Source: an optimization exercise on an open RTL-to-GDS flow (aim: small area, a short achievable clock period and few clock cycles per item). Production flows keep margins and buffers that such runs may drop. In this exercise RTL edits were held to simulation tests only and were not proved equivalent to the original. Not every run is shown, and edits may drop behaviour that the tests do not exercise.

$ cat run.sh
#!/bin/bash
# synth_recipe.tcl (not shown) runs the flow's synth.tcl, then flattens the netlist and writes it again
# the make line also repeats each setting of config.mk as NAME=value (left out here)
make -C /OpenROAD-flow-scripts/flow DESIGN_CONFIG=/design/flow/config.mk WORK_HOME=/design/flow/orfs CLKGATE_MAP_FILE= SYNTH_SCRIPT=/design/flow/synth_recipe.tcl finish
$ cat config.mk
export PLATFORM = sky130hd
export DESIGN_NAME = LCM
export DESIGN_NICKNAME = LCM
export VERILOG_FILES = /design/flow/design.v
export SDC_FILE = /design/flow/constraint.sdc
export NUM_CORES = 4
export LEC_CHECK = 0
export CAP_MARGIN = 20
export CORE_MARGIN = 2
export CORE_UTILIZATION = 40
export SLEW_MARGIN = 20
$ cat constraint.sdc
create_clock -name core_clock -period 240.0 [get_ports {clk}]
set_input_delay 48.0000 -clock core_clock [delete_from_list [all_inputs] [get_ports {clk}]]
set_output_delay 48.0000 -clock core_clock [all_outputs]
set_load 0.01 [all_outputs]
$ cat design.v
module DIV #(
    DATA_WIDTH  = 8                      
)(
    input  [DATA_WIDTH-1:0] numer,       
    input  [DATA_WIDTH-1:0] denom,       
    output [DATA_WIDTH-1:0] quotient,    
    output [DATA_WIDTH-1:0] remain       
);
    reg [DATA_WIDTH*2-1:0] numer_r;
    reg [DATA_WIDTH*2-1:0] denom_r;
    reg quotient_e [DATA_WIDTH];
    always_comb begin
        numer_r = {{DATA_WIDTH{1'b0}},numer};    
        denom_r = denom << DATA_WIDTH;           
    end
    reg [DATA_WIDTH*2-1:0] numer_e [DATA_WIDTH+1];
    reg [DATA_WIDTH*2-1:0] denom_e [DATA_WIDTH+1];
    assign numer_e[0] = numer_r;
    assign denom_e[0] = denom_r >> 1;
    generate
    genvar i;
    for(i=0;i<DATA_WIDTH;i++)
        begin:shift
            always_comb begin
                if( numer_e[i] >= denom_e[i])begin
                    quotient_e[DATA_WIDTH-1-i] = 1'b1;
                    numer_e[i+1] =  numer_e[i]-denom_e[i];
                    denom_e[i+1] = denom_e[i] >> 1;
                end
                else begin
                    quotient_e[DATA_WIDTH-1-i] = 1'b0;
                    numer_e[i+1] =numer_e[i];
                    denom_e[i+1] = denom_e[i] >> 1;
                end
            end
				assign quotient[i] = quotient_e[i];  
        end
    endgenerate
    assign remain = numer_e[DATA_WIDTH];     
endmodule
`timescale 1ns/1ns
module LCM #(
    parameter   DATA_WIDTH = 16          
)(
    input                       clk,     
    input                       rst_n,   
    input                       en,      
    input  [DATA_WIDTH-1:0]     a,       
    input  [DATA_WIDTH-1:0]     b,       
    output                      valid,   
    output [DATA_WIDTH*2-1:0]   gcd,     
    output [DATA_WIDTH*2-1:0]   lcm      
);
    reg en_r1,en_r2;
    always_ff @(posedge clk, negedge rst_n) begin
        if(!rst_n) begin
            en_r1 <= '0;
            en_r2 <= '0;
        end
        else begin
            en_r1 <= en;
            en_r2 <= en_r1;
        end
    end
    wire enable;
    assign enable = en_r1 && ~en_r2;
    reg  [DATA_WIDTH-1:0] numer,denom;
    wire [DATA_WIDTH-1:0]quotient,remain;
    DIV#(
        .DATA_WIDTH(DATA_WIDTH)                      
    )u_DIV(
        .numer,       
        .denom,       
        .quotient,    
        .remain       
    );
    reg [DATA_WIDTH*2-1:0]   gcd_r;
    always_ff @(posedge clk, negedge rst_n) begin
        if(!rst_n) begin
            numer <= '0;
            denom <= '0;   
		end
        else if(valid) begin
            numer <= '0;
            denom <= '0;
        end
        else if(enable) begin
            numer <= a;
            denom <= b;
        end
        else if(remain!='0)begin
            numer <= denom;
            denom <= remain;
        end
        else begin
            gcd_r <= denom;
        end
    end
    assign gcd = (valid)?gcd_r:'0;
    reg valid_r;
    always_ff @(posedge clk, negedge rst_n) begin
        if(!rst_n) begin
            valid_r <= '0;
        end
        else if((remain=='0)&&(denom!='0)&&(valid_r=='0)) begin
            valid_r <= '1;
        end
        else begin
            valid_r <= '0;
        end
    end
    assign valid = valid_r;
    wire [DATA_WIDTH*2-1:0]   lcm_r;
    wire [DATA_WIDTH*2-1:0]   product;
    assign product = a*b;
    DIV#(
        .DATA_WIDTH(DATA_WIDTH*2)                      
    )ulcm_DIV(
        .numer(product),       
        .denom(gcd),       
        .quotient(lcm_r),    
        .remain()       
    );
    assign lcm = (valid)?lcm_r:'0;
endmodule
==> summary.md, run 1 <==
| Metric | Value |
|---|---|
| Cell variety after synth | `225` |
| Largest net degree at the start of global routing | `66` |
| WP buf/inv | `35` |
| Hold buffer count at CTS | `0` |
| Sequential cell area | `1360 um2` |
| Reg2Reg Launch Point | `numer[0]$_DFFE_PN0P_` |
| Minimum clock period | `231.63 ns` |
| Asr flop ratio synth | `68.6%` |
| Maxcap violations | `0` |
| Die height | `475 um` |
| Site Rows | `172` |
| EDFF count, synth | `16` |
| Share of layout cells above drive strength 1 | `14.1%` |
| Critical R2R Capture | `gcd_r[10]$_DFFE_PP_` |
| CTS Buffer Depth | `2` |
| Worst path slowest cell | `clkdlybuf4s15_1` |
| Worst-margin pin slew | `1.21 ns` |
| Initial antenna violation count | `6` |
| Nets | `12,909` |
| Reg2Reg Depth | `300` |
| Top Family by Delay on Critical Path | `compound AO/OA/AOI/OAI gates` |
| Final HPWL DP | `269,000 um` |
| Critical Path RT | `192.00 ns` |
| Critical Path Sink Type | `output pin` |
| WHS Path Cells | `0` |
| IO Port Bufs | `83` |
| Ys flop type | `dfrtp_1` |
| H-tree levels | `2` |
| Synth top area share | `11.9%` |
| Starting density of the core | `40.3%` |
| RD Place Congestion | `0.978` |
| WS Path Type | `in2out` |
| Synth-to-layout area growth | `4.35%` |
| Num CTS Buffers | `5` |
| Crit Path Max Fanout | `34` |
| Yosys warns | `13` |
| Fillcell total | `22,832` |
| Drt via density | `6.26` |
| Critical path depth | `689` |
| R2R Setup Slk | `175.39 ns` |
| N_diodes | `0` |
| Hold path start | `en_r1$_DFF_PN0_` |
| WHS Endpoint | `en_r2$_DFF_PN0_` |
| Wire per inst | `22.6 um` |
| Synthesized instance count | `11,845` |
| Max-slew headroom | `18.8%` |
| Via count | `92,336` |
| Commonest non-fill, non-tap cells in the layout | `1,056 x nor2_1, 984 x a21oi_1, 914 x nand2_1, 843 x ha_1, 810 x xnor2_1` |
| Synth area leader | `ha_1` |
| Avg Synthesized Cell Area | `7.48 um2` |
| Peak Freq | `4.32 MHz` |
| Crit. Startpoint | `b[12]` |
| Clock sink total | `51` |
| Worst min path class | `reg2reg` |
| Clock Skews | `0.0157 ns` |
| GR Overflow Total | `0` |
| Post-route ant nets | `0` |
| CP arrival | `183.63 ns` |
| Most common cell after layout, fill and taps aside | `nor2_1` |
| CTS tree | `done` |
| Slew Limit Fails | `0` |
| Area contributors post-synth | `ha_1 12%, xnor2_1 8.0%, a21oi_1 5.6%, fa_1 5.4%, a21o_1 5.3%` |
| First-pass iteration count of the detailed router | `6` |
| Critical Path Sink | `lcm[0]` |
| Outcome | `no timing/DRC/antenna violations` |
| Final setup fails | `0` |
| Vias in the first global route | `87,485` |
| Final WL | `333,000 um` |
| Final hold violations | `0` |
| Core area | `220,000 um2` |
| Worst-skew pair later-pin latency | `0.32 ns` |
| CP max stage delay | `0.69 ns` |
| Mapped Area | `88,600 um2` |
| CTS root buf | `clkbuf_16` |
| Min Hold Slack | `0.497 ns` |
| Most numerous cell on the critical path | `a21o_1` |
| DRC | `0` |
| Worst setup SP type | `input port` |
| Iter 0 DRT Violations | `8,088` |
| Die area | `225,000 um2` |
| Clock transition at path regs | `0.08 ns` |
| Total GRT Usage | `27.9%` |
| Chip width | `475 um` |
| Multi-input logic area | `81,700 um2` |
| First-pass GRT wire length | `510,000 um` |
| Post-synthesis register bit count | `51` |
| Sequential area share after synthesis | `1.53%` |
| Io pins | `100` |
| Final Cycle Share | `96.5%` |
Testbench counts for the RTL of run 1, summed over its fixed seeds: cycles 18,210, items 1,600.
run 1: registers in the layout, summed over array words and instances (netlist names):
signal,cells
en_r1,1
numer,16
denom,16
gcd_r,16
valid_r,1
en_r2,1
run 1: cell type report:
cell class                 instances  share of cell area [%]
multi-input combinational      10691                    88.3
tap                             2958                    4.00
inverter                         675                    2.75
sequential                        51                    1.47
clock buffer                       5                   0.135
clock inverter                     3                  0.0487
timing repair buffer             368                    3.29
run 1: Yosys cell counts, drive strengths merged (101+ instances only):
cell type	n
buf	246
fa	239
a21oi	1056
inv	672
a21o	675
and3	140
and2	288
nor2	1087
nor2b	122
xnor2	851
nor3	261
nand3	342
mux2	178
nand2b	160
ha	843
nor4	161
nand4	311
mux2i	121
a31oi	113
o21bai	125
xor2	356
clkbuf	195
a211oi	101
nand2	959
o21ai	513
or3	109
run 1: metal layers:
metal / wire length (um) / vias to the layer above / GRT usage, % / part of all wire, %
li1: - / 43793 / - / -
met1: 149000 / 44610 / 38.0 / 45
met2: 153000 / 3344 / 46.6 / 46
met3: 19800 / 585 / 2.44 / 5.9
met4: 11200 / 4 / 8.16 / 3.3
met5: 27 / - / 0 / 0.0081
run 1: kinds of logic after synthesis:
logic type	after synthesis	synth area share, %
DFF	51	1.53
xor gates and xnor gates	1213	12.6
buffers and inverters	1134	7.18
AOI/OAI and AO/OA	3621	29.8
other	1	0.00423
adders and majority gates	1082	17.3
and+or+nand+nor	4444	27.9
muxes	299	3.71
run 1: what timing repair did:
| item | 4_1_cts | 5_1_grt |
|---|---|---|
| setup endpoints to repair | 1 | 3 |
| resized for setup | 20 | 144 |
| cloned | 2 | 14 |
| pin swaps | 3 | 30 |
| buffers inserted | 1 | 97 |
run 1: per-stage QoR:
step	std cells	setup slack (ns)	cell area (um2)	util (%)	TNS (ns)
global placement	14629	1.64	90900	41.3	0
global route	14751	-0.318	92500	42.0	-0.318
finish	14751	8.37	92500	42.0	0
detailed placement	14629	-0.867	90900	41.3	-0.867
CTS	14640	0.216	91100	41.4	0
floorplan	11860	2.07	88700	-	0
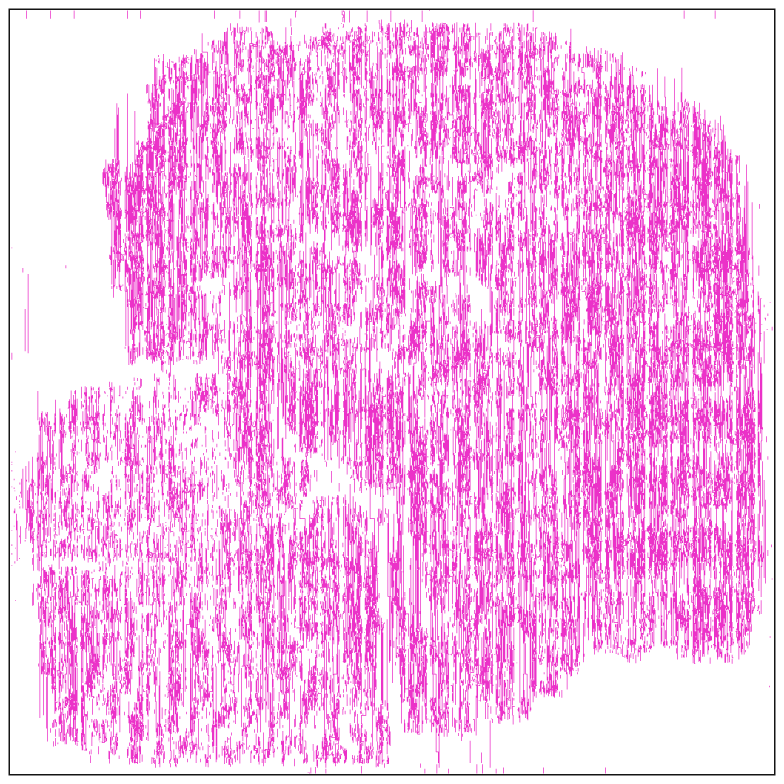
run_1/layer_met2.png
nets with wire on the layer: 11,148
main direction: vertical

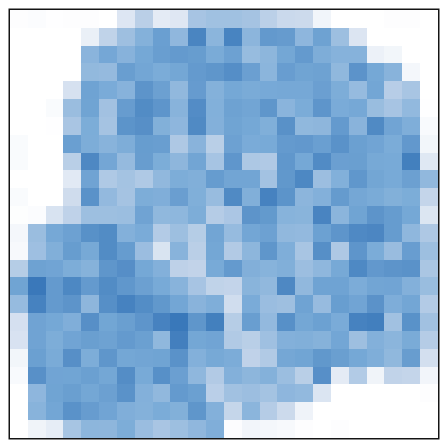
run_1/cell_density.png
24 x 24 tiles, from white (low) to dark blue (high), 0 to 100% covered.
emptiest ninth of the die: top left
nearly empty tiles: 13%
mean over tiles: 39%
fullest tile: 71%

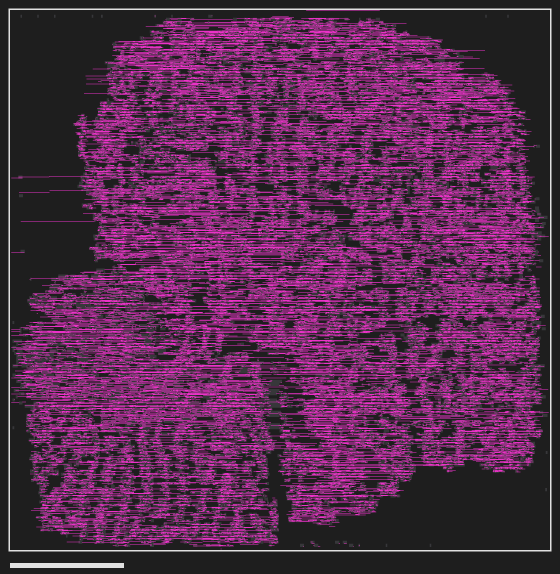
run_1/layer_met1.png
Scale bar: 100 um.
main direction: horizontal
longest straight run: 113 um
nets with wire on the layer: 12,409
share of all routed wire: 45%

run_1/detail.png
Window x 99 to 139, y 99 to 139 um. Cells in gray, sequential cells in the stronger gray; small squares are vias.
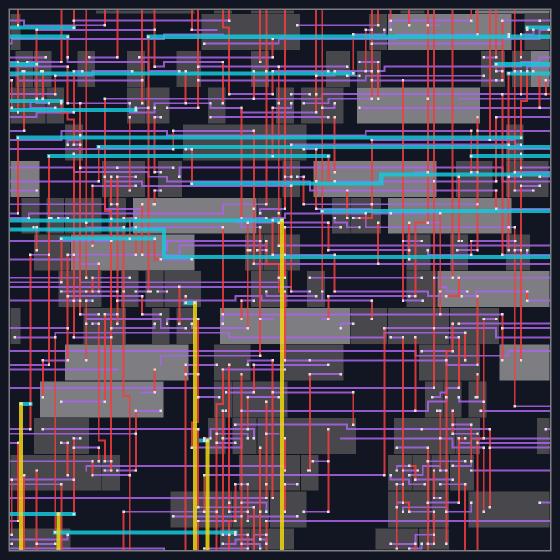

==> inputs of run 2 (changes only) <==
==> design.v (replaced) <==
module DIV #(
    parameter W  = 16,       
    parameter SH = 2         
)(
    input  [W-1:0]   m,
    input  [W-1:0]   x,
    input  [W-1:0]   y,
    input  [2*W-1:0] u,
    input  [2*W-1:0] v,
    output [W-1:0]   xn,
    output [W-1:0]   yn,
    output [2*W-1:0] un,
    output [2*W-1:0] vn
);
    wire xo = |(x & m);
    wire yo = |(y & m);
    wire [W-1:0] bx = ~(y & {W{xo}});      
    wire [W-1:0] by = ~(x & {W{yo}});      
    wire [W:0]   cx, cy;
    wire selx = ~xo | (yo & cx[W]);       
    wire both = xo & yo;
    wire [W-1:0] dx, dy;
    assign cx[0] = 1'b1;
    assign cy[0] = 1'b1;
    wire [2*W-1:0] ug = u & {2*W{both | ~selx}};
    wire [2*W-1:0] vg = v & {2*W{both | selx}};
    wire [2*W:0]   cs;
    wire [2*W-1:0] s;                     
    assign cs[0] = 1'b0;
    genvar i;
    generate
        for (i = 0; i < W; i++) begin : sub
            assign dx[i]   = x[i] ^ bx[i] ^ cx[i];
            assign cx[i+1] = (x[i] & bx[i]) | (cx[i] & (x[i] ^ bx[i]));
            assign dy[i]   = y[i] ^ by[i] ^ cy[i];
            assign cy[i+1] = (y[i] & by[i]) | (cy[i] & (y[i] ^ by[i]));
        end
        for (i = 0; i < 2*W; i++) begin : add
            assign s[i]    = ug[i] ^ vg[i] ^ cs[i];
            assign cs[i+1] = (ug[i] & vg[i]) | (cs[i] & (ug[i] ^ vg[i]));
        end
    endgenerate
    wire tx = (SH > 1) && ~|(dx & (m << 1));
    wire ty = (SH > 1) && ~|(dy & (m << 1));
    assign xn = selx ? (tx ? dx >> 2 : dx >> 1) : x;
    assign yn = selx ? y : (ty ? dy >> 2 : dy >> 1);
    assign un = selx ? (tx ? u << 2 : u << 1) : s;
    assign vn = selx ? s : (ty ? v << 2 : v << 1);
endmodule
module LCM #(
    parameter DATA_WIDTH = 16
)(
    input                       clk,
    input                       rst_n,
    input                       en,
    input  [DATA_WIDTH-1:0]     a,
    input  [DATA_WIDTH-1:0]     b,
    output                      valid,
    output [DATA_WIDTH*2-1:0]   gcd,
    output [DATA_WIDTH*2-1:0]   lcm
);
    localparam W  = DATA_WIDTH;
    localparam NS = 2;               
    reg en_q, busy;
    reg [W-1:0]   x, y;
    reg [2*W-1:0] u, v;
    wire start = en & ~en_q;
    always_ff @(posedge clk, negedge rst_n) begin
        if (!rst_n) begin
            en_q <= 1'b0;
            busy <= 1'b0;
        end else begin
            en_q <= en;
            if (start)      busy <= 1'b1;
            else if (valid) busy <= 1'b0;
        end
    end
    wire [W-1:0] o = x | y;
    wire [W-1:0] m;
    wire [W:0]   seen;               
    assign seen[0] = 1'b0;
    genvar j;
    generate
        for (j = 0; j < W; j++) begin : low
            assign m[j]      = o[j] & ~seen[j];
            assign seen[j+1] = o[j] | seen[j];
        end
    endgenerate
    wire [W-1:0]   xs [NS+1];
    wire [W-1:0]   ys [NS+1];
    wire [2*W-1:0] us [NS+1];
    wire [2*W-1:0] vs [NS+1];
    assign xs[0] = x;
    assign ys[0] = y;
    assign us[0] = u;
    assign vs[0] = v;
    genvar i;
    generate
        for (i = 0; i < NS; i++) begin : step
            DIV #(.W(W)) u_step (
                .m (m),
                .x (xs[i]), .y (ys[i]), .u (us[i]), .v (vs[i]),
                .xn(xs[i+1]), .yn(ys[i+1]), .un(us[i+1]), .vn(vs[i+1])
            );
        end
    endgenerate
    always_ff @(posedge clk) begin
        if (start) begin
            x <= a;
            y <= b;
            u <= {{W{1'b0}}, b};
            v <= '0;
        end else begin
            x <= xs[NS];
            y <= ys[NS];
            u <= us[NS];
            v <= vs[NS];
        end
    end
    assign valid = busy & (~|x | ~|y);
    assign gcd   = {{W{1'b0}}, x | y};
    assign lcm   = v;
endmodule
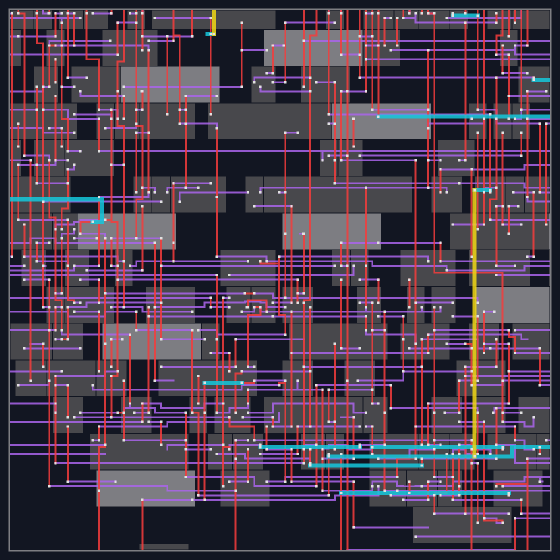
run_2/detail.png
Window x 24 to 64, y 24 to 64 um. Cells in gray, sequential cells in the stronger gray; small squares are vias.
| color | layer |
|---|---|
| red | metal 2 |
| yellow | metal 4 |
| purple | metal 1 |
| cyan | metal 3 |
cells with their middle in the window: 108
sequential cells in the window: 8
most frequent: nand2_1 (23), o21ai_0 (15), mux2i_1 (12)
netlist names of flops here include: u (5), v (3)

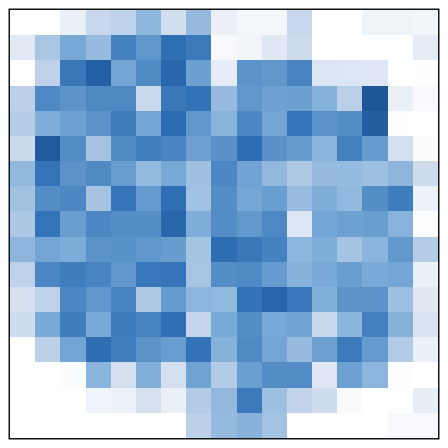
run_2/cell_density.png
17 x 17 tiles, from white (low) to dark blue (high), 0 to 100% covered.
fullest tile: 85%
nearly empty tiles: 13%
emptiest ninth of the die: top right

==> summary.md, run 2 <==
| Metric | Value |
|---|---|
| WS Path Type | `reg2out (was in2out)` |
| Worst-margin pin slew | `0.977 ns (was 1.21 ns)` |
| Final Cycle Share | `21.1% (was 96.5%)` |
| Minimum clock period | `50.66 ns (was 231.63 ns)` |
| WP buf/inv | `1 (was 35)` |
| Crit Path Max Fanout | `9 (was 34)` |
| IO Port Bufs | `83 (unchanged)` |
| Setup Fix Bufs, Post-CTS | `0 (was 1)` |
| CTS tree | `done (unchanged)` |
| Final HPWL DP | `29,900 um (was 269,000 um)` |
| Met3 usage | `2.65% (was 2.44%)` |
| Setup TNS | `0 ns (unchanged)` |
| Via count | `11,031 (was 92,336)` |
| Vias in the first global route | `11,291 (was 87,485)` |
| EDFF count, synth | `0 (was 16)` |
| Starting density of the core | `40.6% (was 40.3%)` |
| Clock sink total | `98 (was 51)` |
| Synth area leader | `fa_1 (was ha_1)` |
| Ys flop type | `dfxtp_1 (was dfrtp_1)` |
| Largest family of logic cells by synthesized area | `simple AND/OR/NAND/NOR gates (was compound AO/OA/AOI/OAI gates)` |
| CTS root buf | `clkbuf_16 (unchanged)` |
| Die height | `174 um (was 475 um)` |
| RD Place Congestion | `0.971 (was 0.978)` |
| First-pass iteration count of the detailed router | `6 (unchanged)` |
| Max-slew headroom | `34.5% (was 18.8%)` |
| Post-route ant nets | `0 (unchanged)` |
| Outcome | `no timing/DRC/antenna violations (unchanged)` |
| Grt peak-use layer | `met2 (unchanged)` |
| Clock transition at path regs | `0.07 ns (was 0.08 ns)` |
| Wire per inst | `22.5 um (was 22.6 um)` |
| Post-synthesis compound-gate area fraction | `21.6% (was 29.8%)` |
| M1 GR Usage | `34.6% (was 38.0%)` |
| Core Util, Final | `45.2% (was 42.0%)` |
| Mapped Area | `11,600 um2 (was 88,600 um2)` |
| Final setup fails | `0 (unchanged)` |
| Site Rows | `62 (was 172)` |
| Yosys warns | `1 (was 13)` |
| Final hold violations | `0 (unchanged)` |
| Share of layout cells above drive strength 1 | `8.87% (was 14.1%)` |
| GR Overflow Total | `0 (unchanged)` |
| Synthesized instance count | `1,406 (was 11,845)` |
| CTS resizes | `0 (was 20)` |
Testbench counts for the RTL of run 2, summed over its fixed seeds: cycles 13,518, items 1,600.
## run 2: cell types whose count changed in the layout (fill, tap and decap cells not counted), sizes merged, moves of 671 or more
cell	delta
a21o	-671
a21oi	-994
ha	-841
nand2	-741
nor2	-997
xnor2	-849
## run 2: worst register-to-register path, delay by kind of cell (launching register included)
family / cells / cell delay [ns]
adder cells (fa/ha/maj): 44 / 19.50
AND/OR/NAND/NOR: 13 / 3.93
buffers and inverters: 4 / 1.28
multiplexers: 2 / 0.92
AO/OA/AOI/OAI: 2 / 0.56
flip-flops: 1 / 0.53
## run 2: layout make-up
type | count | area [um2]
well taps | 384 | 480
multi-input cells | 1170 | 9060
repair buffers | 101 | 978
inverters | 36 | 135
clock inverters | 3 | 40.0
fillers | 2828 | 15700
flip-flops and latches | 98 | 1970
clock buffers | 12 | 256
## run 2: final timing paths
check | from | endpoint | slack (ns) | cells after the start
setup / recovery | x[1]$_DFF_P_ | valid | 189.34 | 5
hold / removal | busy$_DFFE_PN0P_ | busy$_DFFE_PN0P_ | 0.54 | 2
setup reg to reg | y[5]$_DFF_P_ | v[31]$_SDFF_PP0_ | 213.17 | 65
hold reg to reg | busy$_DFFE_PN0P_ | busy$_DFFE_PN0P_ | 0.54 | 2
max in group asynchronous | rst_n | busy$_DFFE_PN0P_ | 192.09 | 1
min in group asynchronous | rst_n | en_q$_DFF_PN0_ | 47.80 | 1
## run 2: through the flow
stage	setup slack, ns	std cells	area, um2
2_1_floorplan	190.70	1422	11700
3_3_place_gp	189.50	1788	12600
3_5_place_dp	189.75	1789	12600
4_1_cts	189.35	1804	12900
5_1_grt	189.31	1804	12900
6_report	189.34	1804	12900
## run 2: kinds of logic after synthesis
kind of cell,count (synthesis)
flops,98
simple gates,509
mux,140
other cells,2
xor+xnor,4
buf+inv,154
compound gates,379
fa+ha+maj,120
## run 2: routing by layer
layer	part of all wire (%)	routed length (um)
met5	0	0
met4	4.3	1730
met3	6.5	2620
met2	48	19500
met1	41	16700
==> inputs of run 3 (changes only) <==
--- a/design.v
+++ b/design.v
@@ -12,21 +12,15 @@
     output [2*W-1:0] un,
     output [2*W-1:0] vn
 );
-    wire xo = |(x & m);
-    wire yo = |(y & m);
-    wire [W-1:0] bx = ~(y & {W{xo}});      
-    wire [W-1:0] by = ~(x & {W{yo}});      
+    wire xo   = |(x & m);
+    wire yo   = |(y & m);
+    wire both = xo & yo;
+    wire [W-1:0] bx = ~(y & {W{both}});
+    wire [W-1:0] by = ~(x & {W{both}});
     wire [W:0]   cx, cy;
-    wire selx = ~xo | (yo & cx[W]);       
-    wire both = xo & yo;
     wire [W-1:0] dx, dy;
     assign cx[0] = 1'b1;
     assign cy[0] = 1'b1;
-    wire [2*W-1:0] ug = u & {2*W{both | ~selx}};
-    wire [2*W-1:0] vg = v & {2*W{both | selx}};
-    wire [2*W:0]   cs;
-    wire [2*W-1:0] s;                     
-    assign cs[0] = 1'b0;
     genvar i;
     generate
         for (i = 0; i < W; i++) begin : sub
@@ -35,17 +29,24 @@
             assign dy[i]   = y[i] ^ by[i] ^ cy[i];
             assign cy[i+1] = (y[i] & by[i]) | (cy[i] & (y[i] ^ by[i]));
         end
+    endgenerate
+    wire swap = xo & (~yo | ~cx[W]);
+    wire [W-1:0]   d = swap ? dy : dx;       
+    wire [2*W-1:0] w = swap ? v : u;         
+    wire t = (SH > 1) && ~|(d & (m << 1));
+    assign xn = t ? d >> 2 : d >> 1;
+    assign un = t ? w << 2 : w << 1;
+    assign yn = swap ? x : y;
+    wire [2*W-1:0] va = v & {2*W{yo}};
+    wire [2*W-1:0] ua = u & {2*W{xo}};
+    wire [2*W:0]   cs;
+    assign cs[0] = 1'b0;
+    generate
         for (i = 0; i < 2*W; i++) begin : add
-            assign s[i]    = ug[i] ^ vg[i] ^ cs[i];
-            assign cs[i+1] = (ug[i] & vg[i]) | (cs[i] & (ug[i] ^ vg[i]));
+            assign vn[i]    = va[i] ^ ua[i] ^ cs[i];
+            assign cs[i+1] = (va[i] & ua[i]) | (cs[i] & (va[i] ^ ua[i]));
         end
     endgenerate
-    wire tx = (SH > 1) && ~|(dx & (m << 1));
-    wire ty = (SH > 1) && ~|(dy & (m << 1));
-    assign xn = selx ? (tx ? dx >> 2 : dx >> 1) : x;
-    assign yn = selx ? y : (ty ? dy >> 2 : dy >> 1);
-    assign un = selx ? (tx ? u << 2 : u << 1) : s;
-    assign vn = selx ? s : (ty ? v << 2 : v << 1);
 endmodule
 module LCM #(
     parameter DATA_WIDTH = 16
@@ -61,20 +62,11 @@
 );
     localparam W  = DATA_WIDTH;
     localparam NS = 2;               
-    reg en_q, busy;
+    reg en_q, busy, valid_r;
     reg [W-1:0]   x, y;
     reg [2*W-1:0] u, v;
     wire start = en & ~en_q;
-    always_ff @(posedge clk, negedge rst_n) begin
-        if (!rst_n) begin
-            en_q <= 1'b0;
-            busy <= 1'b0;
-        end else begin
-            en_q <= en;
-            if (start)      busy <= 1'b1;
-            else if (valid) busy <= 1'b0;
-        end
-    end
+    wire load  = ~busy | valid_r;
     wire [W-1:0] o = x | y;
     wire [W-1:0] m;
     wire [W:0]   seen;               
@@ -104,8 +96,19 @@
             );
         end
     endgenerate
+    always_ff @(posedge clk, negedge rst_n) begin
+        if (!rst_n) begin
+            en_q    <= 1'b0;
+            busy    <= 1'b0;
+            valid_r <= 1'b0;
+        end else begin
+            en_q    <= en;
+            busy    <= start | (busy & ~valid_r);
+            valid_r <= busy & ~valid_r & ~|xs[NS];
+        end
+    end
     always_ff @(posedge clk) begin
-        if (start) begin
+        if (load) begin
             x <= a;
             y <= b;
             u <= {{W{1'b0}}, b};
@@ -117,7 +120,7 @@
             v <= vs[NS];
         end
     end
-    assign valid = busy & (~|x | ~|y);
-    assign gcd   = {{W{1'b0}}, x | y};
+    assign valid = valid_r;
+    assign gcd   = {{W{1'b0}}, y};
     assign lcm   = v;
 endmodule
==> summary.md, run 3 <==
| Metric | Value |
|---|---|
| Outcome | `no timing/DRC/antenna violations (unchanged)` |
| Fillcell total | `2,640 (was 2,828)` |
| Nets | `1,588 (was 1,571)` |
| Final hold violations | `0 (unchanged)` |
| Chip width | `167 um (was 174 um)` |
| Drt via density | `5.70 (was 6.11)` |
| RD Place Congestion | `0.934 (was 0.971)` |
| Minimum clock period | `49.56 ns (was 50.66 ns)` |
| Largest net degree at the start of global routing | `85 (was 71)` |
| CP max stage delay | `0.62 ns (was 0.60 ns)` |
| Worst min path class | `reg2reg (unchanged)` |
| Post-synthesis compound-gate area fraction | `11.4% (was 21.6%)` |
| Maxcap violations | `0 (unchanged)` |
| Reg2Reg Depth | `67 (was 65)` |
| Critical path depth | `1 (was 5)` |
| Hold buffer count at CTS | `0 (unchanged)` |
| Post-synthesis simple-gate area fraction | `32.0% (was 21.9%)` |
| First-pass iteration count of the detailed router | `6 (unchanged)` |
| First-pass GRT wire length | `54,300 um (was 64,300 um)` |
| Max-slew headroom | `23.9% (was 34.5%)` |
| Critical Path RT | `192.00 ns (about the same)` |
| Area share of fa/ha/maj cells after synthesis | `22.2% (was 20.5%)` |
| Setup TNS | `0 ns (unchanged)` |
| Synth-to-layout area growth | `12.3% (was 11.2%)` |
| Initial antenna violation count | `1 (was 0)` |
| Post-route ant nets | `0 (unchanged)` |
| Slew Limit Fails | `0 (unchanged)` |
| Post-synthesis register bit count | `99 (was 98)` |
| Post-synth top cells | `351 x nand2_1, 210 x nor2_1, 116 x fa_1, 96 x dfxtp_1, 90 x mux2i_1 (was 216 x nand2_1, 125 x o21ai_0, 118 x fa_1, 96 x dfxtp_1, 92 x mux2i_1)` |
| Iter 0 DRT Violations | `1,137 (was 1,159)` |
| Post-Synth XOR/XNOR Area | `0.412% (was 0.301%)` |
| Synthesized instance count | `1,408 (was 1,406)` |
| CTS tree | `done (unchanged)` |
| Clock transition at path regs | `0.07 ns (about the same)` |
| Crit Path Max Fanout | `10 (was 9)` |
| Ys flop type | `dfxtp_1 (unchanged)` |
| N_diodes | `0 (unchanged)` |
| Largest family of logic cells by synthesized area | `simple AND/OR/NAND/NOR gates (unchanged)` |
| CTS Buffer Depth | `2 (unchanged)` |
| Most numerous cell in the Yosys netlist | `nand2_1 (unchanged)` |
| Multiplexer share of the synthesized area | `9.33% (was 12.6%)` |
| Io pins | `100 (unchanged)` |
| Site Rows | `59 (was 62)` |
| Vias in the first global route | `9,724 (was 11,291)` |
| WP buf/inv | `1 (unchanged)` |
| WHS Path Cells | `1 (was 2)` |
| Multi-input logic area | `8110 um2 (was 9060 um2)` |
| Via count | `10,116 (was 11,031)` |
| IO Port Bufs | `83 (unchanged)` |
| Clock Skews | `0.0135 ns (was 0.0105 ns)` |
| Cell variety after synth | `76 (was 87)` |
| WS Path Type | `reg2out (unchanged)` |
| Worst path slowest cell | `clkdlybuf4s50_1 (was nor4_1)` |
| Area contributors post-synth | `fa_1 22%, dfxtp_1 18%, nand2_1 12%, mux2i_1 8.5%, nor2_1 7.4% (was fa_1 20%, dfxtp_1 17%, mux2i_1 7.9%, nand2_1 7.0%, o21ai_0 5.4%)` |
| Most common cell after layout, fill and taps aside | `nand2_1 (unchanged)` |
| Synth area leader | `fa_1 (unchanged)` |
| Total GRT Usage | `24.5% (was 26.8%)` |
Testbench counts for the RTL of run 3, summed over its fixed seeds: cycles 13,518, items 1,600.
-- run 3: metal layers --
layer  vias up  share of wire, %  track usage, %
met5         -                 0               0
met4         0               2.8            8.06
met3        56               7.5            3.92
met2       422                44            36.3
met1      4920                46            36.4
li1       4718                 -               -
-- run 3: cell type report --
cell class                      instances  share of cell area [%]
Multi-Input combinational cell       1192                    68.0
Sequential cell                        99                    16.7
Timing Repair Buffer                   98                    8.18
Tap cell                              335                    3.51
Clock buffer                           10                    1.92
Inverter                               34                    1.07
Clock inverter                          6                   0.608
-- run 3: worst paths after layout --
path	from	endpoint	slack (ns)
hold reg to reg	en_q$_DFF_PN0_	busy$_DFF_PN0_	0.45
hold / removal	en_q$_DFF_PN0_	busy$_DFF_PN0_	0.45
setup reg to reg	y[5]$_DFF_P_	v[31]$_SDFF_PN0_	214.72
max in group asynchronous	rst_n	busy$_DFF_PN0_	192.05
min in group asynchronous	rst_n	en_q$_DFF_PN0_	47.81
setup / recovery	y[3]$_DFF_P_	gcd[3]	190.45
-- run 3: logic make-up after synthesis --
family,Yosys count
xor gates and xnor gates,5
adders and majority gates,119
and+or+nand+nor,771
DFF,99
other,2
buffers and inverters,134
AOI/OAI and AO/OA,182
muxes,96
-- run 3: stage by stage --
stage / cells / instance area [um2] / hold slack (ns) / worst slack [ns]
floorplan: 1425 / 10700 / 0.400 / 191.47
global placement: 1757 / 11600 / 0.408 / 190.87
detailed placement: 1757 / 11600 / 0.443 / 190.83
CTS: 1773 / 11900 / 0.458 / 190.44
global route: 1774 / 11900 / 0.470 / 190.40
finish: 1774 / 11900 / 0.448 / 190.45
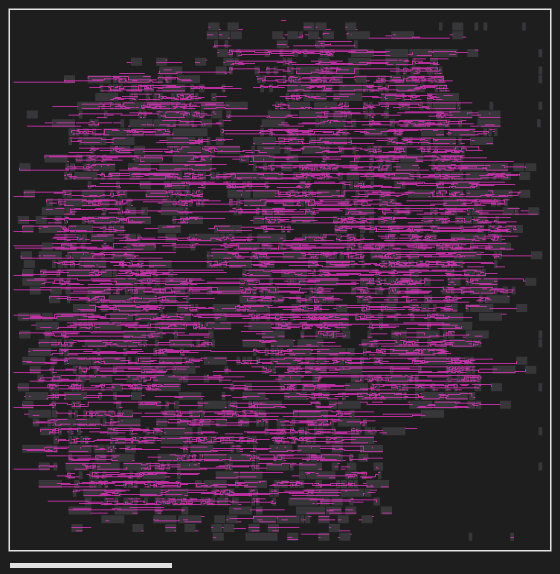
run_3/layer_met1.png
Scale bar: 50 um.
main direction: horizontal
wire length on this layer: 15,700 um
share of all routed wire: 46%

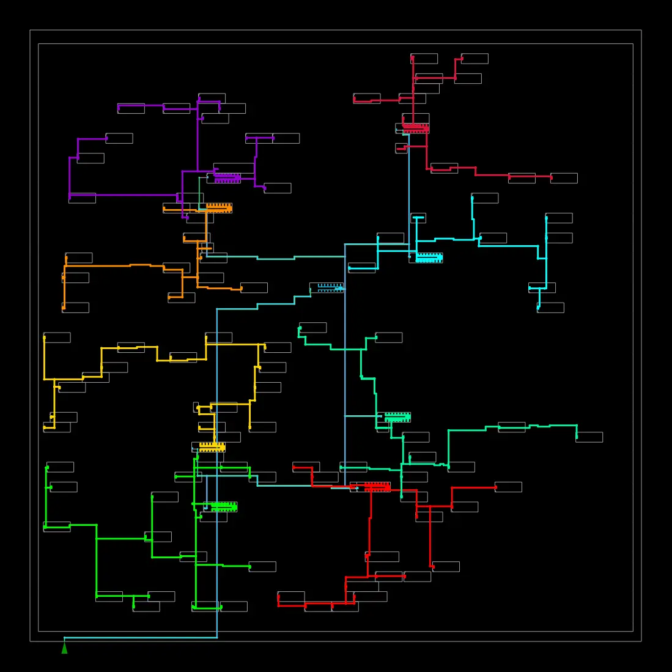
run_3/clock_tree.png
H-tree levels: 3
clock sink total: 99
flip-flop and latch count: 99
CTS root buf: clkbuf_16
Num CTS Buffers: 9

==> inputs of run 4 (changes only) <==
--- a/design.v
+++ b/design.v
@@ -3,6 +3,7 @@
     parameter SH = 2         
 )(
     input  [W-1:0]   m,
+    input            yo,     
     input  [W-1:0]   x,
     input  [W-1:0]   y,
     input  [2*W-1:0] u,
@@ -13,7 +14,6 @@
     output [2*W-1:0] vn
 );
     wire xo   = |(x & m);
-    wire yo   = |(y & m);
     wire both = xo & yo;
     wire [W-1:0] bx = ~(y & {W{both}});
     wire [W-1:0] by = ~(x & {W{both}});
@@ -37,14 +37,13 @@
     assign xn = t ? d >> 2 : d >> 1;
     assign un = t ? w << 2 : w << 1;
     assign yn = swap ? x : y;
-    wire [2*W-1:0] va = v & {2*W{yo}};
     wire [2*W-1:0] ua = u & {2*W{xo}};
     wire [2*W:0]   cs;
     assign cs[0] = 1'b0;
     generate
         for (i = 0; i < 2*W; i++) begin : add
-            assign vn[i]    = va[i] ^ ua[i] ^ cs[i];
-            assign cs[i+1] = (va[i] & ua[i]) | (cs[i] & (va[i] ^ ua[i]));
+            assign vn[i]    = v[i] ^ ua[i] ^ cs[i];
+            assign cs[i+1] = (v[i] & ua[i]) | (cs[i] & (v[i] ^ ua[i]));
         end
     endgenerate
 endmodule
@@ -91,6 +90,7 @@
         for (i = 0; i < NS; i++) begin : step
             DIV #(.W(W)) u_step (
                 .m (m),
+                .yo(i == 0 ? |(y & m) : 1'b1),
                 .x (xs[i]), .y (ys[i]), .u (us[i]), .v (vs[i]),
                 .xn(xs[i+1]), .yn(ys[i+1]), .un(us[i+1]), .vn(vs[i+1])
             );
--- a/config.mk
+++ b/config.mk
@@ -5,6 +5,7 @@
 export SDC_FILE = /design/flow/constraint.sdc
 export NUM_CORES = 4
 export LEC_CHECK = 0
+export ABC_AREA = 1
 export CAP_MARGIN = 20
 export CORE_MARGIN = 2
 export CORE_UTILIZATION = 40
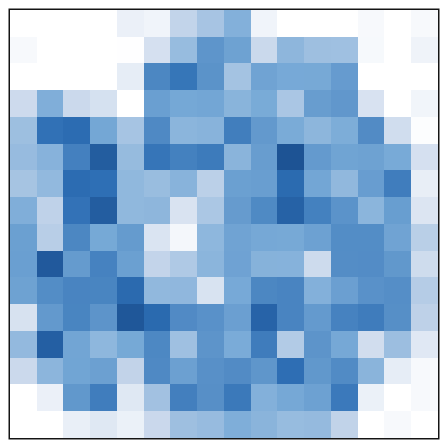
run_4/cell_density.png
16 x 16 tiles, from white (low) to dark blue (high), 0 to 100% covered.
starting density of the core: 40.5%
Core Util, Final: 45.7%
core area: 24,200 um2

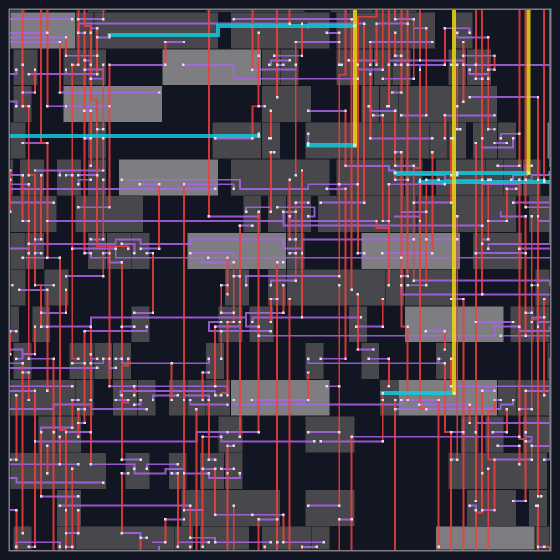
run_4/detail.png
Window x 20 to 60, y 20 to 60 um. Cells in gray, sequential cells in the stronger gray; small squares are vias.
| color | layer |
|---|---|
| red | metal 2 |
| cyan | metal 3 |
| yellow | metal 4 |
| purple | metal 1 |
cells with their middle in the window: 119
most frequent: nand2_1 (29), o21ai_0 (21), nor2_1 (18)
netlist names of flops here include: v (6), u (4)
sequential cells in the window: 10

==> summary.md, run 4 <==
| Metric | Value |
|---|---|
| Outcome | `no timing/DRC/antenna violations (unchanged)` |
| Synthesized instance count | `1,396 (was 1,408)` |
| Vias in the first global route | `8,904 (was 9,724)` |
| Die area | `25,800 um2 (was 27,900 um2)` |
| Synth-to-layout area growth | `12.8% (was 12.3%)` |
| Drt via density | `5.04 (was 5.70)` |
| Clock Skews | `0.00933 ns (was 0.0135 ns)` |
| Reg2Reg Depth | `79 (was 67)` |
| RD Place Congestion | `0.929 (was 0.934)` |
| Wire per inst | `16.1 um (was 19.3 um)` |
| GR Overflow Total | `0 (unchanged)` |
| Maxcap violations | `0 (unchanged)` |
| Critical Path Sink Type | `output pin (unchanged)` |
| Clock sink total | `99 (unchanged)` |
| Multi-input logic area | `6820 um2 (was 8110 um2)` |
| Worst path slowest cell | `clkdlybuf4s50_1 (unchanged)` |
| Total GRT Usage | `22.9% (was 24.5%)` |
| Worst-skew pair later-pin latency | `0.36 ns (was 0.37 ns)` |
| Placed cell count | `1,748 (was 1,757)` |
| Ys flop type | `dfxtp_1 (unchanged)` |
| CTS Buffer Depth | `2 (unchanged)` |
| Reg2Reg Launch Point | `y[2]$_DFF_P_ (was y[5]$_DFF_P_)` |
| Post-synthesis compound-gate area fraction | `7.71% (was 11.4%)` |
| Hold buffer count at CTS | `0 (unchanged)` |
| Layout Cells excl Fill | `1,764 (was 1,774)` |
| First-pass GRT wire length | `46,900 um (was 54,300 um)` |
| Peak Freq | `20.2 MHz (about the same)` |
| First-pass iteration count of the detailed router | `5 (was 6)` |
| CTS root buf | `clkbuf_16 (unchanged)` |
| Site Rows | `57 (was 59)` |
| Largest regs | `u: 32 flops, v: 32 flops (unchanged)` |
| Final setup fails | `0 (unchanged)` |
| Post-route cell area | `11,100 um2 (was 11,900 um2)` |
| Post-synthesis register bit count | `99 (unchanged)` |
| Asr flop ratio synth | `3.03% (unchanged)` |
| Nets | `1,589 (was 1,588)` |
| Most numerous cell in the Yosys netlist | `nand2_1 (unchanged)` |
| WHS Path Cells | `1 (unchanged)` |
| Final Cycle Share | `20.6% (about the same)` |
| WP buf/inv | `1 (unchanged)` |
| Synth area leader | `fa_1 (unchanged)` |
| Met2 WL | `13,100 um (was 15,000 um)` |
| H-tree levels | `3 (unchanged)` |
| CP arrival | `1.46 ns (was 1.56 ns)` |
| Crit Path Max Fanout | `6 (was 10)` |
| Fillcell total | `2,505 (was 2,640)` |
| EDFF count, synth | `0 (unchanged)` |
| Worst setup SP type | `flop (unchanged)` |
| CTS resizes | `0 (unchanged)` |
| Placed cell area | `10,800 um2 (was 11,600 um2)` |
| Iter 0 DRT Violations | `667 (was 1,137)` |
| Top Family by Delay on Critical Path | `buffers and inverters (unchanged)` |
| Num CTS Buffers | `9 (unchanged)` |
| Final HPWL DP | `21,300 um (was 25,000 um)` |
| Setup WS post-layout | `190.54 ns (was 190.45 ns)` |
| Largest family of logic cells by synthesized area | `simple AND/OR/NAND/NOR gates (unchanged)` |
| CP max stage delay | `0.60 ns (was 0.62 ns)` |
| Avg Synthesized Cell Area | `7.04 um2 (was 7.54 um2)` |
| Via count | `8,895 (was 10,116)` |
| Yosys warns | `1 (unchanged)` |
| Area contributors post-synth | `fa_1 24%, dfxtp_1 20%, nand2_1 15%, inv_1 6.2%, nand3_1 6.0% (was fa_1 22%, dfxtp_1 18%, nand2_1 12%, mux2i_1 8.5%, nor2_1 7.4%)` |
| Commonest non-fill, non-tap cells in the layout | `400 x nand2_1, 161 x inv_1, 151 x nor2_1, 118 x nand3_1, 116 x fa_1 (was 350 x nand2_1, 209 x nor2_1, 116 x fa_1, 96 x dfxtp_1, 90 x mux2i_1)` |
| Multiplexer share of the synthesized area | `4.28% (was 9.33%)` |
| IO Port Bufs | `83 (unchanged)` |
| Critical R2R Capture | `v[31]$_SDFF_PN0_ (unchanged)` |
| Final WL | `28,300 um (was 34,200 um)` |
| Sequential area share after synthesis | `20.3% (was 18.8%)` |
| Mapped Area | `9820 um2 (was 10,600 um2)` |
| Hold path start | `en_q$_DFF_PN0_ (unchanged)` |
| Post-synth top cells | `401 x nand2_1, 162 x inv_1, 152 x nor2_1, 118 x nand3_1, 116 x fa_1 (was 351 x nand2_1, 210 x nor2_1, 116 x fa_1, 96 x dfxtp_1, 90 x mux2i_1)` |
| N_diodes | `0 (unchanged)` |
| CTS tree | `done (unchanged)` |
| Largest net degree at the start of global routing | `78 (was 85)` |
| WHS Endpoint | `busy$_DFF_PN0_ (unchanged)` |
| Pre-CTS worst setup slack | `190.93 ns (was 190.83 ns)` |
| Slew Limit Fails | `0 (unchanged)` |
| Cell variety after synth | `43 (was 76)` |
| Chip width | `161 um (was 167 um)` |
| Minimum clock period | `49.46 ns (was 49.56 ns)` |
| Worst min path class | `reg2reg (unchanged)` |
| Share of layout cells above drive strength 1 | `5.21% (was 4.79%)` |
| Area share of fa/ha/maj cells after synthesis | `24.0% (was 22.2%)` |
| Synth top area share | `23.6% (was 21.9%)` |
| WS Path Type | `reg2out (unchanged)` |
| Clock transition at path regs | `0.07 ns (about the same)` |
| DRC | `0 (unchanged)` |
| Post-synthesis simple-gate area fraction | `32.0% (about the same)` |
| Max-slew headroom | `40.0% (was 23.9%)` |
| Initial antenna violation count | `0 (was 1)` |
| Setup TNS | `0 ns (unchanged)` |
| Io pins | `100 (unchanged)` |
| DR WL met3 | `1770 um (was 2560 um)` |
| Final hold violations | `0 (unchanged)` |
| Most common cell after layout, fill and taps aside | `nand2_1 (unchanged)` |
| Worst-margin pin slew | `0.897 ns (was 1.14 ns)` |
| Post-route ant nets | `0 (unchanged)` |
| R2R Setup Slk | `213.97 ns (was 214.72 ns)` |
| Critical Path RT | `192.00 ns (about the same)` |
| Die height | `161 um (was 167 um)` |
Testbench counts for the RTL of run 4, summed over its fixed seeds: cycles 13,518, items 1,600.
## run 4: worst max path at each step
stage	depth (start not counted)	slack (ns)	end	start
after global routing	1	190.47	gcd[14]	y[14]$_DFF_P_
after CTS	1	190.53	gcd[14]	y[14]$_DFF_P_
after floorplan	0	191.52	gcd[1]	y[1]$_DFF_P_
after detailed placement	1	190.93	gcd[14]	y[14]$_DFF_P_
final	1	190.54	gcd[1]	y[1]$_DFF_P_
after global placement	1	190.95	gcd[1]	y[1]$_DFF_P_
## run 4: cell families after synthesis
kind of cell               count (synthesis)
xor gates and xnor gates                   6
DFF                                       99
muxes                                     42
buffers and inverters                    251
other                                      2
adders and majority gates                119
AOI/OAI and AO/OA                        145
and+or+nand+nor                          732
## run 4: through the flow
stage / hold WS, ns / util [%]
after floorplan: 0.410 / -
after global placement: 0.422 / 44.4
after detailed placement: 0.440 / 44.4
after CTS: 0.457 / 45.7
after global routing: 0.473 / 45.7
final: 0.447 / 45.7
## run 4: per-layer routing
layer,GRT usage [%],vias up
li1,-,4375
met1,31.0,4186
met2,37.1,288
met3,3.80,46
met4,8.28,0
met5,0,-
## run 4: layout make-up
class / count / area share, %
clock buffers: 12 / 2.32
clock inverters: 4 / 0.519
inverters: 169 / 5.73
multi-input cells: 1063 / 61.6
flip-flops and latches: 99 / 18.0
well taps: 324 / 3.66
repair buffers: 93 / 8.18
==> inputs of run 5 (changes only) <==
--- a/design.v
+++ b/design.v
@@ -60,7 +60,7 @@
     output [DATA_WIDTH*2-1:0]   lcm
 );
     localparam W  = DATA_WIDTH;
-    localparam NS = 2;               
+    localparam NS = 3;               
     reg en_q, busy, valid_r;
     reg [W-1:0]   x, y;
     reg [2*W-1:0] u, v;
==> summary.md, run 5 <==
| Metric | Value |
|---|---|
| CTS tree | `done (unchanged)` |
| Critical Path Sink Type | `output pin (unchanged)` |
| RSZ-0062 raised after global routing | `false (unchanged)` |
| Crit. Startpoint | `y[2]$_DFF_P_ (was y[1]$_DFF_P_)` |
| Post-synth top cells | `633 x nand2_1, 198 x inv_1, 196 x nor2_1, 177 x o21ai_0, 173 x fa_1 (was 401 x nand2_1, 162 x inv_1, 152 x nor2_1, 118 x nand3_1, 116 x fa_1)` |
| Outcome | `no timing/DRC/antenna violations (unchanged)` |
| GR Overflow Total | `0 (unchanged)` |
| Synth-to-layout area growth | `9.36% (was 12.8%)` |
| Share of layout cells above drive strength 1 | `4.99% (was 5.21%)` |
| DRC | `0 (unchanged)` |
| Final Cycle Share | `20.6% (about the same)` |
| Total GRT Usage | `24.4% (was 22.9%)` |
| Most common cell after layout, fill and taps aside | `nand2_1 (unchanged)` |
| First-pass iteration count of the detailed router | `5 (unchanged)` |
| Worst setup SP type | `flop (unchanged)` |
| Placed cell count | `2,330 (was 1,748)` |
| Pre-CTS worst setup slack | `190.88 ns (was 190.93 ns)` |
| Min Hold Slack | `0.431 ns (was 0.447 ns)` |
| Worst-skew pair later-pin latency | `0.38 ns (was 0.36 ns)` |
| Synth top area share | `26.8% (was 23.6%)` |
| Final WL | `39,600 um (was 28,300 um)` |
| Hold path start | `en_q$_DFF_PN0_ (unchanged)` |
| Clock sink total | `99 (unchanged)` |
| CP arrival | `1.53 ns (was 1.46 ns)` |
| Area contributors post-synth | `fa_1 27%, nand2_1 18%, dfxtp_1 15%, o21ai_0 6.8%, nand3_1 6.4% (was fa_1 24%, dfxtp_1 20%, nand2_1 15%, inv_1 6.2%, nand3_1 6.0%)` |
| Fillcell total | `3,328 (was 2,505)` |
| Core area | `31,700 um2 (was 24,200 um2)` |
| Num CTS Buffers | `9 (unchanged)` |
| Minimum clock period | `49.53 ns (was 49.46 ns)` |
| WS Path Type | `reg2out (unchanged)` |
| Vias in the first global route | `11,949 (was 8,904)` |
| Maxcap violations | `0 (unchanged)` |
| Die height | `184 um (was 161 um)` |
| Setup TNS | `0 ns (unchanged)` |
| Setup WS post-layout | `190.47 ns (was 190.54 ns)` |
| Top Family by Delay on Critical Path | `buffers and inverters (unchanged)` |
| Worst path slowest cell | `clkdlybuf4s50_1 (unchanged)` |
| Slew Limit Fails | `0 (unchanged)` |
| Die area | `33,800 um2 (was 25,800 um2)` |
| Mapped Area | `12,900 um2 (was 9820 um2)` |
| Chip width | `184 um (was 161 um)` |
| Ys flop type | `dfxtp_1 (unchanged)` |
| Io pins | `100 (unchanged)` |
| Crit path cell chain | `clkdlybuf4s50_1 (unchanged)` |
| Crit Path Max Fanout | `6 (unchanged)` |
| Final HPWL DP | `30,200 um (was 21,300 um)` |
| Post-route cell area | `14,200 um2 (was 11,100 um2)` |
| Largest regs | `u: 32 flops, v: 32 flops (unchanged)` |
| Synth area leader | `fa_1 (unchanged)` |
| Most numerous cell in the Yosys netlist | `nand2_1 (unchanged)` |
| Commonest non-fill, non-tap cells in the layout | `633 x nand2_1, 197 x inv_1, 195 x nor2_1, 177 x o21ai_0, 173 x fa_1 (was 400 x nand2_1, 161 x inv_1, 151 x nor2_1, 118 x nand3_1, 116 x fa_1)` |
| Post-synthesis register bit count | `99 (unchanged)` |
| CP max stage delay | `0.61 ns (was 0.60 ns)` |
| Layout Cells excl Fill | `2,347 (was 1,764)` |
| Drt via density | `5.17 (was 5.04)` |
| CTS root buf | `clkbuf_16 (unchanged)` |
| Site Rows | `65 (was 57)` |
| CTS resizes | `0 (unchanged)` |
| Sequential area share after synthesis | `15.4% (was 20.3%)` |
| Largest net degree at the start of global routing | `75 (was 78)` |
| Setup Fix Bufs, Post-CTS | `0 (unchanged)` |
| Peak Freq | `20.2 MHz (about the same)` |
| Wire per inst | `16.9 um (was 16.1 um)` |
| Avg Synthesized Cell Area | `6.73 um2 (was 7.04 um2)` |
| Via count | `12,129 (was 8,895)` |
| Synthesized instance count | `1,923 (was 1,396)` |
| WP buf/inv | `1 (unchanged)` |
| CTS Buffer Depth | `2 (unchanged)` |
| Placed cell area | `13,900 um2 (was 10,800 um2)` |
| Reg2Reg Launch Point | `y[0]$_DFF_P_ (was y[2]$_DFF_P_)` |
| Final hold violations | `0 (unchanged)` |
| Starting density of the core | `40.8% (was 40.5%)` |
| Final setup fails | `0 (unchanged)` |
| Iter 0 DRT Violations | `747 (was 667)` |
| Initial antenna violation count | `1 (was 0)` |
| Clock Skews | `0.0155 ns (was 0.00933 ns)` |
| EDFF count, synth | `0 (unchanged)` |
| H-tree levels | `3 (unchanged)` |
| Worst min path class | `reg2reg (unchanged)` |
| Cell variety after synth | `41 (was 43)` |
| Worst-margin pin slew | `0.938 ns (was 0.897 ns)` |
| Nets | `2,152 (was 1,589)` |
| Max-slew headroom | `37.0% (was 40.0%)` |
| Hold buffer count at CTS | `0 (unchanged)` |
| Asr flop ratio synth | `3.03% (unchanged)` |
| Clock transition at path regs | `0.09 ns (was 0.07 ns)` |
| RD Place Congestion | `0.870 (was 0.929)` |
| Critical Path RT | `192.00 ns (about the same)` |
| First-pass GRT wire length | `64,000 um (was 46,900 um)` |
| IO Port Bufs | `83 (unchanged)` |
| Yosys warns | `1 (unchanged)` |
| Post-route ant nets | `0 (unchanged)` |
Testbench counts for the RTL of run 5, summed over its fixed seeds: cycles 9,814, items 1,600.
==> run 5: cell families (layout without fill, tap and decap cells) <==
kind of cell	after synthesis	after routing	synth area share [%]
xor gates and xnor gates	8	8	0.541
muxes	29	29	2.24
buffers and inverters	323	327	10.8
other	2	20	0.0580
adders and majority gates	178	178	27.2
DFF	99	99	15.4
and+or+nand+nor	1066	1066	34.9
AOI/OAI and AO/OA	218	218	8.85
==> run 5: path summary, 6_finish.rpt <==
check                                     to  slack (ns)  depth (start not counted)
setup reg to reg            v[31]$_SDFF_PN0_      203.89                        116
min in group asynchronous  valid_r$_DFF_PN0_       47.80                          1
setup / recovery                      gcd[2]      190.47                          1
hold reg to reg               busy$_DFF_PN0_        0.43                          1
max in group asynchronous     busy$_DFF_PN0_      192.06                          1
hold / removal                busy$_DFF_PN0_        0.43                          1
==> run 5: area by class of cell <==
type                       instances  area (um2)  area share, %
multi-input combinational       1518        9620           68.0
sequential                        99        2000           14.1
timing repair buffer              98         943           6.66
inverter                         213         800           5.65
tap                              402         503           3.55
clock buffer                      10         239           1.69
clock inverter                     6        47.5          0.336
antenna                            1        2.50         0.0177
==> run 5: per-stage QoR <==
stage | utilization, %
finish | 44.6
global route | 44.6
CTS | 44.6
detailed placement | 43.7
global placement | 43.7
floorplan | -
==> run 5: layer usage <==
metal / part of all wire (%) / track usage, % / vias up
met3: 4.2 / 2.54 / 64
met1: 43 / 30.8 / 5783
met4: 3.4 / 9.57 / 0
met2: 49 / 42.8 / 316
li1: - / - / 5966
met5: 0 / 0 / -
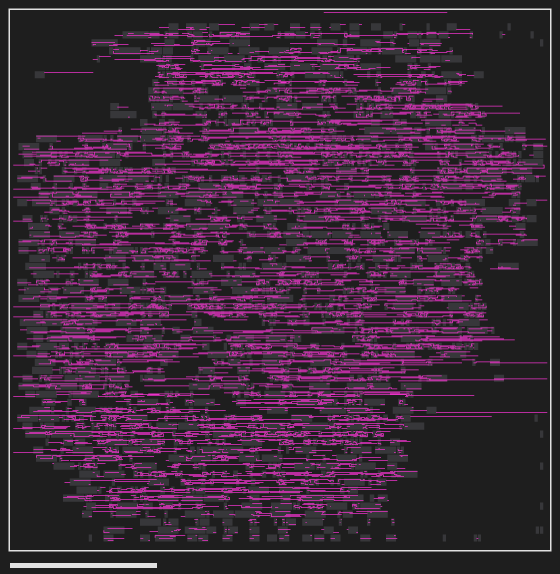
run_5/layer_met1.png
Scale bar: 50 um.
main direction: horizontal
share of all routed wire: 43%
wire length on this layer: 17,100 um

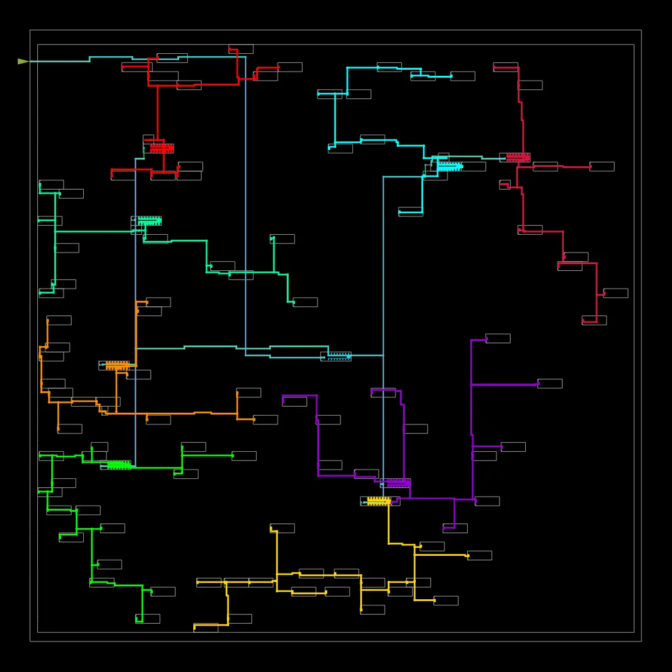
run_5/clock_tree.png

run_5/cell_density.png
18 x 18 tiles, from white (low) to dark blue (high), 0 to 100% covered.
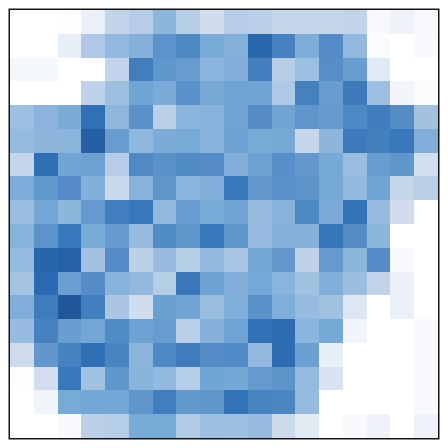

==> inputs of run 6 (changes only) <==
--- a/design.v
+++ b/design.v
@@ -60,7 +60,7 @@
     output [DATA_WIDTH*2-1:0]   lcm
 );
     localparam W  = DATA_WIDTH;
-    localparam NS = 3;               
+    localparam NS = 4;               
     reg en_q, busy, valid_r;
     reg [W-1:0]   x, y;
     reg [2*W-1:0] u, v;
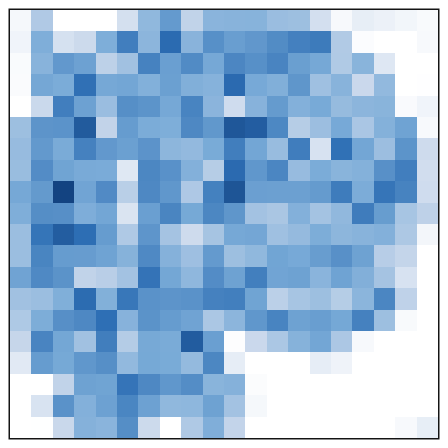
run_6/cell_density.png
20 x 20 tiles, from white (low) to dark blue (high), 0 to 100% covered.
emptiest ninth of the die: bottom right
nearly empty tiles: 14%
tiles over 75% full: 3.0%
fullest tile: 92%
mean over tiles: 40%

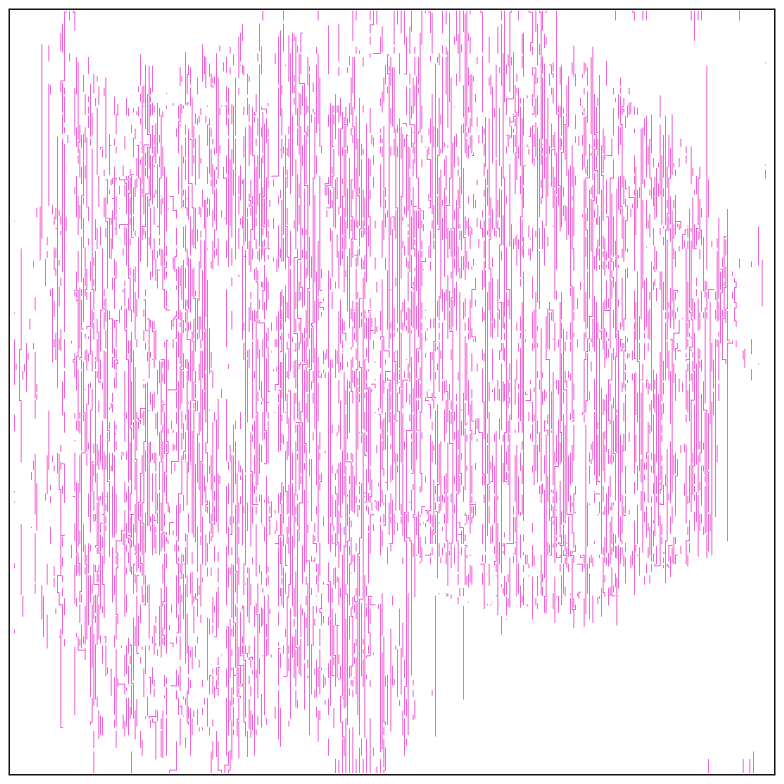
run_6/layer_met2.png
via count: 15,562
final WL: 54,100 um
met2 usage: 46.4%

==> summary.md, run 6 <==
| Metric | Value |
|---|---|
| Post-route ant nets | `0 (unchanged)` |
| Worst min path class | `reg2reg (unchanged)` |
| Core area | `39,500 um2 (was 31,700 um2)` |
| Met1 wire length | `23,100 um (was 17,100 um)` |
| Die height | `204 um (was 184 um)` |
| Top Family by Delay on Critical Path | `buffers and inverters (unchanged)` |
| Hold buffer count at CTS | `0 (unchanged)` |
| WP buf/inv | `1 (unchanged)` |
| Slew Limit Fails | `0 (unchanged)` |
| Site Rows | `73 (was 65)` |
| Ys flop type | `dfxtp_1 (unchanged)` |
| Wire per inst | `18.3 um (was 16.9 um)` |
| Setup WS post-layout | `190.44 ns (was 190.47 ns)` |
| Drt via density | `5.26 (was 5.17)` |
| R2R Setup Slk | `192.45 ns (was 203.89 ns)` |
| Commonest non-fill, non-tap cells in the layout | `823 x nand2_1, 261 x nor2_1, 234 x o21ai_0, 230 x fa_1, 228 x inv_1 (was 633 x nand2_1, 197 x inv_1, 195 x nor2_1, 177 x o21ai_0, 173 x fa_1)` |
| Iter 0 DRT Violations | `1,317 (was 747)` |
| Num CTS Buffers | `9 (unchanged)` |
| WHS Endpoint | `busy$_DFF_PN0_ (unchanged)` |
| Cell variety after synth | `41 (unchanged)` |
| CTS Buffer Depth | `2 (unchanged)` |
| Clock Skews | `0.0185 ns (was 0.0155 ns)` |
| Yosys warns | `1 (unchanged)` |
| Vias in the first global route | `15,174 (was 11,949)` |
| Setup Fix Bufs, Post-CTS | `0 (unchanged)` |
| Reg2Reg Depth | `146 (was 116)` |
| H-tree levels | `3 (unchanged)` |
| Outcome | `no timing/DRC/antenna violations (unchanged)` |
| Pre-CTS worst setup slack | `190.71 ns (was 190.88 ns)` |
| Nets | `2,700 (was 2,152)` |
| CTS tree | `done (unchanged)` |
| Reg2Reg Launch Point | `x[0]$_DFF_P_ (was y[0]$_DFF_P_)` |
| RD Place Congestion | `0.977 (was 0.870)` |
| Synth-to-layout area growth | `8.91% (was 9.36%)` |
| CTS resizes | `0 (unchanged)` |
| Asr flop ratio synth | `3.03% (unchanged)` |
| CP max stage delay | `0.64 ns (was 0.61 ns)` |
| RSZ-0062 raised after global routing | `false (unchanged)` |
| Final setup fails | `0 (unchanged)` |
| Synthesized instance count | `2,430 (was 1,923)` |
| Most common cell after layout, fill and taps aside | `nand2_1 (unchanged)` |
| Die area | `41,400 um2 (was 33,800 um2)` |
| EDFF count, synth | `0 (unchanged)` |
| Clock transition at path regs | `0.09 ns (about the same)` |
| Worst setup SP type | `flop (unchanged)` |
| Sequential area share after synthesis | `12.5% (was 15.4%)` |
| WHS Path Cells | `1 (unchanged)` |
| Met2 WL | `26,400 um (was 19,600 um)` |
| DR WL met3 | `2750 um (was 1650 um)` |
| First-pass iteration count of the detailed router | `6 (was 5)` |
| Final hold violations | `0 (unchanged)` |
| Final HPWL DP | `43,300 um (was 30,200 um)` |
| Share of layout cells above drive strength 1 | `4.40% (was 4.99%)` |
| Most numerous cell in the Yosys netlist | `nand2_1 (unchanged)` |
| DRC | `0 (unchanged)` |
| GR Overflow Total | `0 (unchanged)` |
| Max-slew headroom | `30.1% (was 37.0%)` |
| Avg Synthesized Cell Area | `6.55 um2 (was 6.73 um2)` |
| Setup TNS | `0 ns (unchanged)` |
| Crit path cell chain | `clkdlybuf4s50_1 (unchanged)` |
| Hold path start | `en_q$_DFF_PN0_ (unchanged)` |
| Post-synthesis register bit count | `99 (unchanged)` |
| Top Metal Used | `met4 (unchanged)` |
| First-pass GRT wire length | `86,000 um (was 64,000 um)` |
| Minimum clock period | `49.56 ns (was 49.53 ns)` |
| Crit Path Max Fanout | `6 (unchanged)` |
| Critical Path Sink Type | `output pin (unchanged)` |
| Mapped Area | `15,900 um2 (was 12,900 um2)` |
Testbench counts for the RTL of run 6, summed over its fixed seeds: cycles 7,949, items 1,600.
## run 6: cell count changes in the layout (fill, tap and decap cells not counted), sizes merged, moves of 10 or more
cell,delta
nor2,+67
fa,+57
buf,+10
nand2,+190
inv,+36
nand3,+47
a31oi,+12
o21ai,+65
## run 6: layout make-up
| class | instances | area, um2 |
|---|---|---|
| sequential | 99 | 2000 |
| clock inverter | 7 | 95.1 |
| inverter | 247 | 927 |
| clock buffer | 9 | 225 |
| antenna | 1 | 2.50 |
| fill | 4194 | 22200 |
| multi-input combinational | 1963 | 12400 |
| timing repair buffer | 108 | 1030 |
| tap | 525 | 657 |
## run 6: kinds of logic (layout without fill, tap and decap cells)
| kind of cell | Yosys count | count (layout) | synth area share (%) |
|---|---|---|---|
| buffers and inverters | 385 | 371 | 10.1 |
| AOI/OAI and AO/OA | 298 | 298 | 9.90 |
| DFF | 99 | 99 | 12.5 |
| xor gates and xnor gates | 12 | 12 | 0.660 |
| muxes | 28 | 28 | 1.76 |
| adders and majority gates | 237 | 237 | 29.5 |
| other | 2 | 20 | 0.0472 |
| and+or+nand+nor | 1369 | 1369 | 35.5 |
## run 6: per-layer routing
layer	up-vias	global-route usage [%]
met2	460	46.4
li1	7531	-
met1	7497	35.4
met5	-	0
met4	0	9.07
met3	74	3.20
## run 6: metrics by stage
step	hold slack [ns]	cells	cell area (um2)	util, %
after global routing	0.478	2958	17300	43.8
after detailed placement	0.431	2941	17000	43.0
after CTS	0.448	2957	17300	43.8
after global placement	0.427	2941	17000	43.0
after floorplan	0.410	2447	16000	-
final	0.442	2959	17300	43.8
## run 6: how the worst max path moves through the flow
stage,endpoint,start,slack [ns],cells past startpoint
after floorplan,gcd[1],y[1]$_DFF_P_,191.52,0
after global placement,y[7]$_DFF_P_,b[7],190.69,3
after detailed placement,y[7]$_DFF_P_,b[7],190.71,3
after CTS,gcd[11],y[11]$_DFF_P_,190.43,1
after global routing,v[31]$_SDFF_PN0_,x[0]$_DFF_P_,189.64,146
final,gcd[11],y[11]$_DFF_P_,190.44,1
==> inputs of run 7 (changes only) <==
--- a/design.v
+++ b/design.v
@@ -60,7 +60,7 @@
     output [DATA_WIDTH*2-1:0]   lcm
 );
     localparam W  = DATA_WIDTH;
-    localparam NS = 4;               
+    localparam NS = 3;               
     reg en_q, busy, valid_r;
     reg [W-1:0]   x, y;
     reg [2*W-1:0] u, v;
==> flow/run.sh (new file) <==
#!/bin/bash
# Own layout flow: the standard synthesis, then ABC re-maps the
# combinational logic for area (registers and adder cells untouched), then
# the standard ORFS flow from floorplan to finish, with plain buf_1 port
# buffers. Each tool writes its full output to a log here.
set -euo pipefail
HERE=$(pwd)
R=$HERE/orfs/results/$FLOW_PLATFORM/LCM/base
LIB=$FLOW_HOME/platforms/$FLOW_PLATFORM/lib/sky130_fd_sc_hd__tt_025C_1v80.lib

bash standard.sh synth > log_synth.txt 2>&1

# combinational cells as logic, for ABC to map again
python3 flow/genmap.py "$LIB" comb_map.v > log_genmap.txt 2>&1
DU=$(make -s -C "$FLOW_HOME" DESIGN_CONFIG="$HERE/config.mk" WORK_HOME="$HERE/orfs" print-DONT_USE_CELLS 2>/dev/null | sed -n 's/^DONT_USE_CELLS: //p')
DUARGS=""
for c in $DU; do DUARGS="$DUARGS -dont_use $c"; done
cp "$R/1_2_yosys.v" "$HERE/std_synth.v"
cat > remap.ys <<E2
read_liberty -lib $LIB
read_verilog $HERE/std_synth.v
hierarchy -top $FLOW_TOP
techmap -map $HERE/comb_map.v
techmap
opt -fast
abc -script $HERE/flow/area.abc -liberty $LIB $DUARGS -D 240000
opt_clean -purge
hilomap -singleton -hicell sky130_fd_sc_hd__conb_1 HI -locell sky130_fd_sc_hd__conb_1 LO
splitnets
opt_clean -purge
tee -o $HERE/remap_stat.txt stat -liberty $LIB
check -assert -mapped
write_verilog -noattr -nohex -nodec $HERE/remap.v
E2
yosys -s remap.ys > log_remap.txt 2>&1
cp remap.v "$R/1_2_yosys.v"
touch "$R/1_2_yosys.v"

export BUFFER_PORTS_ARGS="-buffer_cell sky130_fd_sc_hd__buf_1"
bash standard.sh finish > log_finish.txt 2>&1
==> flow/area.abc (new file) <==
strash
dch
map -a
mfs2
&get -n
&st
&dch
&nf -R 1000
&put
mfs2
&get -n
&st
&dch
&nf -R 1000
&put
topo
==> flow/genmap.py (new file) <==
import re,sys
lib=open(sys.argv[1]).read()
# cells kept as they are: adders, tie cells and anything not for logic
keep=['sky130_fd_sc_hd__fa_','sky130_fd_sc_hd__ha_','sky130_fd_sc_hd__conb','sky130_fd_sc_hd__lpflow','sky130_fd_sc_hd__probe']
out=[]
starts=[m for m in re.finditer(r'\n\s*cell\s*\(\s*"?(sky130_fd_sc_hd__\w+)"?\s*\)',lib)]
for k,m in enumerate(starts):
    name=m.group(1)
    body=lib[m.end(): starts[k+1].start() if k+1<len(starts) else len(lib)]
    if re.search(r'\b(ff|latch|statetable)\s*\(',body): continue
    if any(name.startswith(p) for p in keep): continue
    pins=re.findall(r'pin\s*\(\s*"?(\w+)"?\s*\)\s*\{(.*?)\n\s{8}\}',body,re.S)
    ins=[];outs=[]
    for pn,pb in pins:
        d=re.search(r'direction\s*:\s*"?(\w+)',pb)
        if not d: continue
        if d.group(1)=='input': ins.append(pn)
        elif d.group(1)=='output':
            f=re.search(r'function\s*:\s*"([^"]*)"',pb)
            if not f: break
            outs.append((pn,f.group(1)))
    else:
        if not outs: continue
        ex=[]
        for pn,f in outs:
            f=f.replace('!','~').replace('+','|').replace('*','&')
            ex.append(f"  assign {pn} = {f};")
        out.append(f"module {name}({','.join(ins+[o for o,_ in outs])});\n"+''.join(f"  input {i};\n" for i in ins)+''.join(f"  output {o};\n" for o,_ in outs)+'\n'.join(ex)+"\nendmodule\n")
open(sys.argv[2],'w').write('\n'.join(out))
print(len(out))
==> standard.sh (new file) <==
#!/bin/bash
# synth_recipe.tcl (not shown) runs the flow's synth.tcl, then flattens the netlist and writes it again
# the make line also repeats each setting of config.mk as NAME=value (left out here)
make -C /OpenROAD-flow-scripts/flow DESIGN_CONFIG=/design/flow/config.mk WORK_HOME=/design/flow/orfs CLKGATE_MAP_FILE= SYNTH_SCRIPT=/design/flow/synth_recipe.tcl "${@:-finish}"
--- a/config.mk
+++ b/config.mk
@@ -5,7 +5,6 @@
 export SDC_FILE = /design/flow/constraint.sdc
 export NUM_CORES = 4
 export LEC_CHECK = 0
-export ABC_AREA = 1
 export CAP_MARGIN = 20
 export CORE_MARGIN = 2
 export CORE_UTILIZATION = 40
removed: run.sh
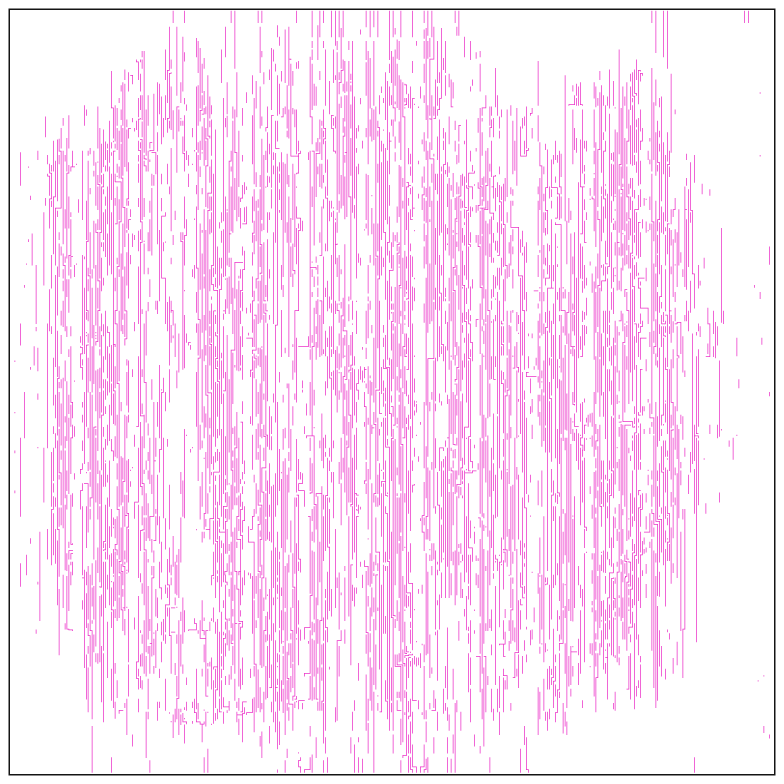
run_7/layer_met2.png
nets with wire on the layer: 1,717
wire length on this layer: 23.8 mm
main direction: vertical

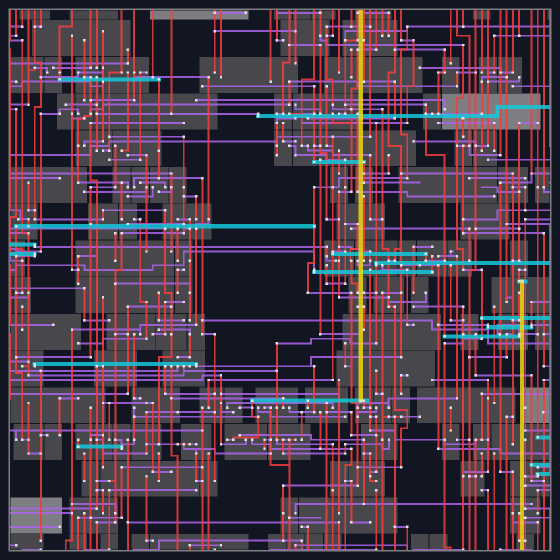
run_7/detail.png
Window x 26 to 66, y 26 to 66 um. Cells in gray, sequential cells in the stronger gray; small squares are vias.
| color | layer |
|---|---|
| cyan | metal 3 |
| purple | metal 1 |
| red | metal 2 |
| yellow | metal 4 |
netlist names of flops here include: u (1), v (1)
most frequent: nand2_1 (24), fa_1 (17), nor2_1 (10)
sequential cells in the window: 2
cells with their middle in the window: 103

==> summary.md, run 7 <==
| Metric | Value |
|---|---|
| Outcome | `no timing/DRC/antenna violations (unchanged)` |
| DRC | `0 (unchanged)` |
| Grt peak-use layer | `met2 (unchanged)` |
| IO Port Bufs | `83 (unchanged)` |
| WHS Endpoint | `busy$_DFF_PN0_ (unchanged)` |
| Post-route ant nets | `0 (unchanged)` |
| Maxcap violations | `0 (unchanged)` |
| Commonest non-fill, non-tap cells in the layout | `328 x nand2_1, 239 x nor2_1, 173 x fa_1, 148 x o21ai_0, 121 x clkinv_1 (was 823 x nand2_1, 261 x nor2_1, 234 x o21ai_0, 230 x fa_1, 228 x inv_1)` |
| Num CTS Buffers | `9 (unchanged)` |
| Reg2Reg Launch Point | `y[0]$_DFF_P_ (was x[0]$_DFF_P_)` |
| Clock Skews | `0.0162 ns (was 0.0185 ns)` |
| Clock sink total | `99 (unchanged)` |
| Via count | `13,782 (was 15,562)` |
| Hold path start | `en_q$_DFF_PN0_ (unchanged)` |
| CTS Buffer Depth | `2 (unchanged)` |
| Wire per inst | `22.3 um (was 18.3 um)` |
| Met3 usage | `4.01% (was 3.20%)` |
| Critical Path Sink Type | `output pin (unchanged)` |
| Avg Synthesized Cell Area | `7.51 um2 (was 6.55 um2)` |
| Final Cycle Share | `20.5% (was 20.7%)` |
| Setup WS post-layout | `190.79 ns (was 190.44 ns)` |
| Largest net degree at the start of global routing | `105 (was 76)` |
| CP max stage delay | `0.64 ns (about the same)` |
| CTS tree | `done (unchanged)` |
| RD Place Congestion | `0.973 (was 0.977)` |
| Minimum clock period | `49.21 ns (was 49.56 ns)` |
| Chip width | `182 um (was 204 um)` |
| Site Rows | `65 (was 73)` |
| M1 GR Usage | `38.1% (was 35.4%)` |
| Final hold violations | `0 (unchanged)` |
| Final HPWL DP | `36,800 um (was 43,300 um)` |
| Total GRT Usage | `30.2% (was 27.1%)` |
| H-tree levels | `3 (unchanged)` |
| WS Path Type | `reg2out (unchanged)` |
| Iter 0 DRT Violations | `1,279 (was 1,317)` |
| Initial antenna violation count | `0 (was 2)` |
| Final WL | `50,000 um (was 54,100 um)` |
| Critical R2R Capture | `v[31]$_SDFF_PN0_ (unchanged)` |
| Most common cell after layout, fill and taps aside | `nand2_1 (unchanged)` |
| Io pins | `100 (unchanged)` |
| Worst-skew pair later-pin latency | `0.37 ns (was 0.41 ns)` |
| N_diodes | `0 (was 1)` |
| Core area | `31,400 um2 (was 39,500 um2)` |
| Yosys warns | `1 (unchanged)` |
| Hold buffer count at CTS | `0 (unchanged)` |
Testbench counts for the RTL of run 7, summed over its fixed seeds: cycles 9,814, items 1,600.
## run 7: area by class of cell
type                    count  area, um2  share of cell area (%)
clock buffers              11        243                    1.72
clock inverters             5       37.5                   0.265
inverters                 121        454                    3.21
multi-input cells        1485      10400                    73.2
flip-flops and latches     99       2000                    14.1
well taps                 402        503                    3.55
repair buffers            115        552                    3.90
## run 7: worst max-delay path by stage
stage | to | cells past startpoint | slack (ns) | start
floorplan | gcd[2] | 0 | 191.52 | y[2]$_DFF_P_
global placement | gcd[8] | 1 | 191.20 | y[8]$_DFF_P_
detailed placement | gcd[8] | 1 | 191.19 | y[8]$_DFF_P_
CTS | gcd[8] | 1 | 190.80 | y[8]$_DFF_P_
global route | gcd[8] | 1 | 190.76 | y[8]$_DFF_P_
finish | gcd[8] | 1 | 190.79 | y[8]$_DFF_P_
## run 7: layer usage
| metal | routed length (um) | vias up |
|---|---|---|
| li1 | - | 6222 |
| met1 | 20000 | 6733 |
| met2 | 23800 | 677 |
| met3 | 3740 | 150 |
| met4 | 2430 | 0 |
| met5 | 0 | - |
## run 7: per-stage QoR
stage                     utilization, %  hold WS [ns]  std cells  area (um2)
final                               45.1         0.438       2238       14200
after global routing                45.1         0.447       2238       14200
after CTS                           45.1         0.441       2238       14100
after detailed placement            44.2         0.431       2222       13900
after global placement              44.2         0.418       2222       13900
after floorplan                        -         0.410       1705       12700
==> inputs of run 8 (changes only) <==
--- a/config.mk
+++ b/config.mk
@@ -5,6 +5,7 @@
 export SDC_FILE = /design/flow/constraint.sdc
 export NUM_CORES = 4
 export LEC_CHECK = 0
+export ABC_AREA = 1
 export CAP_MARGIN = 20
 export CORE_MARGIN = 2
 export CORE_UTILIZATION = 40
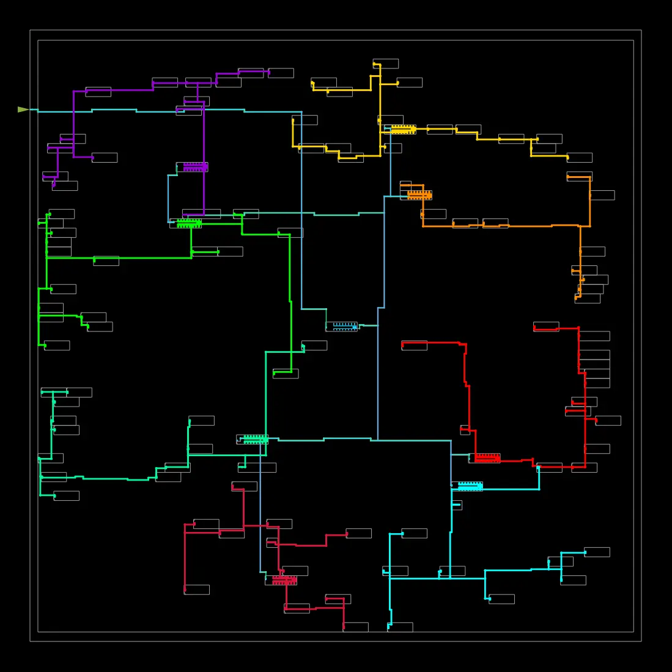
run_8/clock_tree.png

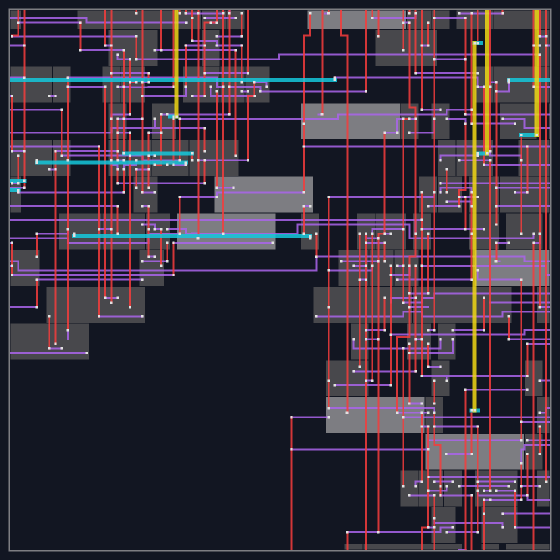
run_8/detail.png
Window x 24 to 64, y 24 to 64 um. Cells in gray, sequential cells in the stronger gray; small squares are vias.

==> summary.md, run 8 <==
| Metric | Value |
|---|---|
| Wire per inst | `19.1 um (was 22.3 um)` |
| Nets | `1,921 (was 2,044)` |
| Io pins | `100 (unchanged)` |
| Final Cycle Share | `20.5% (about the same)` |
| N_diodes | `0 (unchanged)` |
| First-pass iteration count of the detailed router | `5 (was 6)` |
| Crit Path Max Fanout | `8 (was 9)` |
| Final HPWL DP | `31,300 um (was 36,800 um)` |
| GR Overflow Total | `0 (unchanged)` |
| Most common cell after layout, fill and taps aside | `nand2_1 (unchanged)` |
| Total GRT Usage | `26.8% (was 30.2%)` |
| Avg Synthesized Cell Area | `7.63 um2 (was 7.51 um2)` |
| Starting density of the core | `40.5% (was 40.4%)` |
| Num CTS Buffers | `9 (unchanged)` |
| RSZ-0062 raised after global routing | `false (unchanged)` |
| Vias in the first global route | `11,646 (was 13,768)` |
| WP buf/inv | `1 (unchanged)` |
| Maxcap violations | `0 (unchanged)` |
| Via count | `11,844 (was 13,782)` |
| Setup TNS | `0 ns (unchanged)` |
| Site Rows | `63 (was 65)` |
| CP arrival | `1.10 ns (was 1.21 ns)` |
| Crit path cell chain | `buf_1 (unchanged)` |
| CTS root buf | `clkbuf_16 (unchanged)` |
| Met2 usage | `45.2% (was 51.4%)` |
| Final WL | `40,100 um (was 50,000 um)` |
| DRC | `0 (unchanged)` |
| Commonest non-fill, non-tap cells in the layout | `372 x nand2_1, 189 x nor2_1, 173 x fa_1, 171 x o21ai_0, 96 x dfxtp_1 (was 328 x nand2_1, 239 x nor2_1, 173 x fa_1, 148 x o21ai_0, 121 x clkinv_1)` |
| Worst setup SP type | `flop (unchanged)` |
| Worst-margin pin slew | `1.11 ns (was 1.06 ns)` |
| Core area | `29,600 um2 (was 31,400 um2)` |
| First-pass GRT wire length | `64,400 um (was 77,100 um)` |
| RD Place Congestion | `0.965 (was 0.973)` |
| Hold buffer count at CTS | `0 (unchanged)` |
| Synthesized instance count | `1,569 (was 1,688)` |
| CTS Buffer Depth | `2 (unchanged)` |
| Top Family by Delay on Critical Path | `flip-flops (unchanged)` |
| Grt peak-use layer | `met2 (unchanged)` |
| Initial antenna violation count | `1 (was 0)` |
| Crit. Startpoint | `y[10]$_DFF_P_ (was y[8]$_DFF_P_)` |
| IO Port Bufs | `83 (unchanged)` |
| Hold path start | `en_q$_DFF_PN0_ (unchanged)` |
| Placed cell count | `2,087 (was 2,222)` |
| Final setup fails | `0 (unchanged)` |
| Share of layout cells above drive strength 1 | `3.44% (was 3.27%)` |
| Post-route ant nets | `0 (unchanged)` |
| CTS tree | `done (unchanged)` |
| Largest net degree at the start of global routing | `84 (was 105)` |
| Worst path slowest cell | `dfxtp_1 (unchanged)` |
| Min Hold Slack | `0.450 ns (was 0.438 ns)` |
| Critical Path RT | `192.00 ns (about the same)` |
| Minimum clock period | `49.10 ns (was 49.21 ns)` |
| Met3 usage | `3.22% (was 4.01%)` |
| Layout Cells excl Fill | `2,103 (was 2,238)` |
| Worst-skew pair later-pin latency | `0.38 ns (was 0.37 ns)` |
| Iter 0 DRT Violations | `956 (was 1,279)` |
| WS Path Type | `reg2out (unchanged)` |
| Die height | `177 um (was 182 um)` |
| Critical Path Sink Type | `output pin (unchanged)` |
| Clock Skews | `0.0128 ns (was 0.0162 ns)` |
| Chip width | `177 um (was 182 um)` |
| CTS resizes | `0 (unchanged)` |
| M1 GR Usage | `35.4% (was 38.1%)` |
| Clock sink total | `99 (unchanged)` |
| Die area | `31,300 um2 (was 33,100 um2)` |
| Synth-to-layout area growth | `12.7% (was 11.6%)` |
| Worst min path class | `reg2reg (unchanged)` |
| Core Util, Final | `45.7% (was 45.1%)` |
| Final hold violations | `0 (unchanged)` |
| Mapped Area | `12,000 um2 (was 12,700 um2)` |
| Outcome | `no timing/DRC/antenna violations (unchanged)` |
| H-tree levels | `3 (unchanged)` |
| Reg2Reg Launch Point | `x[1]$_DFF_P_ (was y[0]$_DFF_P_)` |
| Clock transition at path regs | `0.08 ns (was 0.07 ns)` |
| Slew Limit Fails | `0 (unchanged)` |
| CP max stage delay | `0.53 ns (was 0.64 ns)` |
| Peak Freq | `20.4 MHz (was 20.3 MHz)` |
| Setup Fix Bufs, Post-CTS | `0 (unchanged)` |
| Yosys warns | `1 (unchanged)` |
| Max-slew headroom | `25.2% (was 28.9%)` |
| Drt via density | `5.63 (was 6.16)` |
| Largest regs | `u: 32 flops, v: 32 flops (unchanged)` |
-- run 8: cell type report --
type,count,area (um2)
fill,3098,16100
multi-input combinational,1392,9810
sequential,99,2000
timing repair buffer,111,522
tap,390,488
inverter,95,357
clock buffer,10,239
clock inverter,6,93.8
-- run 8: stage by stage --
step | worst slack [ns] | area [um2]
final | 190.90 | 13500
after global routing | 190.84 | 13500
after CTS | 190.88 | 13500
after detailed placement | 191.29 | 13200
after global placement | 191.31 | 13200
after floorplan | 191.50 | 12000
-- run 8: per-layer routing --
metal  vias up  wire, um  part of all wire, %
met4         0      1330                  3.3
met2       429     19100                   48
met3        70      2310                  5.8
li1       5589         -                    -
met5         -         0                    0
met1      5756     17300                   43
-- run 8: path summary, 6_finish.rpt --
path / end / slack [ns] / depth (start not counted)
setup / recovery: gcd[10] / 190.90 / 1
hold / removal: busy$_DFF_PN0_ / 0.45 / 1
setup reg to reg: v[31]$_SDFF_PN0_ / 203.62 / 104
hold reg to reg: busy$_DFF_PN0_ / 0.45 / 1
max in group asynchronous: busy$_DFF_PN0_ / 192.43 / 1
min in group asynchronous: en_q$_DFF_PN0_ / 47.42 / 1
==> inputs of run 9 (changes only) <==
--- a/design.v
+++ b/design.v
@@ -60,7 +60,7 @@
     output [DATA_WIDTH*2-1:0]   lcm
 );
     localparam W  = DATA_WIDTH;
-    localparam NS = 3;               
+    localparam NS = 4;               
     reg en_q, busy, valid_r;
     reg [W-1:0]   x, y;
     reg [2*W-1:0] u, v;
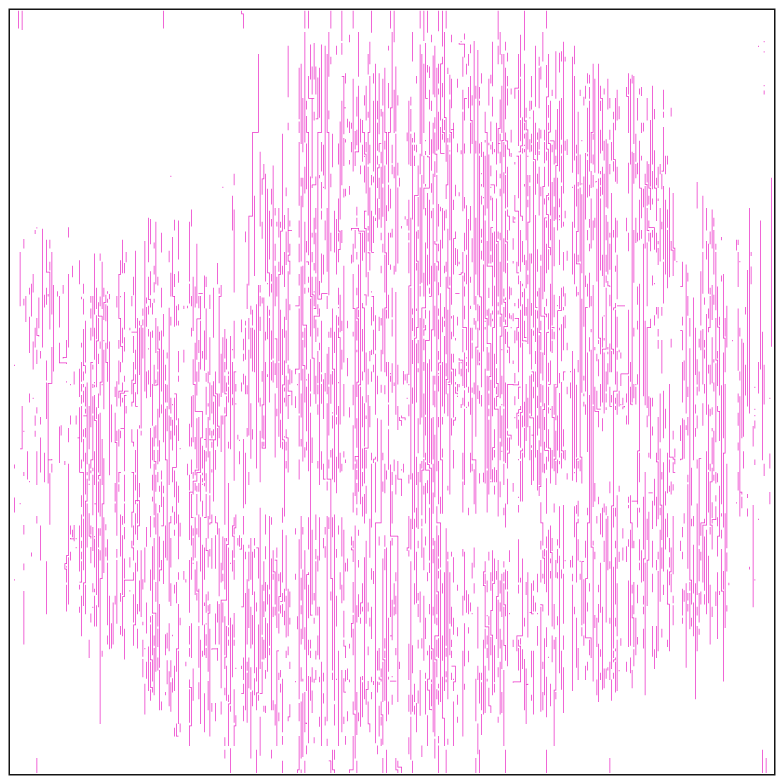
run_9/layer_met2.png
via count: 12,119
final WL: 44,900 um

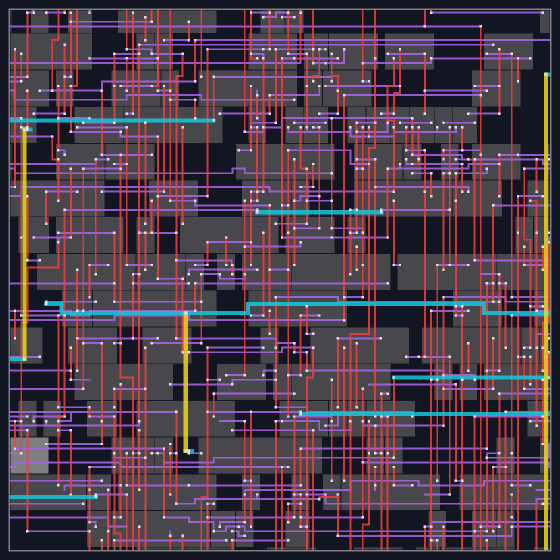
run_9/detail.png
Window x 27 to 67, y 27 to 67 um. Cells in gray, sequential cells in the stronger gray; small squares are vias.
| color | layer |
|---|---|
| yellow | metal 4 |
| cyan | metal 3 |
| purple | metal 1 |
| red | metal 2 |
cells with their middle in the window: 113
sequential cells in the window: 0
most frequent: nand2_1 (29), fa_1 (24), mux2i_1 (24)

==> summary.md, run 9 <==
| Metric | Value |
|---|---|
| Outcome | `no timing/DRC/antenna violations (unchanged)` |
| Io pins | `100 (unchanged)` |
| Initial antenna violation count | `0 (was 1)` |
| Synth-to-layout area growth | `11.1% (was 12.7%)` |
| Slew Limit Fails | `0 (unchanged)` |
| DRC | `0 (unchanged)` |
| Critical Path Sink Type | `flop (was output pin)` |
| Critical Path RT | `240.31 ns (was 192.00 ns)` |
| Iter 0 DRT Violations | `954 (was 956)` |
| Crit Path Max Fanout | `59 (was 8)` |
| Layout Cells excl Fill | `2,142 (was 2,103)` |
| Setup TNS | `0 ns (unchanged)` |
| Die height | `189 um (was 177 um)` |
| Synthesized instance count | `1,553 (was 1,569)` |
| Final setup fails | `0 (unchanged)` |
| Die area | `35,700 um2 (was 31,300 um2)` |
| Clock Skews | `0.0197 ns (was 0.0128 ns)` |
| CP max stage delay | `0.82 ns (was 0.53 ns)` |
| Chip width | `189 um (was 177 um)` |
| Largest net degree at the start of global routing | `78 (was 84)` |
| Worst-skew pair later-pin latency | `0.39 ns (was 0.38 ns)` |
| Final Cycle Share | `21.1% (was 20.5%)` |
| Num CTS Buffers | `9 (unchanged)` |
| Setup Fix Bufs, Post-CTS | `0 (unchanged)` |
| Peak Freq | `19.7 MHz (was 20.4 MHz)` |
| Most common cell after layout, fill and taps aside | `nand2_1 (unchanged)` |
| Final HPWL DP | `36,600 um (was 31,300 um)` |
| IO Port Bufs | `83 (unchanged)` |
| Vias in the first global route | `12,494 (was 11,646)` |
| CTS tree | `done (unchanged)` |
| Most numerous cell on the critical path | `fa_1` |
| Share of layout cells above drive strength 1 | `3.07% (was 3.44%)` |
| WS Path Type | `reg2reg (was reg2out)` |
| Worst min path class | `reg2reg (unchanged)` |
| Yosys warns | `1 (unchanged)` |
| Drt via density | `5.66 (was 5.63)` |
| Worst path slowest cell | `o21ai_0 (was dfxtp_1)` |
| Avg Synthesized Cell Area | `8.81 um2 (was 7.63 um2)` |
| Hold buffer count at CTS | `0 (unchanged)` |
| CTS Buffer Depth | `2 (unchanged)` |
| Wire per inst | `21.0 um (was 19.1 um)` |
| Total GRT Usage | `26.1% (was 26.8%)` |
| Commonest non-fill, non-tap cells in the layout | `279 x nand2_1, 230 x fa_1, 210 x nor2_1, 209 x mux2i_1, 141 x o21ai_0 (was 372 x nand2_1, 189 x nor2_1, 173 x fa_1, 171 x o21ai_0, 96 x dfxtp_1)` |
| Starting density of the core | `40.7% (was 40.5%)` |
| CTS resizes | `0 (unchanged)` |
| N_diodes | `0 (unchanged)` |
| Worst setup SP type | `flop (unchanged)` |
| Nets | `1,961 (was 1,921)` |
| H-tree levels | `3 (unchanged)` |
| GR Overflow Total | `0 (unchanged)` |
| Minimum clock period | `50.73 ns (was 49.10 ns)` |
| Clock transition at path regs | `0.08 ns (about the same)` |
| Placed cell area | `14,900 um2 (was 13,200 um2)` |
| Largest regs | `u: 32 flops, v: 32 flops (unchanged)` |
| CP arrival | `51.05 ns (was 1.10 ns)` |
| Post-route cell area | `15,200 um2 (was 13,500 um2)` |
| Site Rows | `67 (was 63)` |
| First-pass iteration count of the detailed router | `8 (was 5)` |
Testbench counts for the RTL of run 9, summed over its fixed seeds: cycles 7,949, items 1,600.
==> run 9: worst max-delay path, delay by kind of cell (launching register included) <==
family | cells | cell delay (ns)
XOR/XNOR | 5 | 0.81
adder cells (fa/ha/maj) | 74 | 31.85
buffers and inverters | 12 | 3.31
AO/OA/AOI/OAI | 18 | 4.41
multiplexers | 4 | 1.32
flip-flops | 1 | 0.34
AND/OR/NAND/NOR | 37 | 8.43
==> run 9: area by class of cell <==
class / count / area, um2
repair buffers: 108 / 512
fillers: 3363 / 18400
flip-flops and latches: 99 / 2000
well taps: 448 / 561
clock inverters: 5 / 65.1
clock buffers: 11 / 253
inverters: 79 / 297
multi-input cells: 1392 / 11500
==> run 9: worst paths after layout <==
check	start	endpoint	slack (ns)	cells after the start
max in group asynchronous	rst_n	busy$_DFF_PN0_	192.36	1
hold / removal	en_q$_DFF_PN0_	busy$_DFF_PN0_	0.43	1
setup / recovery	y[0]$_DFF_P_	v[31]$_SDFF_PN0_	189.27	150
setup reg to reg	y[0]$_DFF_P_	v[31]$_SDFF_PN0_	189.27	150
hold reg to reg	en_q$_DFF_PN0_	busy$_DFF_PN0_	0.43	1
min in group asynchronous	rst_n	en_q$_DFF_PN0_	47.44	1
==> run 9: per-layer routing <==
| layer | global-route usage, % | routed length, um | share of wire (%) | vias to the layer above |
|---|---|---|---|---|
| met1 | 34.0 | 18900 | 42 | 5978 |
| met2 | 43.4 | 21400 | 48 | 451 |
| li1 | - | - | - | 5594 |
| met5 | 0 | 0 | 0 | - |
| met3 | 5.04 | 2930 | 6.5 | 96 |
| met4 | 9.07 | 1650 | 3.7 | 0 |
==> run 9: stage by stage <==
step,util [%],worst slack (ns),hold WS [ns]
2_1_floorplan,-,183.82,0.400
3_3_place_gp,44.2,190.28,0.409
3_5_place_dp,44.2,189.42,0.424
4_1_cts,45.2,189.35,0.435
5_1_grt,45.2,186.16,0.435
6_report,45.2,189.27,0.429
run_9/clock_tree.png
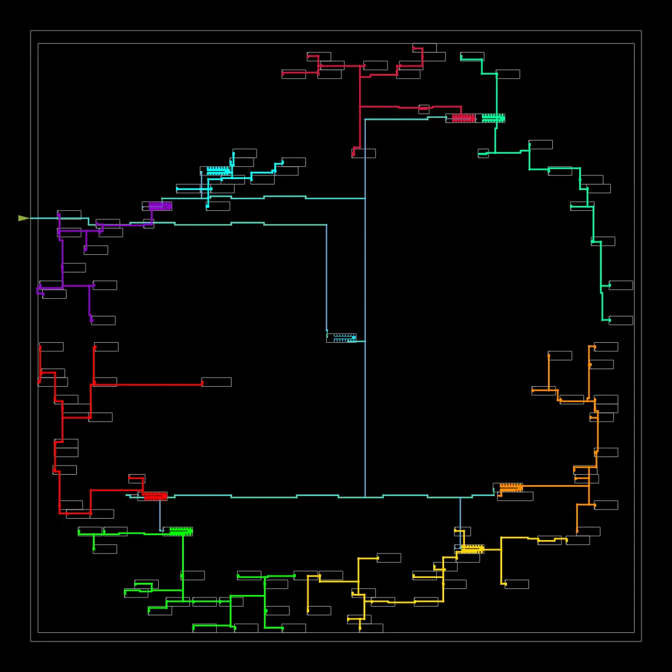

==> inputs of run 10 (changes only) <==
--- a/design.v
+++ b/design.v
@@ -3,6 +3,7 @@
     parameter SH = 2         
 )(
     input  [W-1:0]   m,
+    input            xo,     
     input            yo,     
     input  [W-1:0]   x,
     input  [W-1:0]   y,
@@ -11,9 +12,9 @@
     output [W-1:0]   xn,
     output [W-1:0]   yn,
     output [2*W-1:0] un,
-    output [2*W-1:0] vn
+    output [2*W-1:0] vn,
+    output           xon     
 );
-    wire xo   = |(x & m);
     wire both = xo & yo;
     wire [W-1:0] bx = ~(y & {W{both}});
     wire [W-1:0] by = ~(x & {W{both}});
@@ -34,7 +35,8 @@
     wire [W-1:0]   d = swap ? dy : dx;       
     wire [2*W-1:0] w = swap ? v : u;         
     wire t = (SH > 1) && ~|(d & (m << 1));
-    assign xn = t ? d >> 2 : d >> 1;
+    assign xn  = t ? d >> 2 : d >> 1;
+    assign xon = (SH > 1) ? (~t | |(d & (m << 2))) : |(d & (m << 1));
     assign un = t ? w << 2 : w << 1;
     assign yn = swap ? x : y;
     wire [2*W-1:0] ua = u & {2*W{xo}};
@@ -81,18 +83,22 @@
     wire [W-1:0]   ys [NS+1];
     wire [2*W-1:0] us [NS+1];
     wire [2*W-1:0] vs [NS+1];
+    wire           xos[NS+1];
     assign xs[0] = x;
     assign ys[0] = y;
     assign us[0] = u;
     assign vs[0] = v;
+    assign xos[0] = |(x & m);
     genvar i;
     generate
         for (i = 0; i < NS; i++) begin : step
             DIV #(.W(W)) u_step (
                 .m (m),
+                .xo(xos[i]),
                 .yo(i == 0 ? |(y & m) : 1'b1),
                 .x (xs[i]), .y (ys[i]), .u (us[i]), .v (vs[i]),
-                .xn(xs[i+1]), .yn(ys[i+1]), .un(us[i+1]), .vn(vs[i+1])
+                .xn(xs[i+1]), .yn(ys[i+1]), .un(us[i+1]), .vn(vs[i+1]),
+                .xon(xos[i+1])
             );
         end
     endgenerate
==> flow/run.sh (replaced) <==
#!/bin/bash
# Own layout flow: the standard synthesis, then ABC maps the
# combinational logic again for area with a few scripts (registers and
# adder cells untouched) and keeps the smallest result, then the standard
# ORFS flow from floorplan to finish, with buf_1 port buffers.
# Each tool writes its full output to a log file here.
set -euo pipefail
HERE=$(pwd)
R=$HERE/orfs/results/$FLOW_PLATFORM/LCM/base
LIB=$FLOW_HOME/platforms/$FLOW_PLATFORM/lib/sky130_fd_sc_hd__tt_025C_1v80.lib

bash standard.sh synth > log_synth.txt 2>&1
cp "$R/1_2_yosys.v" "$HERE/std_synth.v"

# combinational cells as logic, for ABC to map again
python3 flow/genmap.py "$LIB" comb_map.v > log_genmap.txt 2>&1
DU=$(make -s -C "$FLOW_HOME" DESIGN_CONFIG="$HERE/config.mk" WORK_HOME="$HERE/orfs" print-DONT_USE_CELLS 2>/dev/null | sed -n 's/^DONT_USE_CELLS: //p')
DUARGS=""
for c in $DU; do DUARGS="$DUARGS -dont_use $c"; done

remap() {  # remap SCRIPT: writes remap_SCRIPT.v and remap_SCRIPT.area
  local s=$1
  cat > remap_$s.ys <<E2
read_liberty -lib $LIB
read_verilog $HERE/std_synth.v
hierarchy -top $FLOW_TOP
techmap -map $HERE/comb_map.v
techmap
opt -fast
abc -script $HERE/flow/$s.abc -liberty $LIB $DUARGS -D 240000
opt_clean -purge
hilomap -singleton -hicell sky130_fd_sc_hd__conb_1 HI -locell sky130_fd_sc_hd__conb_1 LO
splitnets
opt_clean -purge
tee -o $HERE/remap_$s.stat stat -liberty $LIB
check -assert -mapped
write_verilog -noattr -nohex -nodec $HERE/remap_$s.v
E2
  if yosys -s remap_$s.ys > log_remap_$s.txt 2>&1; then
    sed -n "s/.*Chip area for module '.$FLOW_TOP': *//p" remap_$s.stat > remap_$s.area
  fi
}
for s in a4 b1 b3 c4 c5; do remap $s & done
wait
best=""; besta=""
for s in a4 b1 b3 c4 c5; do
  [[ -s remap_$s.area ]] || continue
  a=$(cat remap_$s.area)
  if [[ -z "$best" ]] || awk -v a="$a" -v b="$besta" 'BEGIN{exit !(a<b)}'; then best=$s; besta=$a; fi
done
echo "best remap: $best $besta" | tee log_remap_choice.txt
if [[ -n "$best" ]]; then
  cp remap_$best.v "$R/1_2_yosys.v"
  touch "$R/1_2_yosys.v"
fi

export BUFFER_PORTS_ARGS="-buffer_cell sky130_fd_sc_hd__buf_1"
bash standard.sh finish > log_finish.txt 2>&1
==> flow/a4.abc (new file) <==
strash
dch
map -a
mfs2
&get -n
&st
&dch
&nf -R 1000
&put
mfs2
&get -n
&st
&dch
&nf -R 1000
&put
topo
==> flow/b1.abc (new file) <==
strash
dch
map -a
mfs2
&get -n
&st
&dch
&nf -R 1000
&put
mfs2
&get -n
&st
&dch
&nf -R 1000
&put
mfs2
&get -n
&st
&dch
&nf -R 1000
&put
topo
==> flow/b3.abc (new file) <==
strash
dc2
dch -f
map -a
mfs2 -a
strash
dch -f
map -a
mfs2 -a
&get -n
&st
&dch -f
&nf -R 1000
&put
topo
==> flow/c3.abc (new file) <==
strash
&get -n
&st
&deepsyn -T 120
&put
dch
map -a
mfs2
&get -n
&st
&dch
&nf -R 1000
&put
mfs2
&get -n
&st
&dch
&nf -R 1000
&put
topo
==> flow/c4.abc (new file) <==
strash
dch
amap
mfs2
&get -n
&st
&dch
&nf -R 1000
&put
mfs2
&get -n
&st
&dch
&nf -R 1000
&put
topo
==> flow/c5.abc (new file) <==
strash
ifraig
dc2
dch
map -a
mfs2 -W 4 -M 5000
&get -n
&st
&dch
&nf -R 1000
&put
mfs2 -W 4 -M 5000
&get -n
&st
&dch
&nf -R 1000
&put
topo
--- a/config.mk
+++ b/config.mk
@@ -9,4 +9,5 @@
 export CAP_MARGIN = 20
 export CORE_MARGIN = 2
 export CORE_UTILIZATION = 40
+export CTS_BUF_LIST = sky130_fd_sc_hd__clkbuf_8
 export SLEW_MARGIN = 20
removed: flow/area.abc
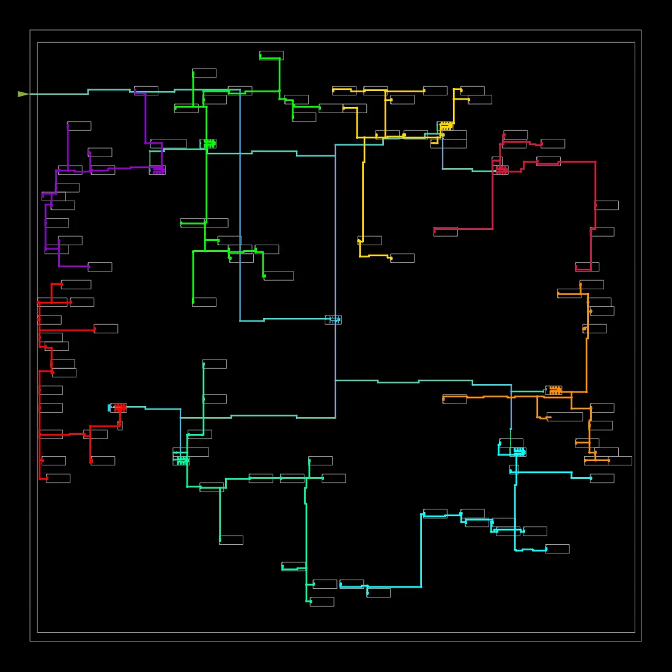
run_10/clock_tree.png
CTS root buf: clkbuf_8

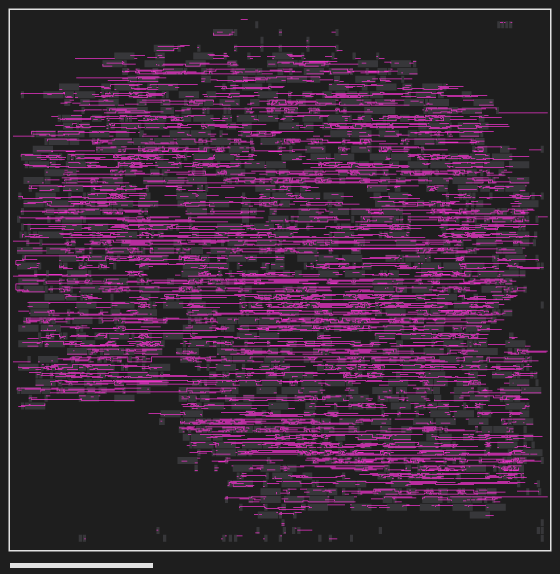
run_10/layer_met1.png
Scale bar: 50 um.
wire length on this layer: 17,700 um
longest straight run: 56.6 um

==> summary.md, run 10 <==
| Metric | Value |
|---|---|
| Final setup fails | `0 (unchanged)` |
| Starting density of the core | `40.6% (was 40.7%)` |
| R2R Setup Slk | `192.59 ns (was 189.27 ns)` |
| Via count | `11,575 (was 12,119)` |
| Post-route ant nets | `0 (unchanged)` |
| Yosys warns | `1 (unchanged)` |
| Crit path cell chain | `buf_1` |
| Core area | `33,600 um2 (unchanged)` |
| H-tree levels | `3 (unchanged)` |
| Mapped Area | `13,700 um2 (about the same)` |
| Critical Path Sink Type | `output pin (was flop)` |
| CTS tree | `done (unchanged)` |
| Pre-CTS worst setup slack | `191.24 ns (was 189.42 ns)` |
| Final hold violations | `0 (unchanged)` |
| Max-slew headroom | `25.8% (was 35.1%)` |
| Commonest non-fill, non-tap cells in the layout | `230 x fa_1, 223 x nand2_1, 219 x mux2i_1, 207 x nor2_1, 96 x dfxtp_1 (was 279 x nand2_1, 230 x fa_1, 210 x nor2_1, 209 x mux2i_1, 141 x o21ai_0)` |
| Clock Skews | `0.0125 ns (was 0.0197 ns)` |
| GR Overflow Total | `0 (unchanged)` |
| Synth-to-layout area growth | `10.4% (was 11.1%)` |
| Hold path start | `en_q$_DFF_PN0_ (unchanged)` |
| Final HPWL DP | `32,300 um (was 36,600 um)` |
| Clock transition at path regs | `0.11 ns (was 0.08 ns)` |
| Worst setup SP type | `flop (unchanged)` |
| Die area | `35,600 um2 (was 35,700 um2)` |
| Largest net degree at the start of global routing | `69 (was 78)` |
| Setup TNS | `0 ns (unchanged)` |
| WHS Endpoint | `busy$_DFF_PN0_ (unchanged)` |
| Io pins | `100 (unchanged)` |
| WP buf/inv | `1 (was 12)` |
| Die height | `189 um (about the same)` |
| Final WL | `40,600 um (was 44,900 um)` |
| First-pass GRT wire length | `66,400 um (was 71,800 um)` |
| Iter 0 DRT Violations | `904 (was 954)` |
| Placed cell area | `14,800 um2 (was 14,900 um2)` |
| First-pass iteration count of the detailed router | `6 (was 8)` |
| IO Port Bufs | `83 (unchanged)` |
| Largest regs | `u: 32 flops, v: 32 flops (unchanged)` |
| Initial antenna violation count | `3 (was 0)` |
| Avg Synthesized Cell Area | `9.18 um2 (was 8.81 um2)` |
| CTS resizes | `0 (unchanged)` |
| Hold buffer count at CTS | `0 (unchanged)` |
| Site Rows | `67 (unchanged)` |
| Nets | `1,892 (was 1,961)` |
| Fillcell total | `3,388 (was 3,363)` |
| RD Place Congestion | `0.951 (was 1.01)` |
| Outcome | `no timing/DRC/antenna violations (unchanged)` |
| Critical R2R Capture | `v[31]$_SDFF_PN0_ (unchanged)` |
| Critical Path RT | `192.00 ns (was 240.31 ns)` |
| Maxcap violations | `0 (unchanged)` |
| WHS Path Cells | `1 (unchanged)` |
Testbench counts for the RTL of run 10, summed over its fixed seeds: cycles 7,949, items 1,600.
-- run 10: cell count changes in the layout (fill, tap and decap cells not counted), sizes merged, moves of 5 or more --
cell / delta
nand2b: +11
o22ai: +13
o21ai: -71
mux2: +19
clkinv: -5
o211ai: +6
mux2i: +10
nand2: -56
a22oi: +18
o221ai: -14
-- run 10: final cells by class --
type                            count  area (um2)  share of cell area [%]
Tap cell                          448         561                    3.72
Timing Repair Buffer              104         469                    3.11
Inverter                           74         278                    1.84
Multi-Input combinational cell   1332       11500                    76.3
Sequential cell                    99        2000                    13.2
Antenna cell                        3        7.51                  0.0498
Clock inverter                      7         140                   0.929
Clock buffer                        9         124                   0.821
-- run 10: worst reg2reg max path, delay by kind of cell (launching register included) --
kind	cells	cell delay [ns]
compound gates	10	2.41
xor+xnor	5	0.82
fa+ha+maj	74	31.61
buf+inv	11	3.03
flops	1	0.37
mux	3	1.06
simple gates	29	8.07
-- run 10: through the flow --
step	utilization (%)	instances	hold slack, ns
6_report	44.9	2076	0.444
2_1_floorplan	-	1505	0.410
4_1_cts	44.8	2073	0.448
3_3_place_gp	44.0	2057	0.423
5_1_grt	44.8	2074	0.462
3_5_place_dp	44.1	2057	0.431
-- run 10: worst max path at each step --
stage / start / end / cells past startpoint
3_5_place_dp: y[9]$_DFF_P_ / gcd[9] / 1
3_3_place_gp: y[9]$_DFF_P_ / gcd[9] / 1
4_1_cts: y[9]$_DFF_P_ / gcd[9] / 1
2_1_floorplan: y[0]$_DFF_P_ / v[31]$_SDFF_PN0_ / 128
5_1_grt: y[1]$_DFF_P_ / v[31]$_SDFF_PN0_ / 132
6_report: y[9]$_DFF_P_ / gcd[9] / 1
-- run 10: metal layers --
metal,track usage (%),routed length (um),vias up
met5,0,0,-
met4,7.18,1150,0
met3,4.51,2470,67
met2,39.3,19200,348
met1,32.1,17700,5756
li1,-,-,5404
run_10/detail.png
Window x 27 to 67, y 27 to 67 um. Cells in gray, sequential cells in the stronger gray; small squares are vias.
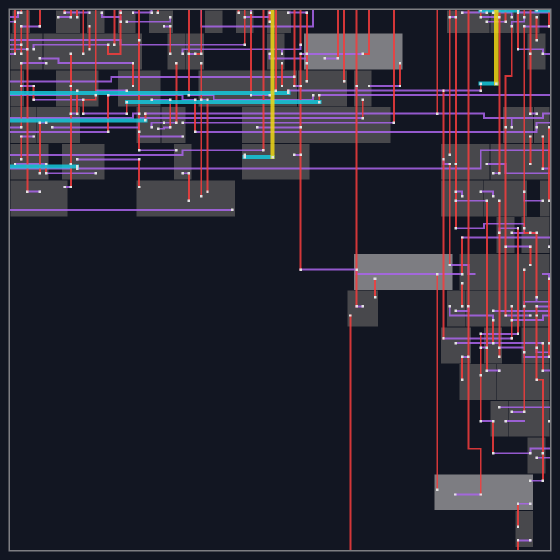

==> inputs of run 11 (changes only) <==
--- a/config.mk
+++ b/config.mk
@@ -6,8 +6,8 @@
 export NUM_CORES = 4
 export LEC_CHECK = 0
 export ABC_AREA = 1
-export CAP_MARGIN = 20
+export CAP_MARGIN = 5
 export CORE_MARGIN = 2
-export CORE_UTILIZATION = 40
+export CORE_UTILIZATION = 60
 export CTS_BUF_LIST = sky130_fd_sc_hd__clkbuf_8
-export SLEW_MARGIN = 20
+export SLEW_MARGIN = 5
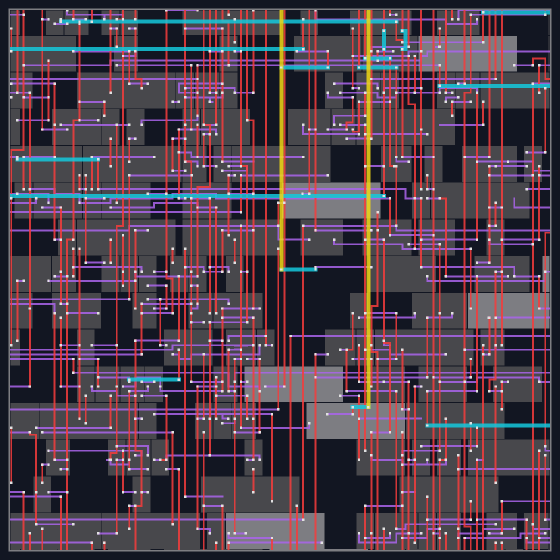
run_11/detail.png
Window x 19 to 59, y 19 to 59 um. Cells in gray, sequential cells in the stronger gray; small squares are vias.

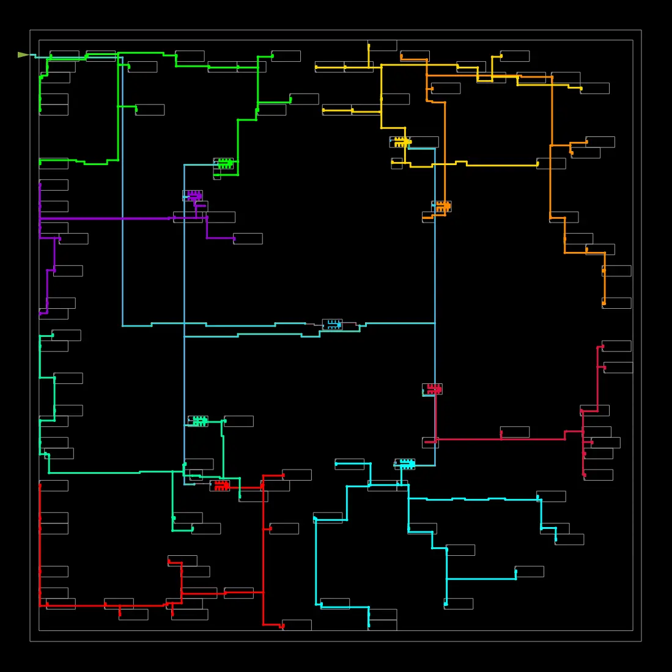
run_11/clock_tree.png

==> summary.md, run 11 <==
| Metric | Value |
|---|---|
| CTS root buf | `clkbuf_8 (unchanged)` |
| Critical R2R Capture | `v[31]$_SDFF_PN0_ (unchanged)` |
| Reg2Reg Depth | `132 (unchanged)` |
| Largest net degree at the start of global routing | `58 (was 69)` |
| Maxcap violations | `0 (unchanged)` |
| Starting density of the core | `60.7% (was 40.6%)` |
| Io pins | `100 (unchanged)` |
| Nets | `1,889 (was 1,892)` |
| Placed cell count | `1,891 (was 2,057)` |
| Peak Freq | `20.3 MHz (about the same)` |
| Crit Path Max Fanout | `9 (was 8)` |
| Synth-to-layout area growth | `8.08% (was 10.4%)` |
| Die height | `155 um (was 189 um)` |
| Final Cycle Share | `20.5% (about the same)` |
| Avg Synthesized Cell Area | `9.18 um2 (unchanged)` |
| N_diodes | `0 (was 3)` |
| Clock Skews | `0.0253 ns (was 0.0125 ns)` |
| WS Path Type | `reg2out (unchanged)` |
| Setup TNS | `0 ns (unchanged)` |
| Final WL | `38,300 um (was 40,600 um)` |
| Setup Fix Bufs, Post-CTS | `0 (unchanged)` |
| CTS tree | `done (unchanged)` |
| Critical Path Sink Type | `output pin (unchanged)` |
| Clock sink total | `99 (unchanged)` |
| H-tree levels | `3 (unchanged)` |
| Worst min path class | `reg2reg (unchanged)` |
| Worst path slowest cell | `dfxtp_1 (unchanged)` |
| WP buf/inv | `1 (unchanged)` |
| Mapped Area | `13,700 um2 (unchanged)` |
| Reg2Reg Launch Point | `y[1]$_DFF_P_ (was y[0]$_DFF_P_)` |
| Outcome | `no timing/DRC/antenna violations (unchanged)` |
| Post-route ant nets | `0 (unchanged)` |
| DRC | `0 (unchanged)` |
| First-pass GRT wire length | `63,600 um (was 66,400 um)` |
| Core Util, Final | `65.6% (was 44.9%)` |
| Worst-margin pin slew | `1.06 ns (was 1.10 ns)` |
| Critical path depth | `1 (unchanged)` |
| Total GRT Usage | `33.8% (was 23.9%)` |
| Largest regs | `u: 32 flops, v: 32 flops (unchanged)` |
| Iter 0 DRT Violations | `910 (was 904)` |
| RSZ-0062 raised after global routing | `false (unchanged)` |
| Drt via density | `6.07 (was 5.58)` |
| GR Overflow Total | `0 (unchanged)` |
| Via count | `11,584 (was 11,575)` |
| Most common cell after layout, fill and taps aside | `fa_1 (unchanged)` |
| Share of layout cells above drive strength 1 | `2.84% (was 2.95%)` |
| Initial antenna violation count | `0 (was 3)` |
| Worst-skew pair later-pin latency | `0.42 ns (was 0.44 ns)` |
| CP max stage delay | `0.54 ns (was 0.57 ns)` |
| Final HPWL DP | `30,400 um (was 32,300 um)` |
| Yosys warns | `1 (unchanged)` |
| Crit path cell chain | `buf_1 (unchanged)` |
| Wire per inst | `20.1 um (was 19.5 um)` |
| RD Place Congestion | `0.937 (was 0.951)` |
| Vias in the first global route | `12,007 (was 11,968)` |
| CP arrival | `1.15 ns (was 1.21 ns)` |
| Commonest non-fill, non-tap cells in the layout | `230 x fa_1, 223 x nand2_1, 219 x mux2i_1, 207 x nor2_1, 96 x dfxtp_1 (unchanged)` |
| Layout Cells excl Fill | `1,907 (was 2,076)` |
| Core area | `22,500 um2 (was 33,600 um2)` |
| Synthesized instance count | `1,488 (unchanged)` |
| Clock transition at path regs | `0.12 ns (was 0.11 ns)` |
| R2R Setup Slk | `192.72 ns (was 192.59 ns)` |
| CTS resizes | `0 (unchanged)` |
| IO Port Bufs | `83 (unchanged)` |
## run 11: stage by stage
stage	hold WS, ns	setup slack (ns)	instance area, um2
3_3_place_gp	0.420	191.32	14600
5_1_grt	0.508	190.15	14800
2_1_floorplan	0.410	182.94	13700
4_1_cts	0.458	190.84	14800
6_report	0.459	190.85	14800
3_5_place_dp	0.425	191.32	14600
## run 11: per-layer routing
| metal | GRT usage, % | part of all wire (%) |
|---|---|---|
| met1 | 44.4 | 41 |
| met2 | 57.7 | 50 |
| met3 | 4.46 | 6.1 |
| met4 | 12.6 | 3.4 |
| met5 | 0 | 0 |
## run 11: worst min-delay path by stage
stage                     end      startpoint  slack (ns)
3_3_place_gp   busy$_DFF_PN0_  en_q$_DFF_PN0_        0.42
6_report       busy$_DFF_PN0_  en_q$_DFF_PN0_        0.46
4_1_cts        busy$_DFF_PN0_  en_q$_DFF_PN0_        0.46
2_1_floorplan  busy$_DFF_PN0_  en_q$_DFF_PN0_        0.41
5_1_grt        busy$_DFF_PN0_  en_q$_DFF_PN0_        0.51
3_5_place_dp   busy$_DFF_PN0_  en_q$_DFF_PN0_        0.43
## run 11: area by class of cell
cell class              count  area [um2]
clock buffers               9         124
inverters                  74         278
clock inverters             7        57.6
repair buffers            101         447
well taps                 285         357
flip-flops and latches     99        2000
fillers                  2016        7740
multi-input cells        1332       11500
## run 11: worst reg2reg max path, delay by kind of cell (launching register included)
family	cells	cell delay, ns
buffers and inverters	11	3.48
adders and majority gates	74	31.62
xor gates and xnor gates	5	0.82
DFF	1	0.41
and+or+nand+nor	30	8.09
AOI/OAI and AO/OA	9	1.53
muxes	3	1.38

==> layout pictures side by side <==
Clock tree branches.
picture 1
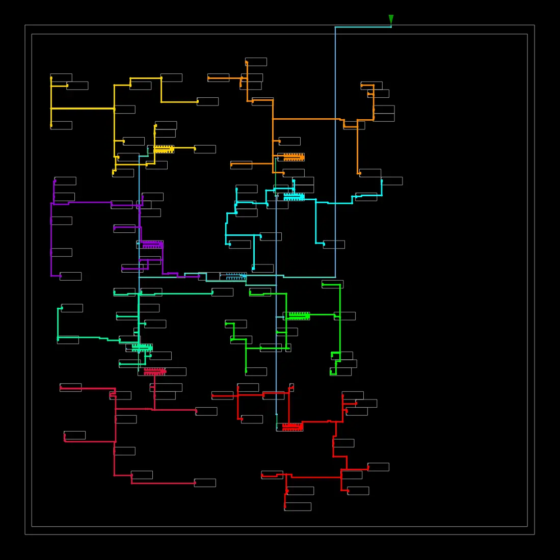
picture 2
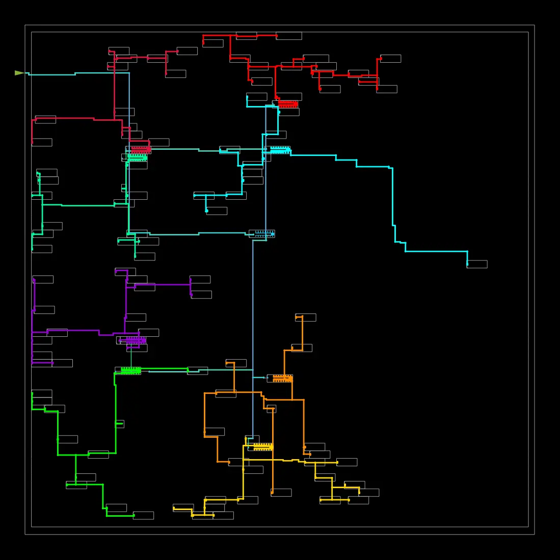
picture 3
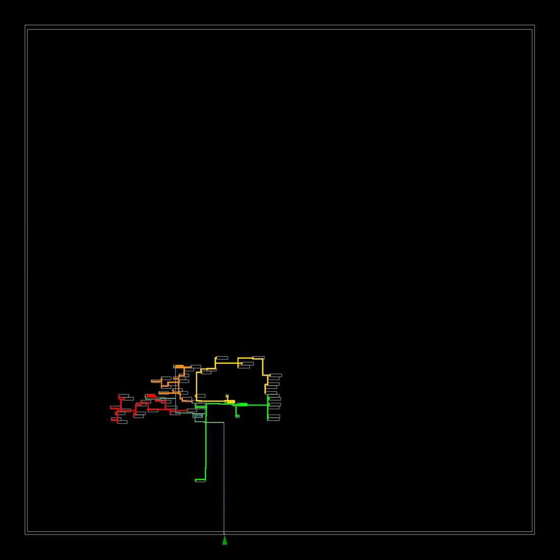
picture 4
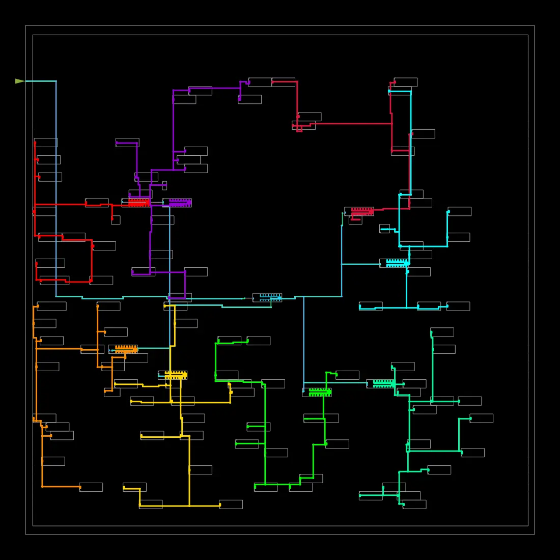
picture 5
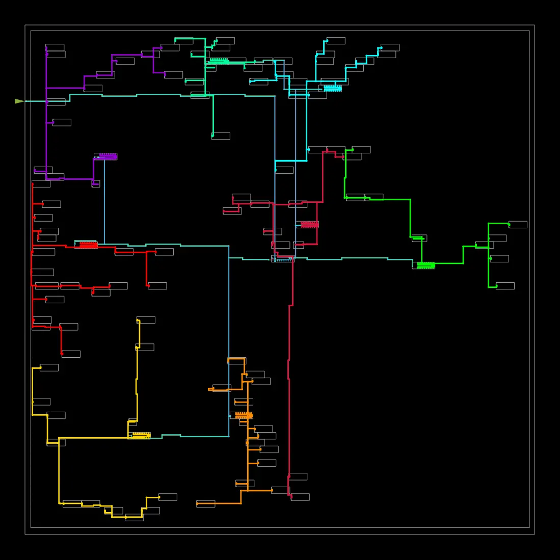
The one with the fewest sequential cells is picture 3.
- run 1 = picture 3
- run 7 = picture 2
- run 4 = picture 4
- run 2 = picture 1
- run 6 = picture 5


==> notes/layouts.md <==
Pictures saved along the way, in no particular order.

Signal wires on met2.
shot_01.png
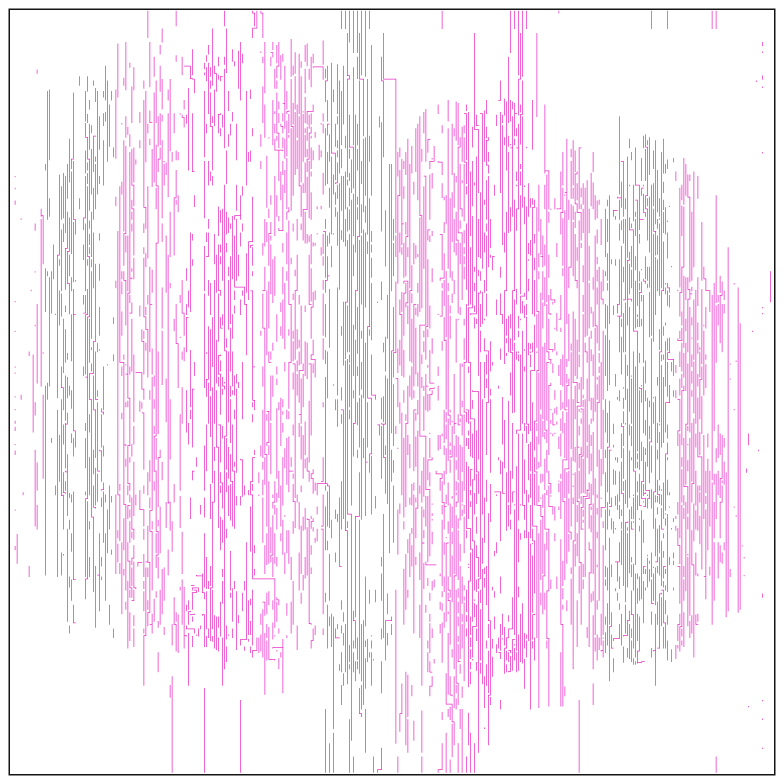
shot_02.png
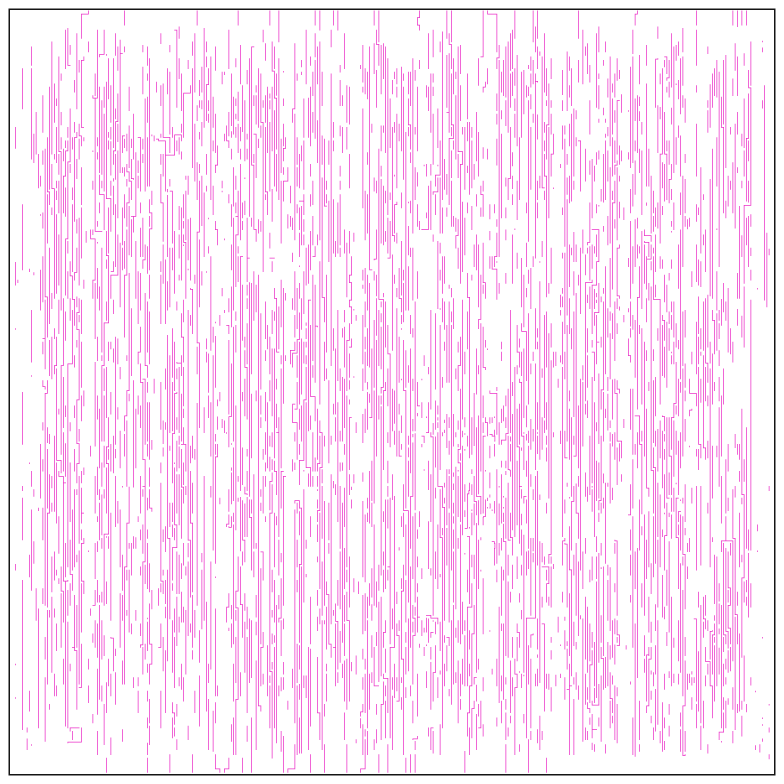
Run 11 is shot_02.png.
Run 2 is shot_01.png.

Key to shot_01.png:
nets with wire on the layer: 1,309
longest straight run: 88.7 um
main direction: vertical
share of all routed wire: 48%
wire length on this layer: 19,500 um

-- what the ideal ports hide --
The flow's constraints put no driver on any port. The routed layouts listed below were extracted and timed again, unchanged, in two steps.
Step 1, drivers: a clkbuf_16 drives clk and a buf_2 each remaining input, both assumed.
Step 2 moves the port delays by t, midway between the first and last clock arrival at a register: inputs arrive t later, outputs are due t later. That takes back most of the time a late clock gives input paths.
Three values: no drivers, after step 1, after step 2; two values: the first two.
run	t, ns	setup WS [ns]	worst setup path at the end	slew at the worst register clock pin (ns)
run 1	0.360	8.365 / 8.333 / 8.333	input to output	0.08 / 0.08
run 2	0.399	189.341 / 189.293 / 189.692	register to output	0.07 / 0.07
run 3	0.412	190.445 / 190.397 / 190.809	register to output	0.08 / 0.08
run 4	0.398	190.544 / 190.500 / 190.898	register to output	0.08 / 0.08
run 5	0.430	190.468 / 190.414 / 190.844	register to output	0.09 / 0.09
run 6	0.452	190.440 / 190.385 / 190.625	input to register	0.09 / 0.09
run 7	0.411	190.786 / 190.738 / 191.149	register to output	0.09 / 0.09
run 8	0.421	190.896 / 190.845 / 191.267	register to output	0.08 / 0.08
run 9	0.425	189.267 / 189.267 / 189.267	register to register	0.08 / 0.08
run 10	0.484	190.789 / 190.742 / 191.226	register to output	0.11 / 0.11
run 11	0.454	190.849 / 190.804 / 191.257	register to output	0.12 / 0.12
After both steps setup and hold are still met in every run listed. The setup slack of run 1, which loses most, moves by -0.032 ns with the drivers and by -0.032 ns with both steps.
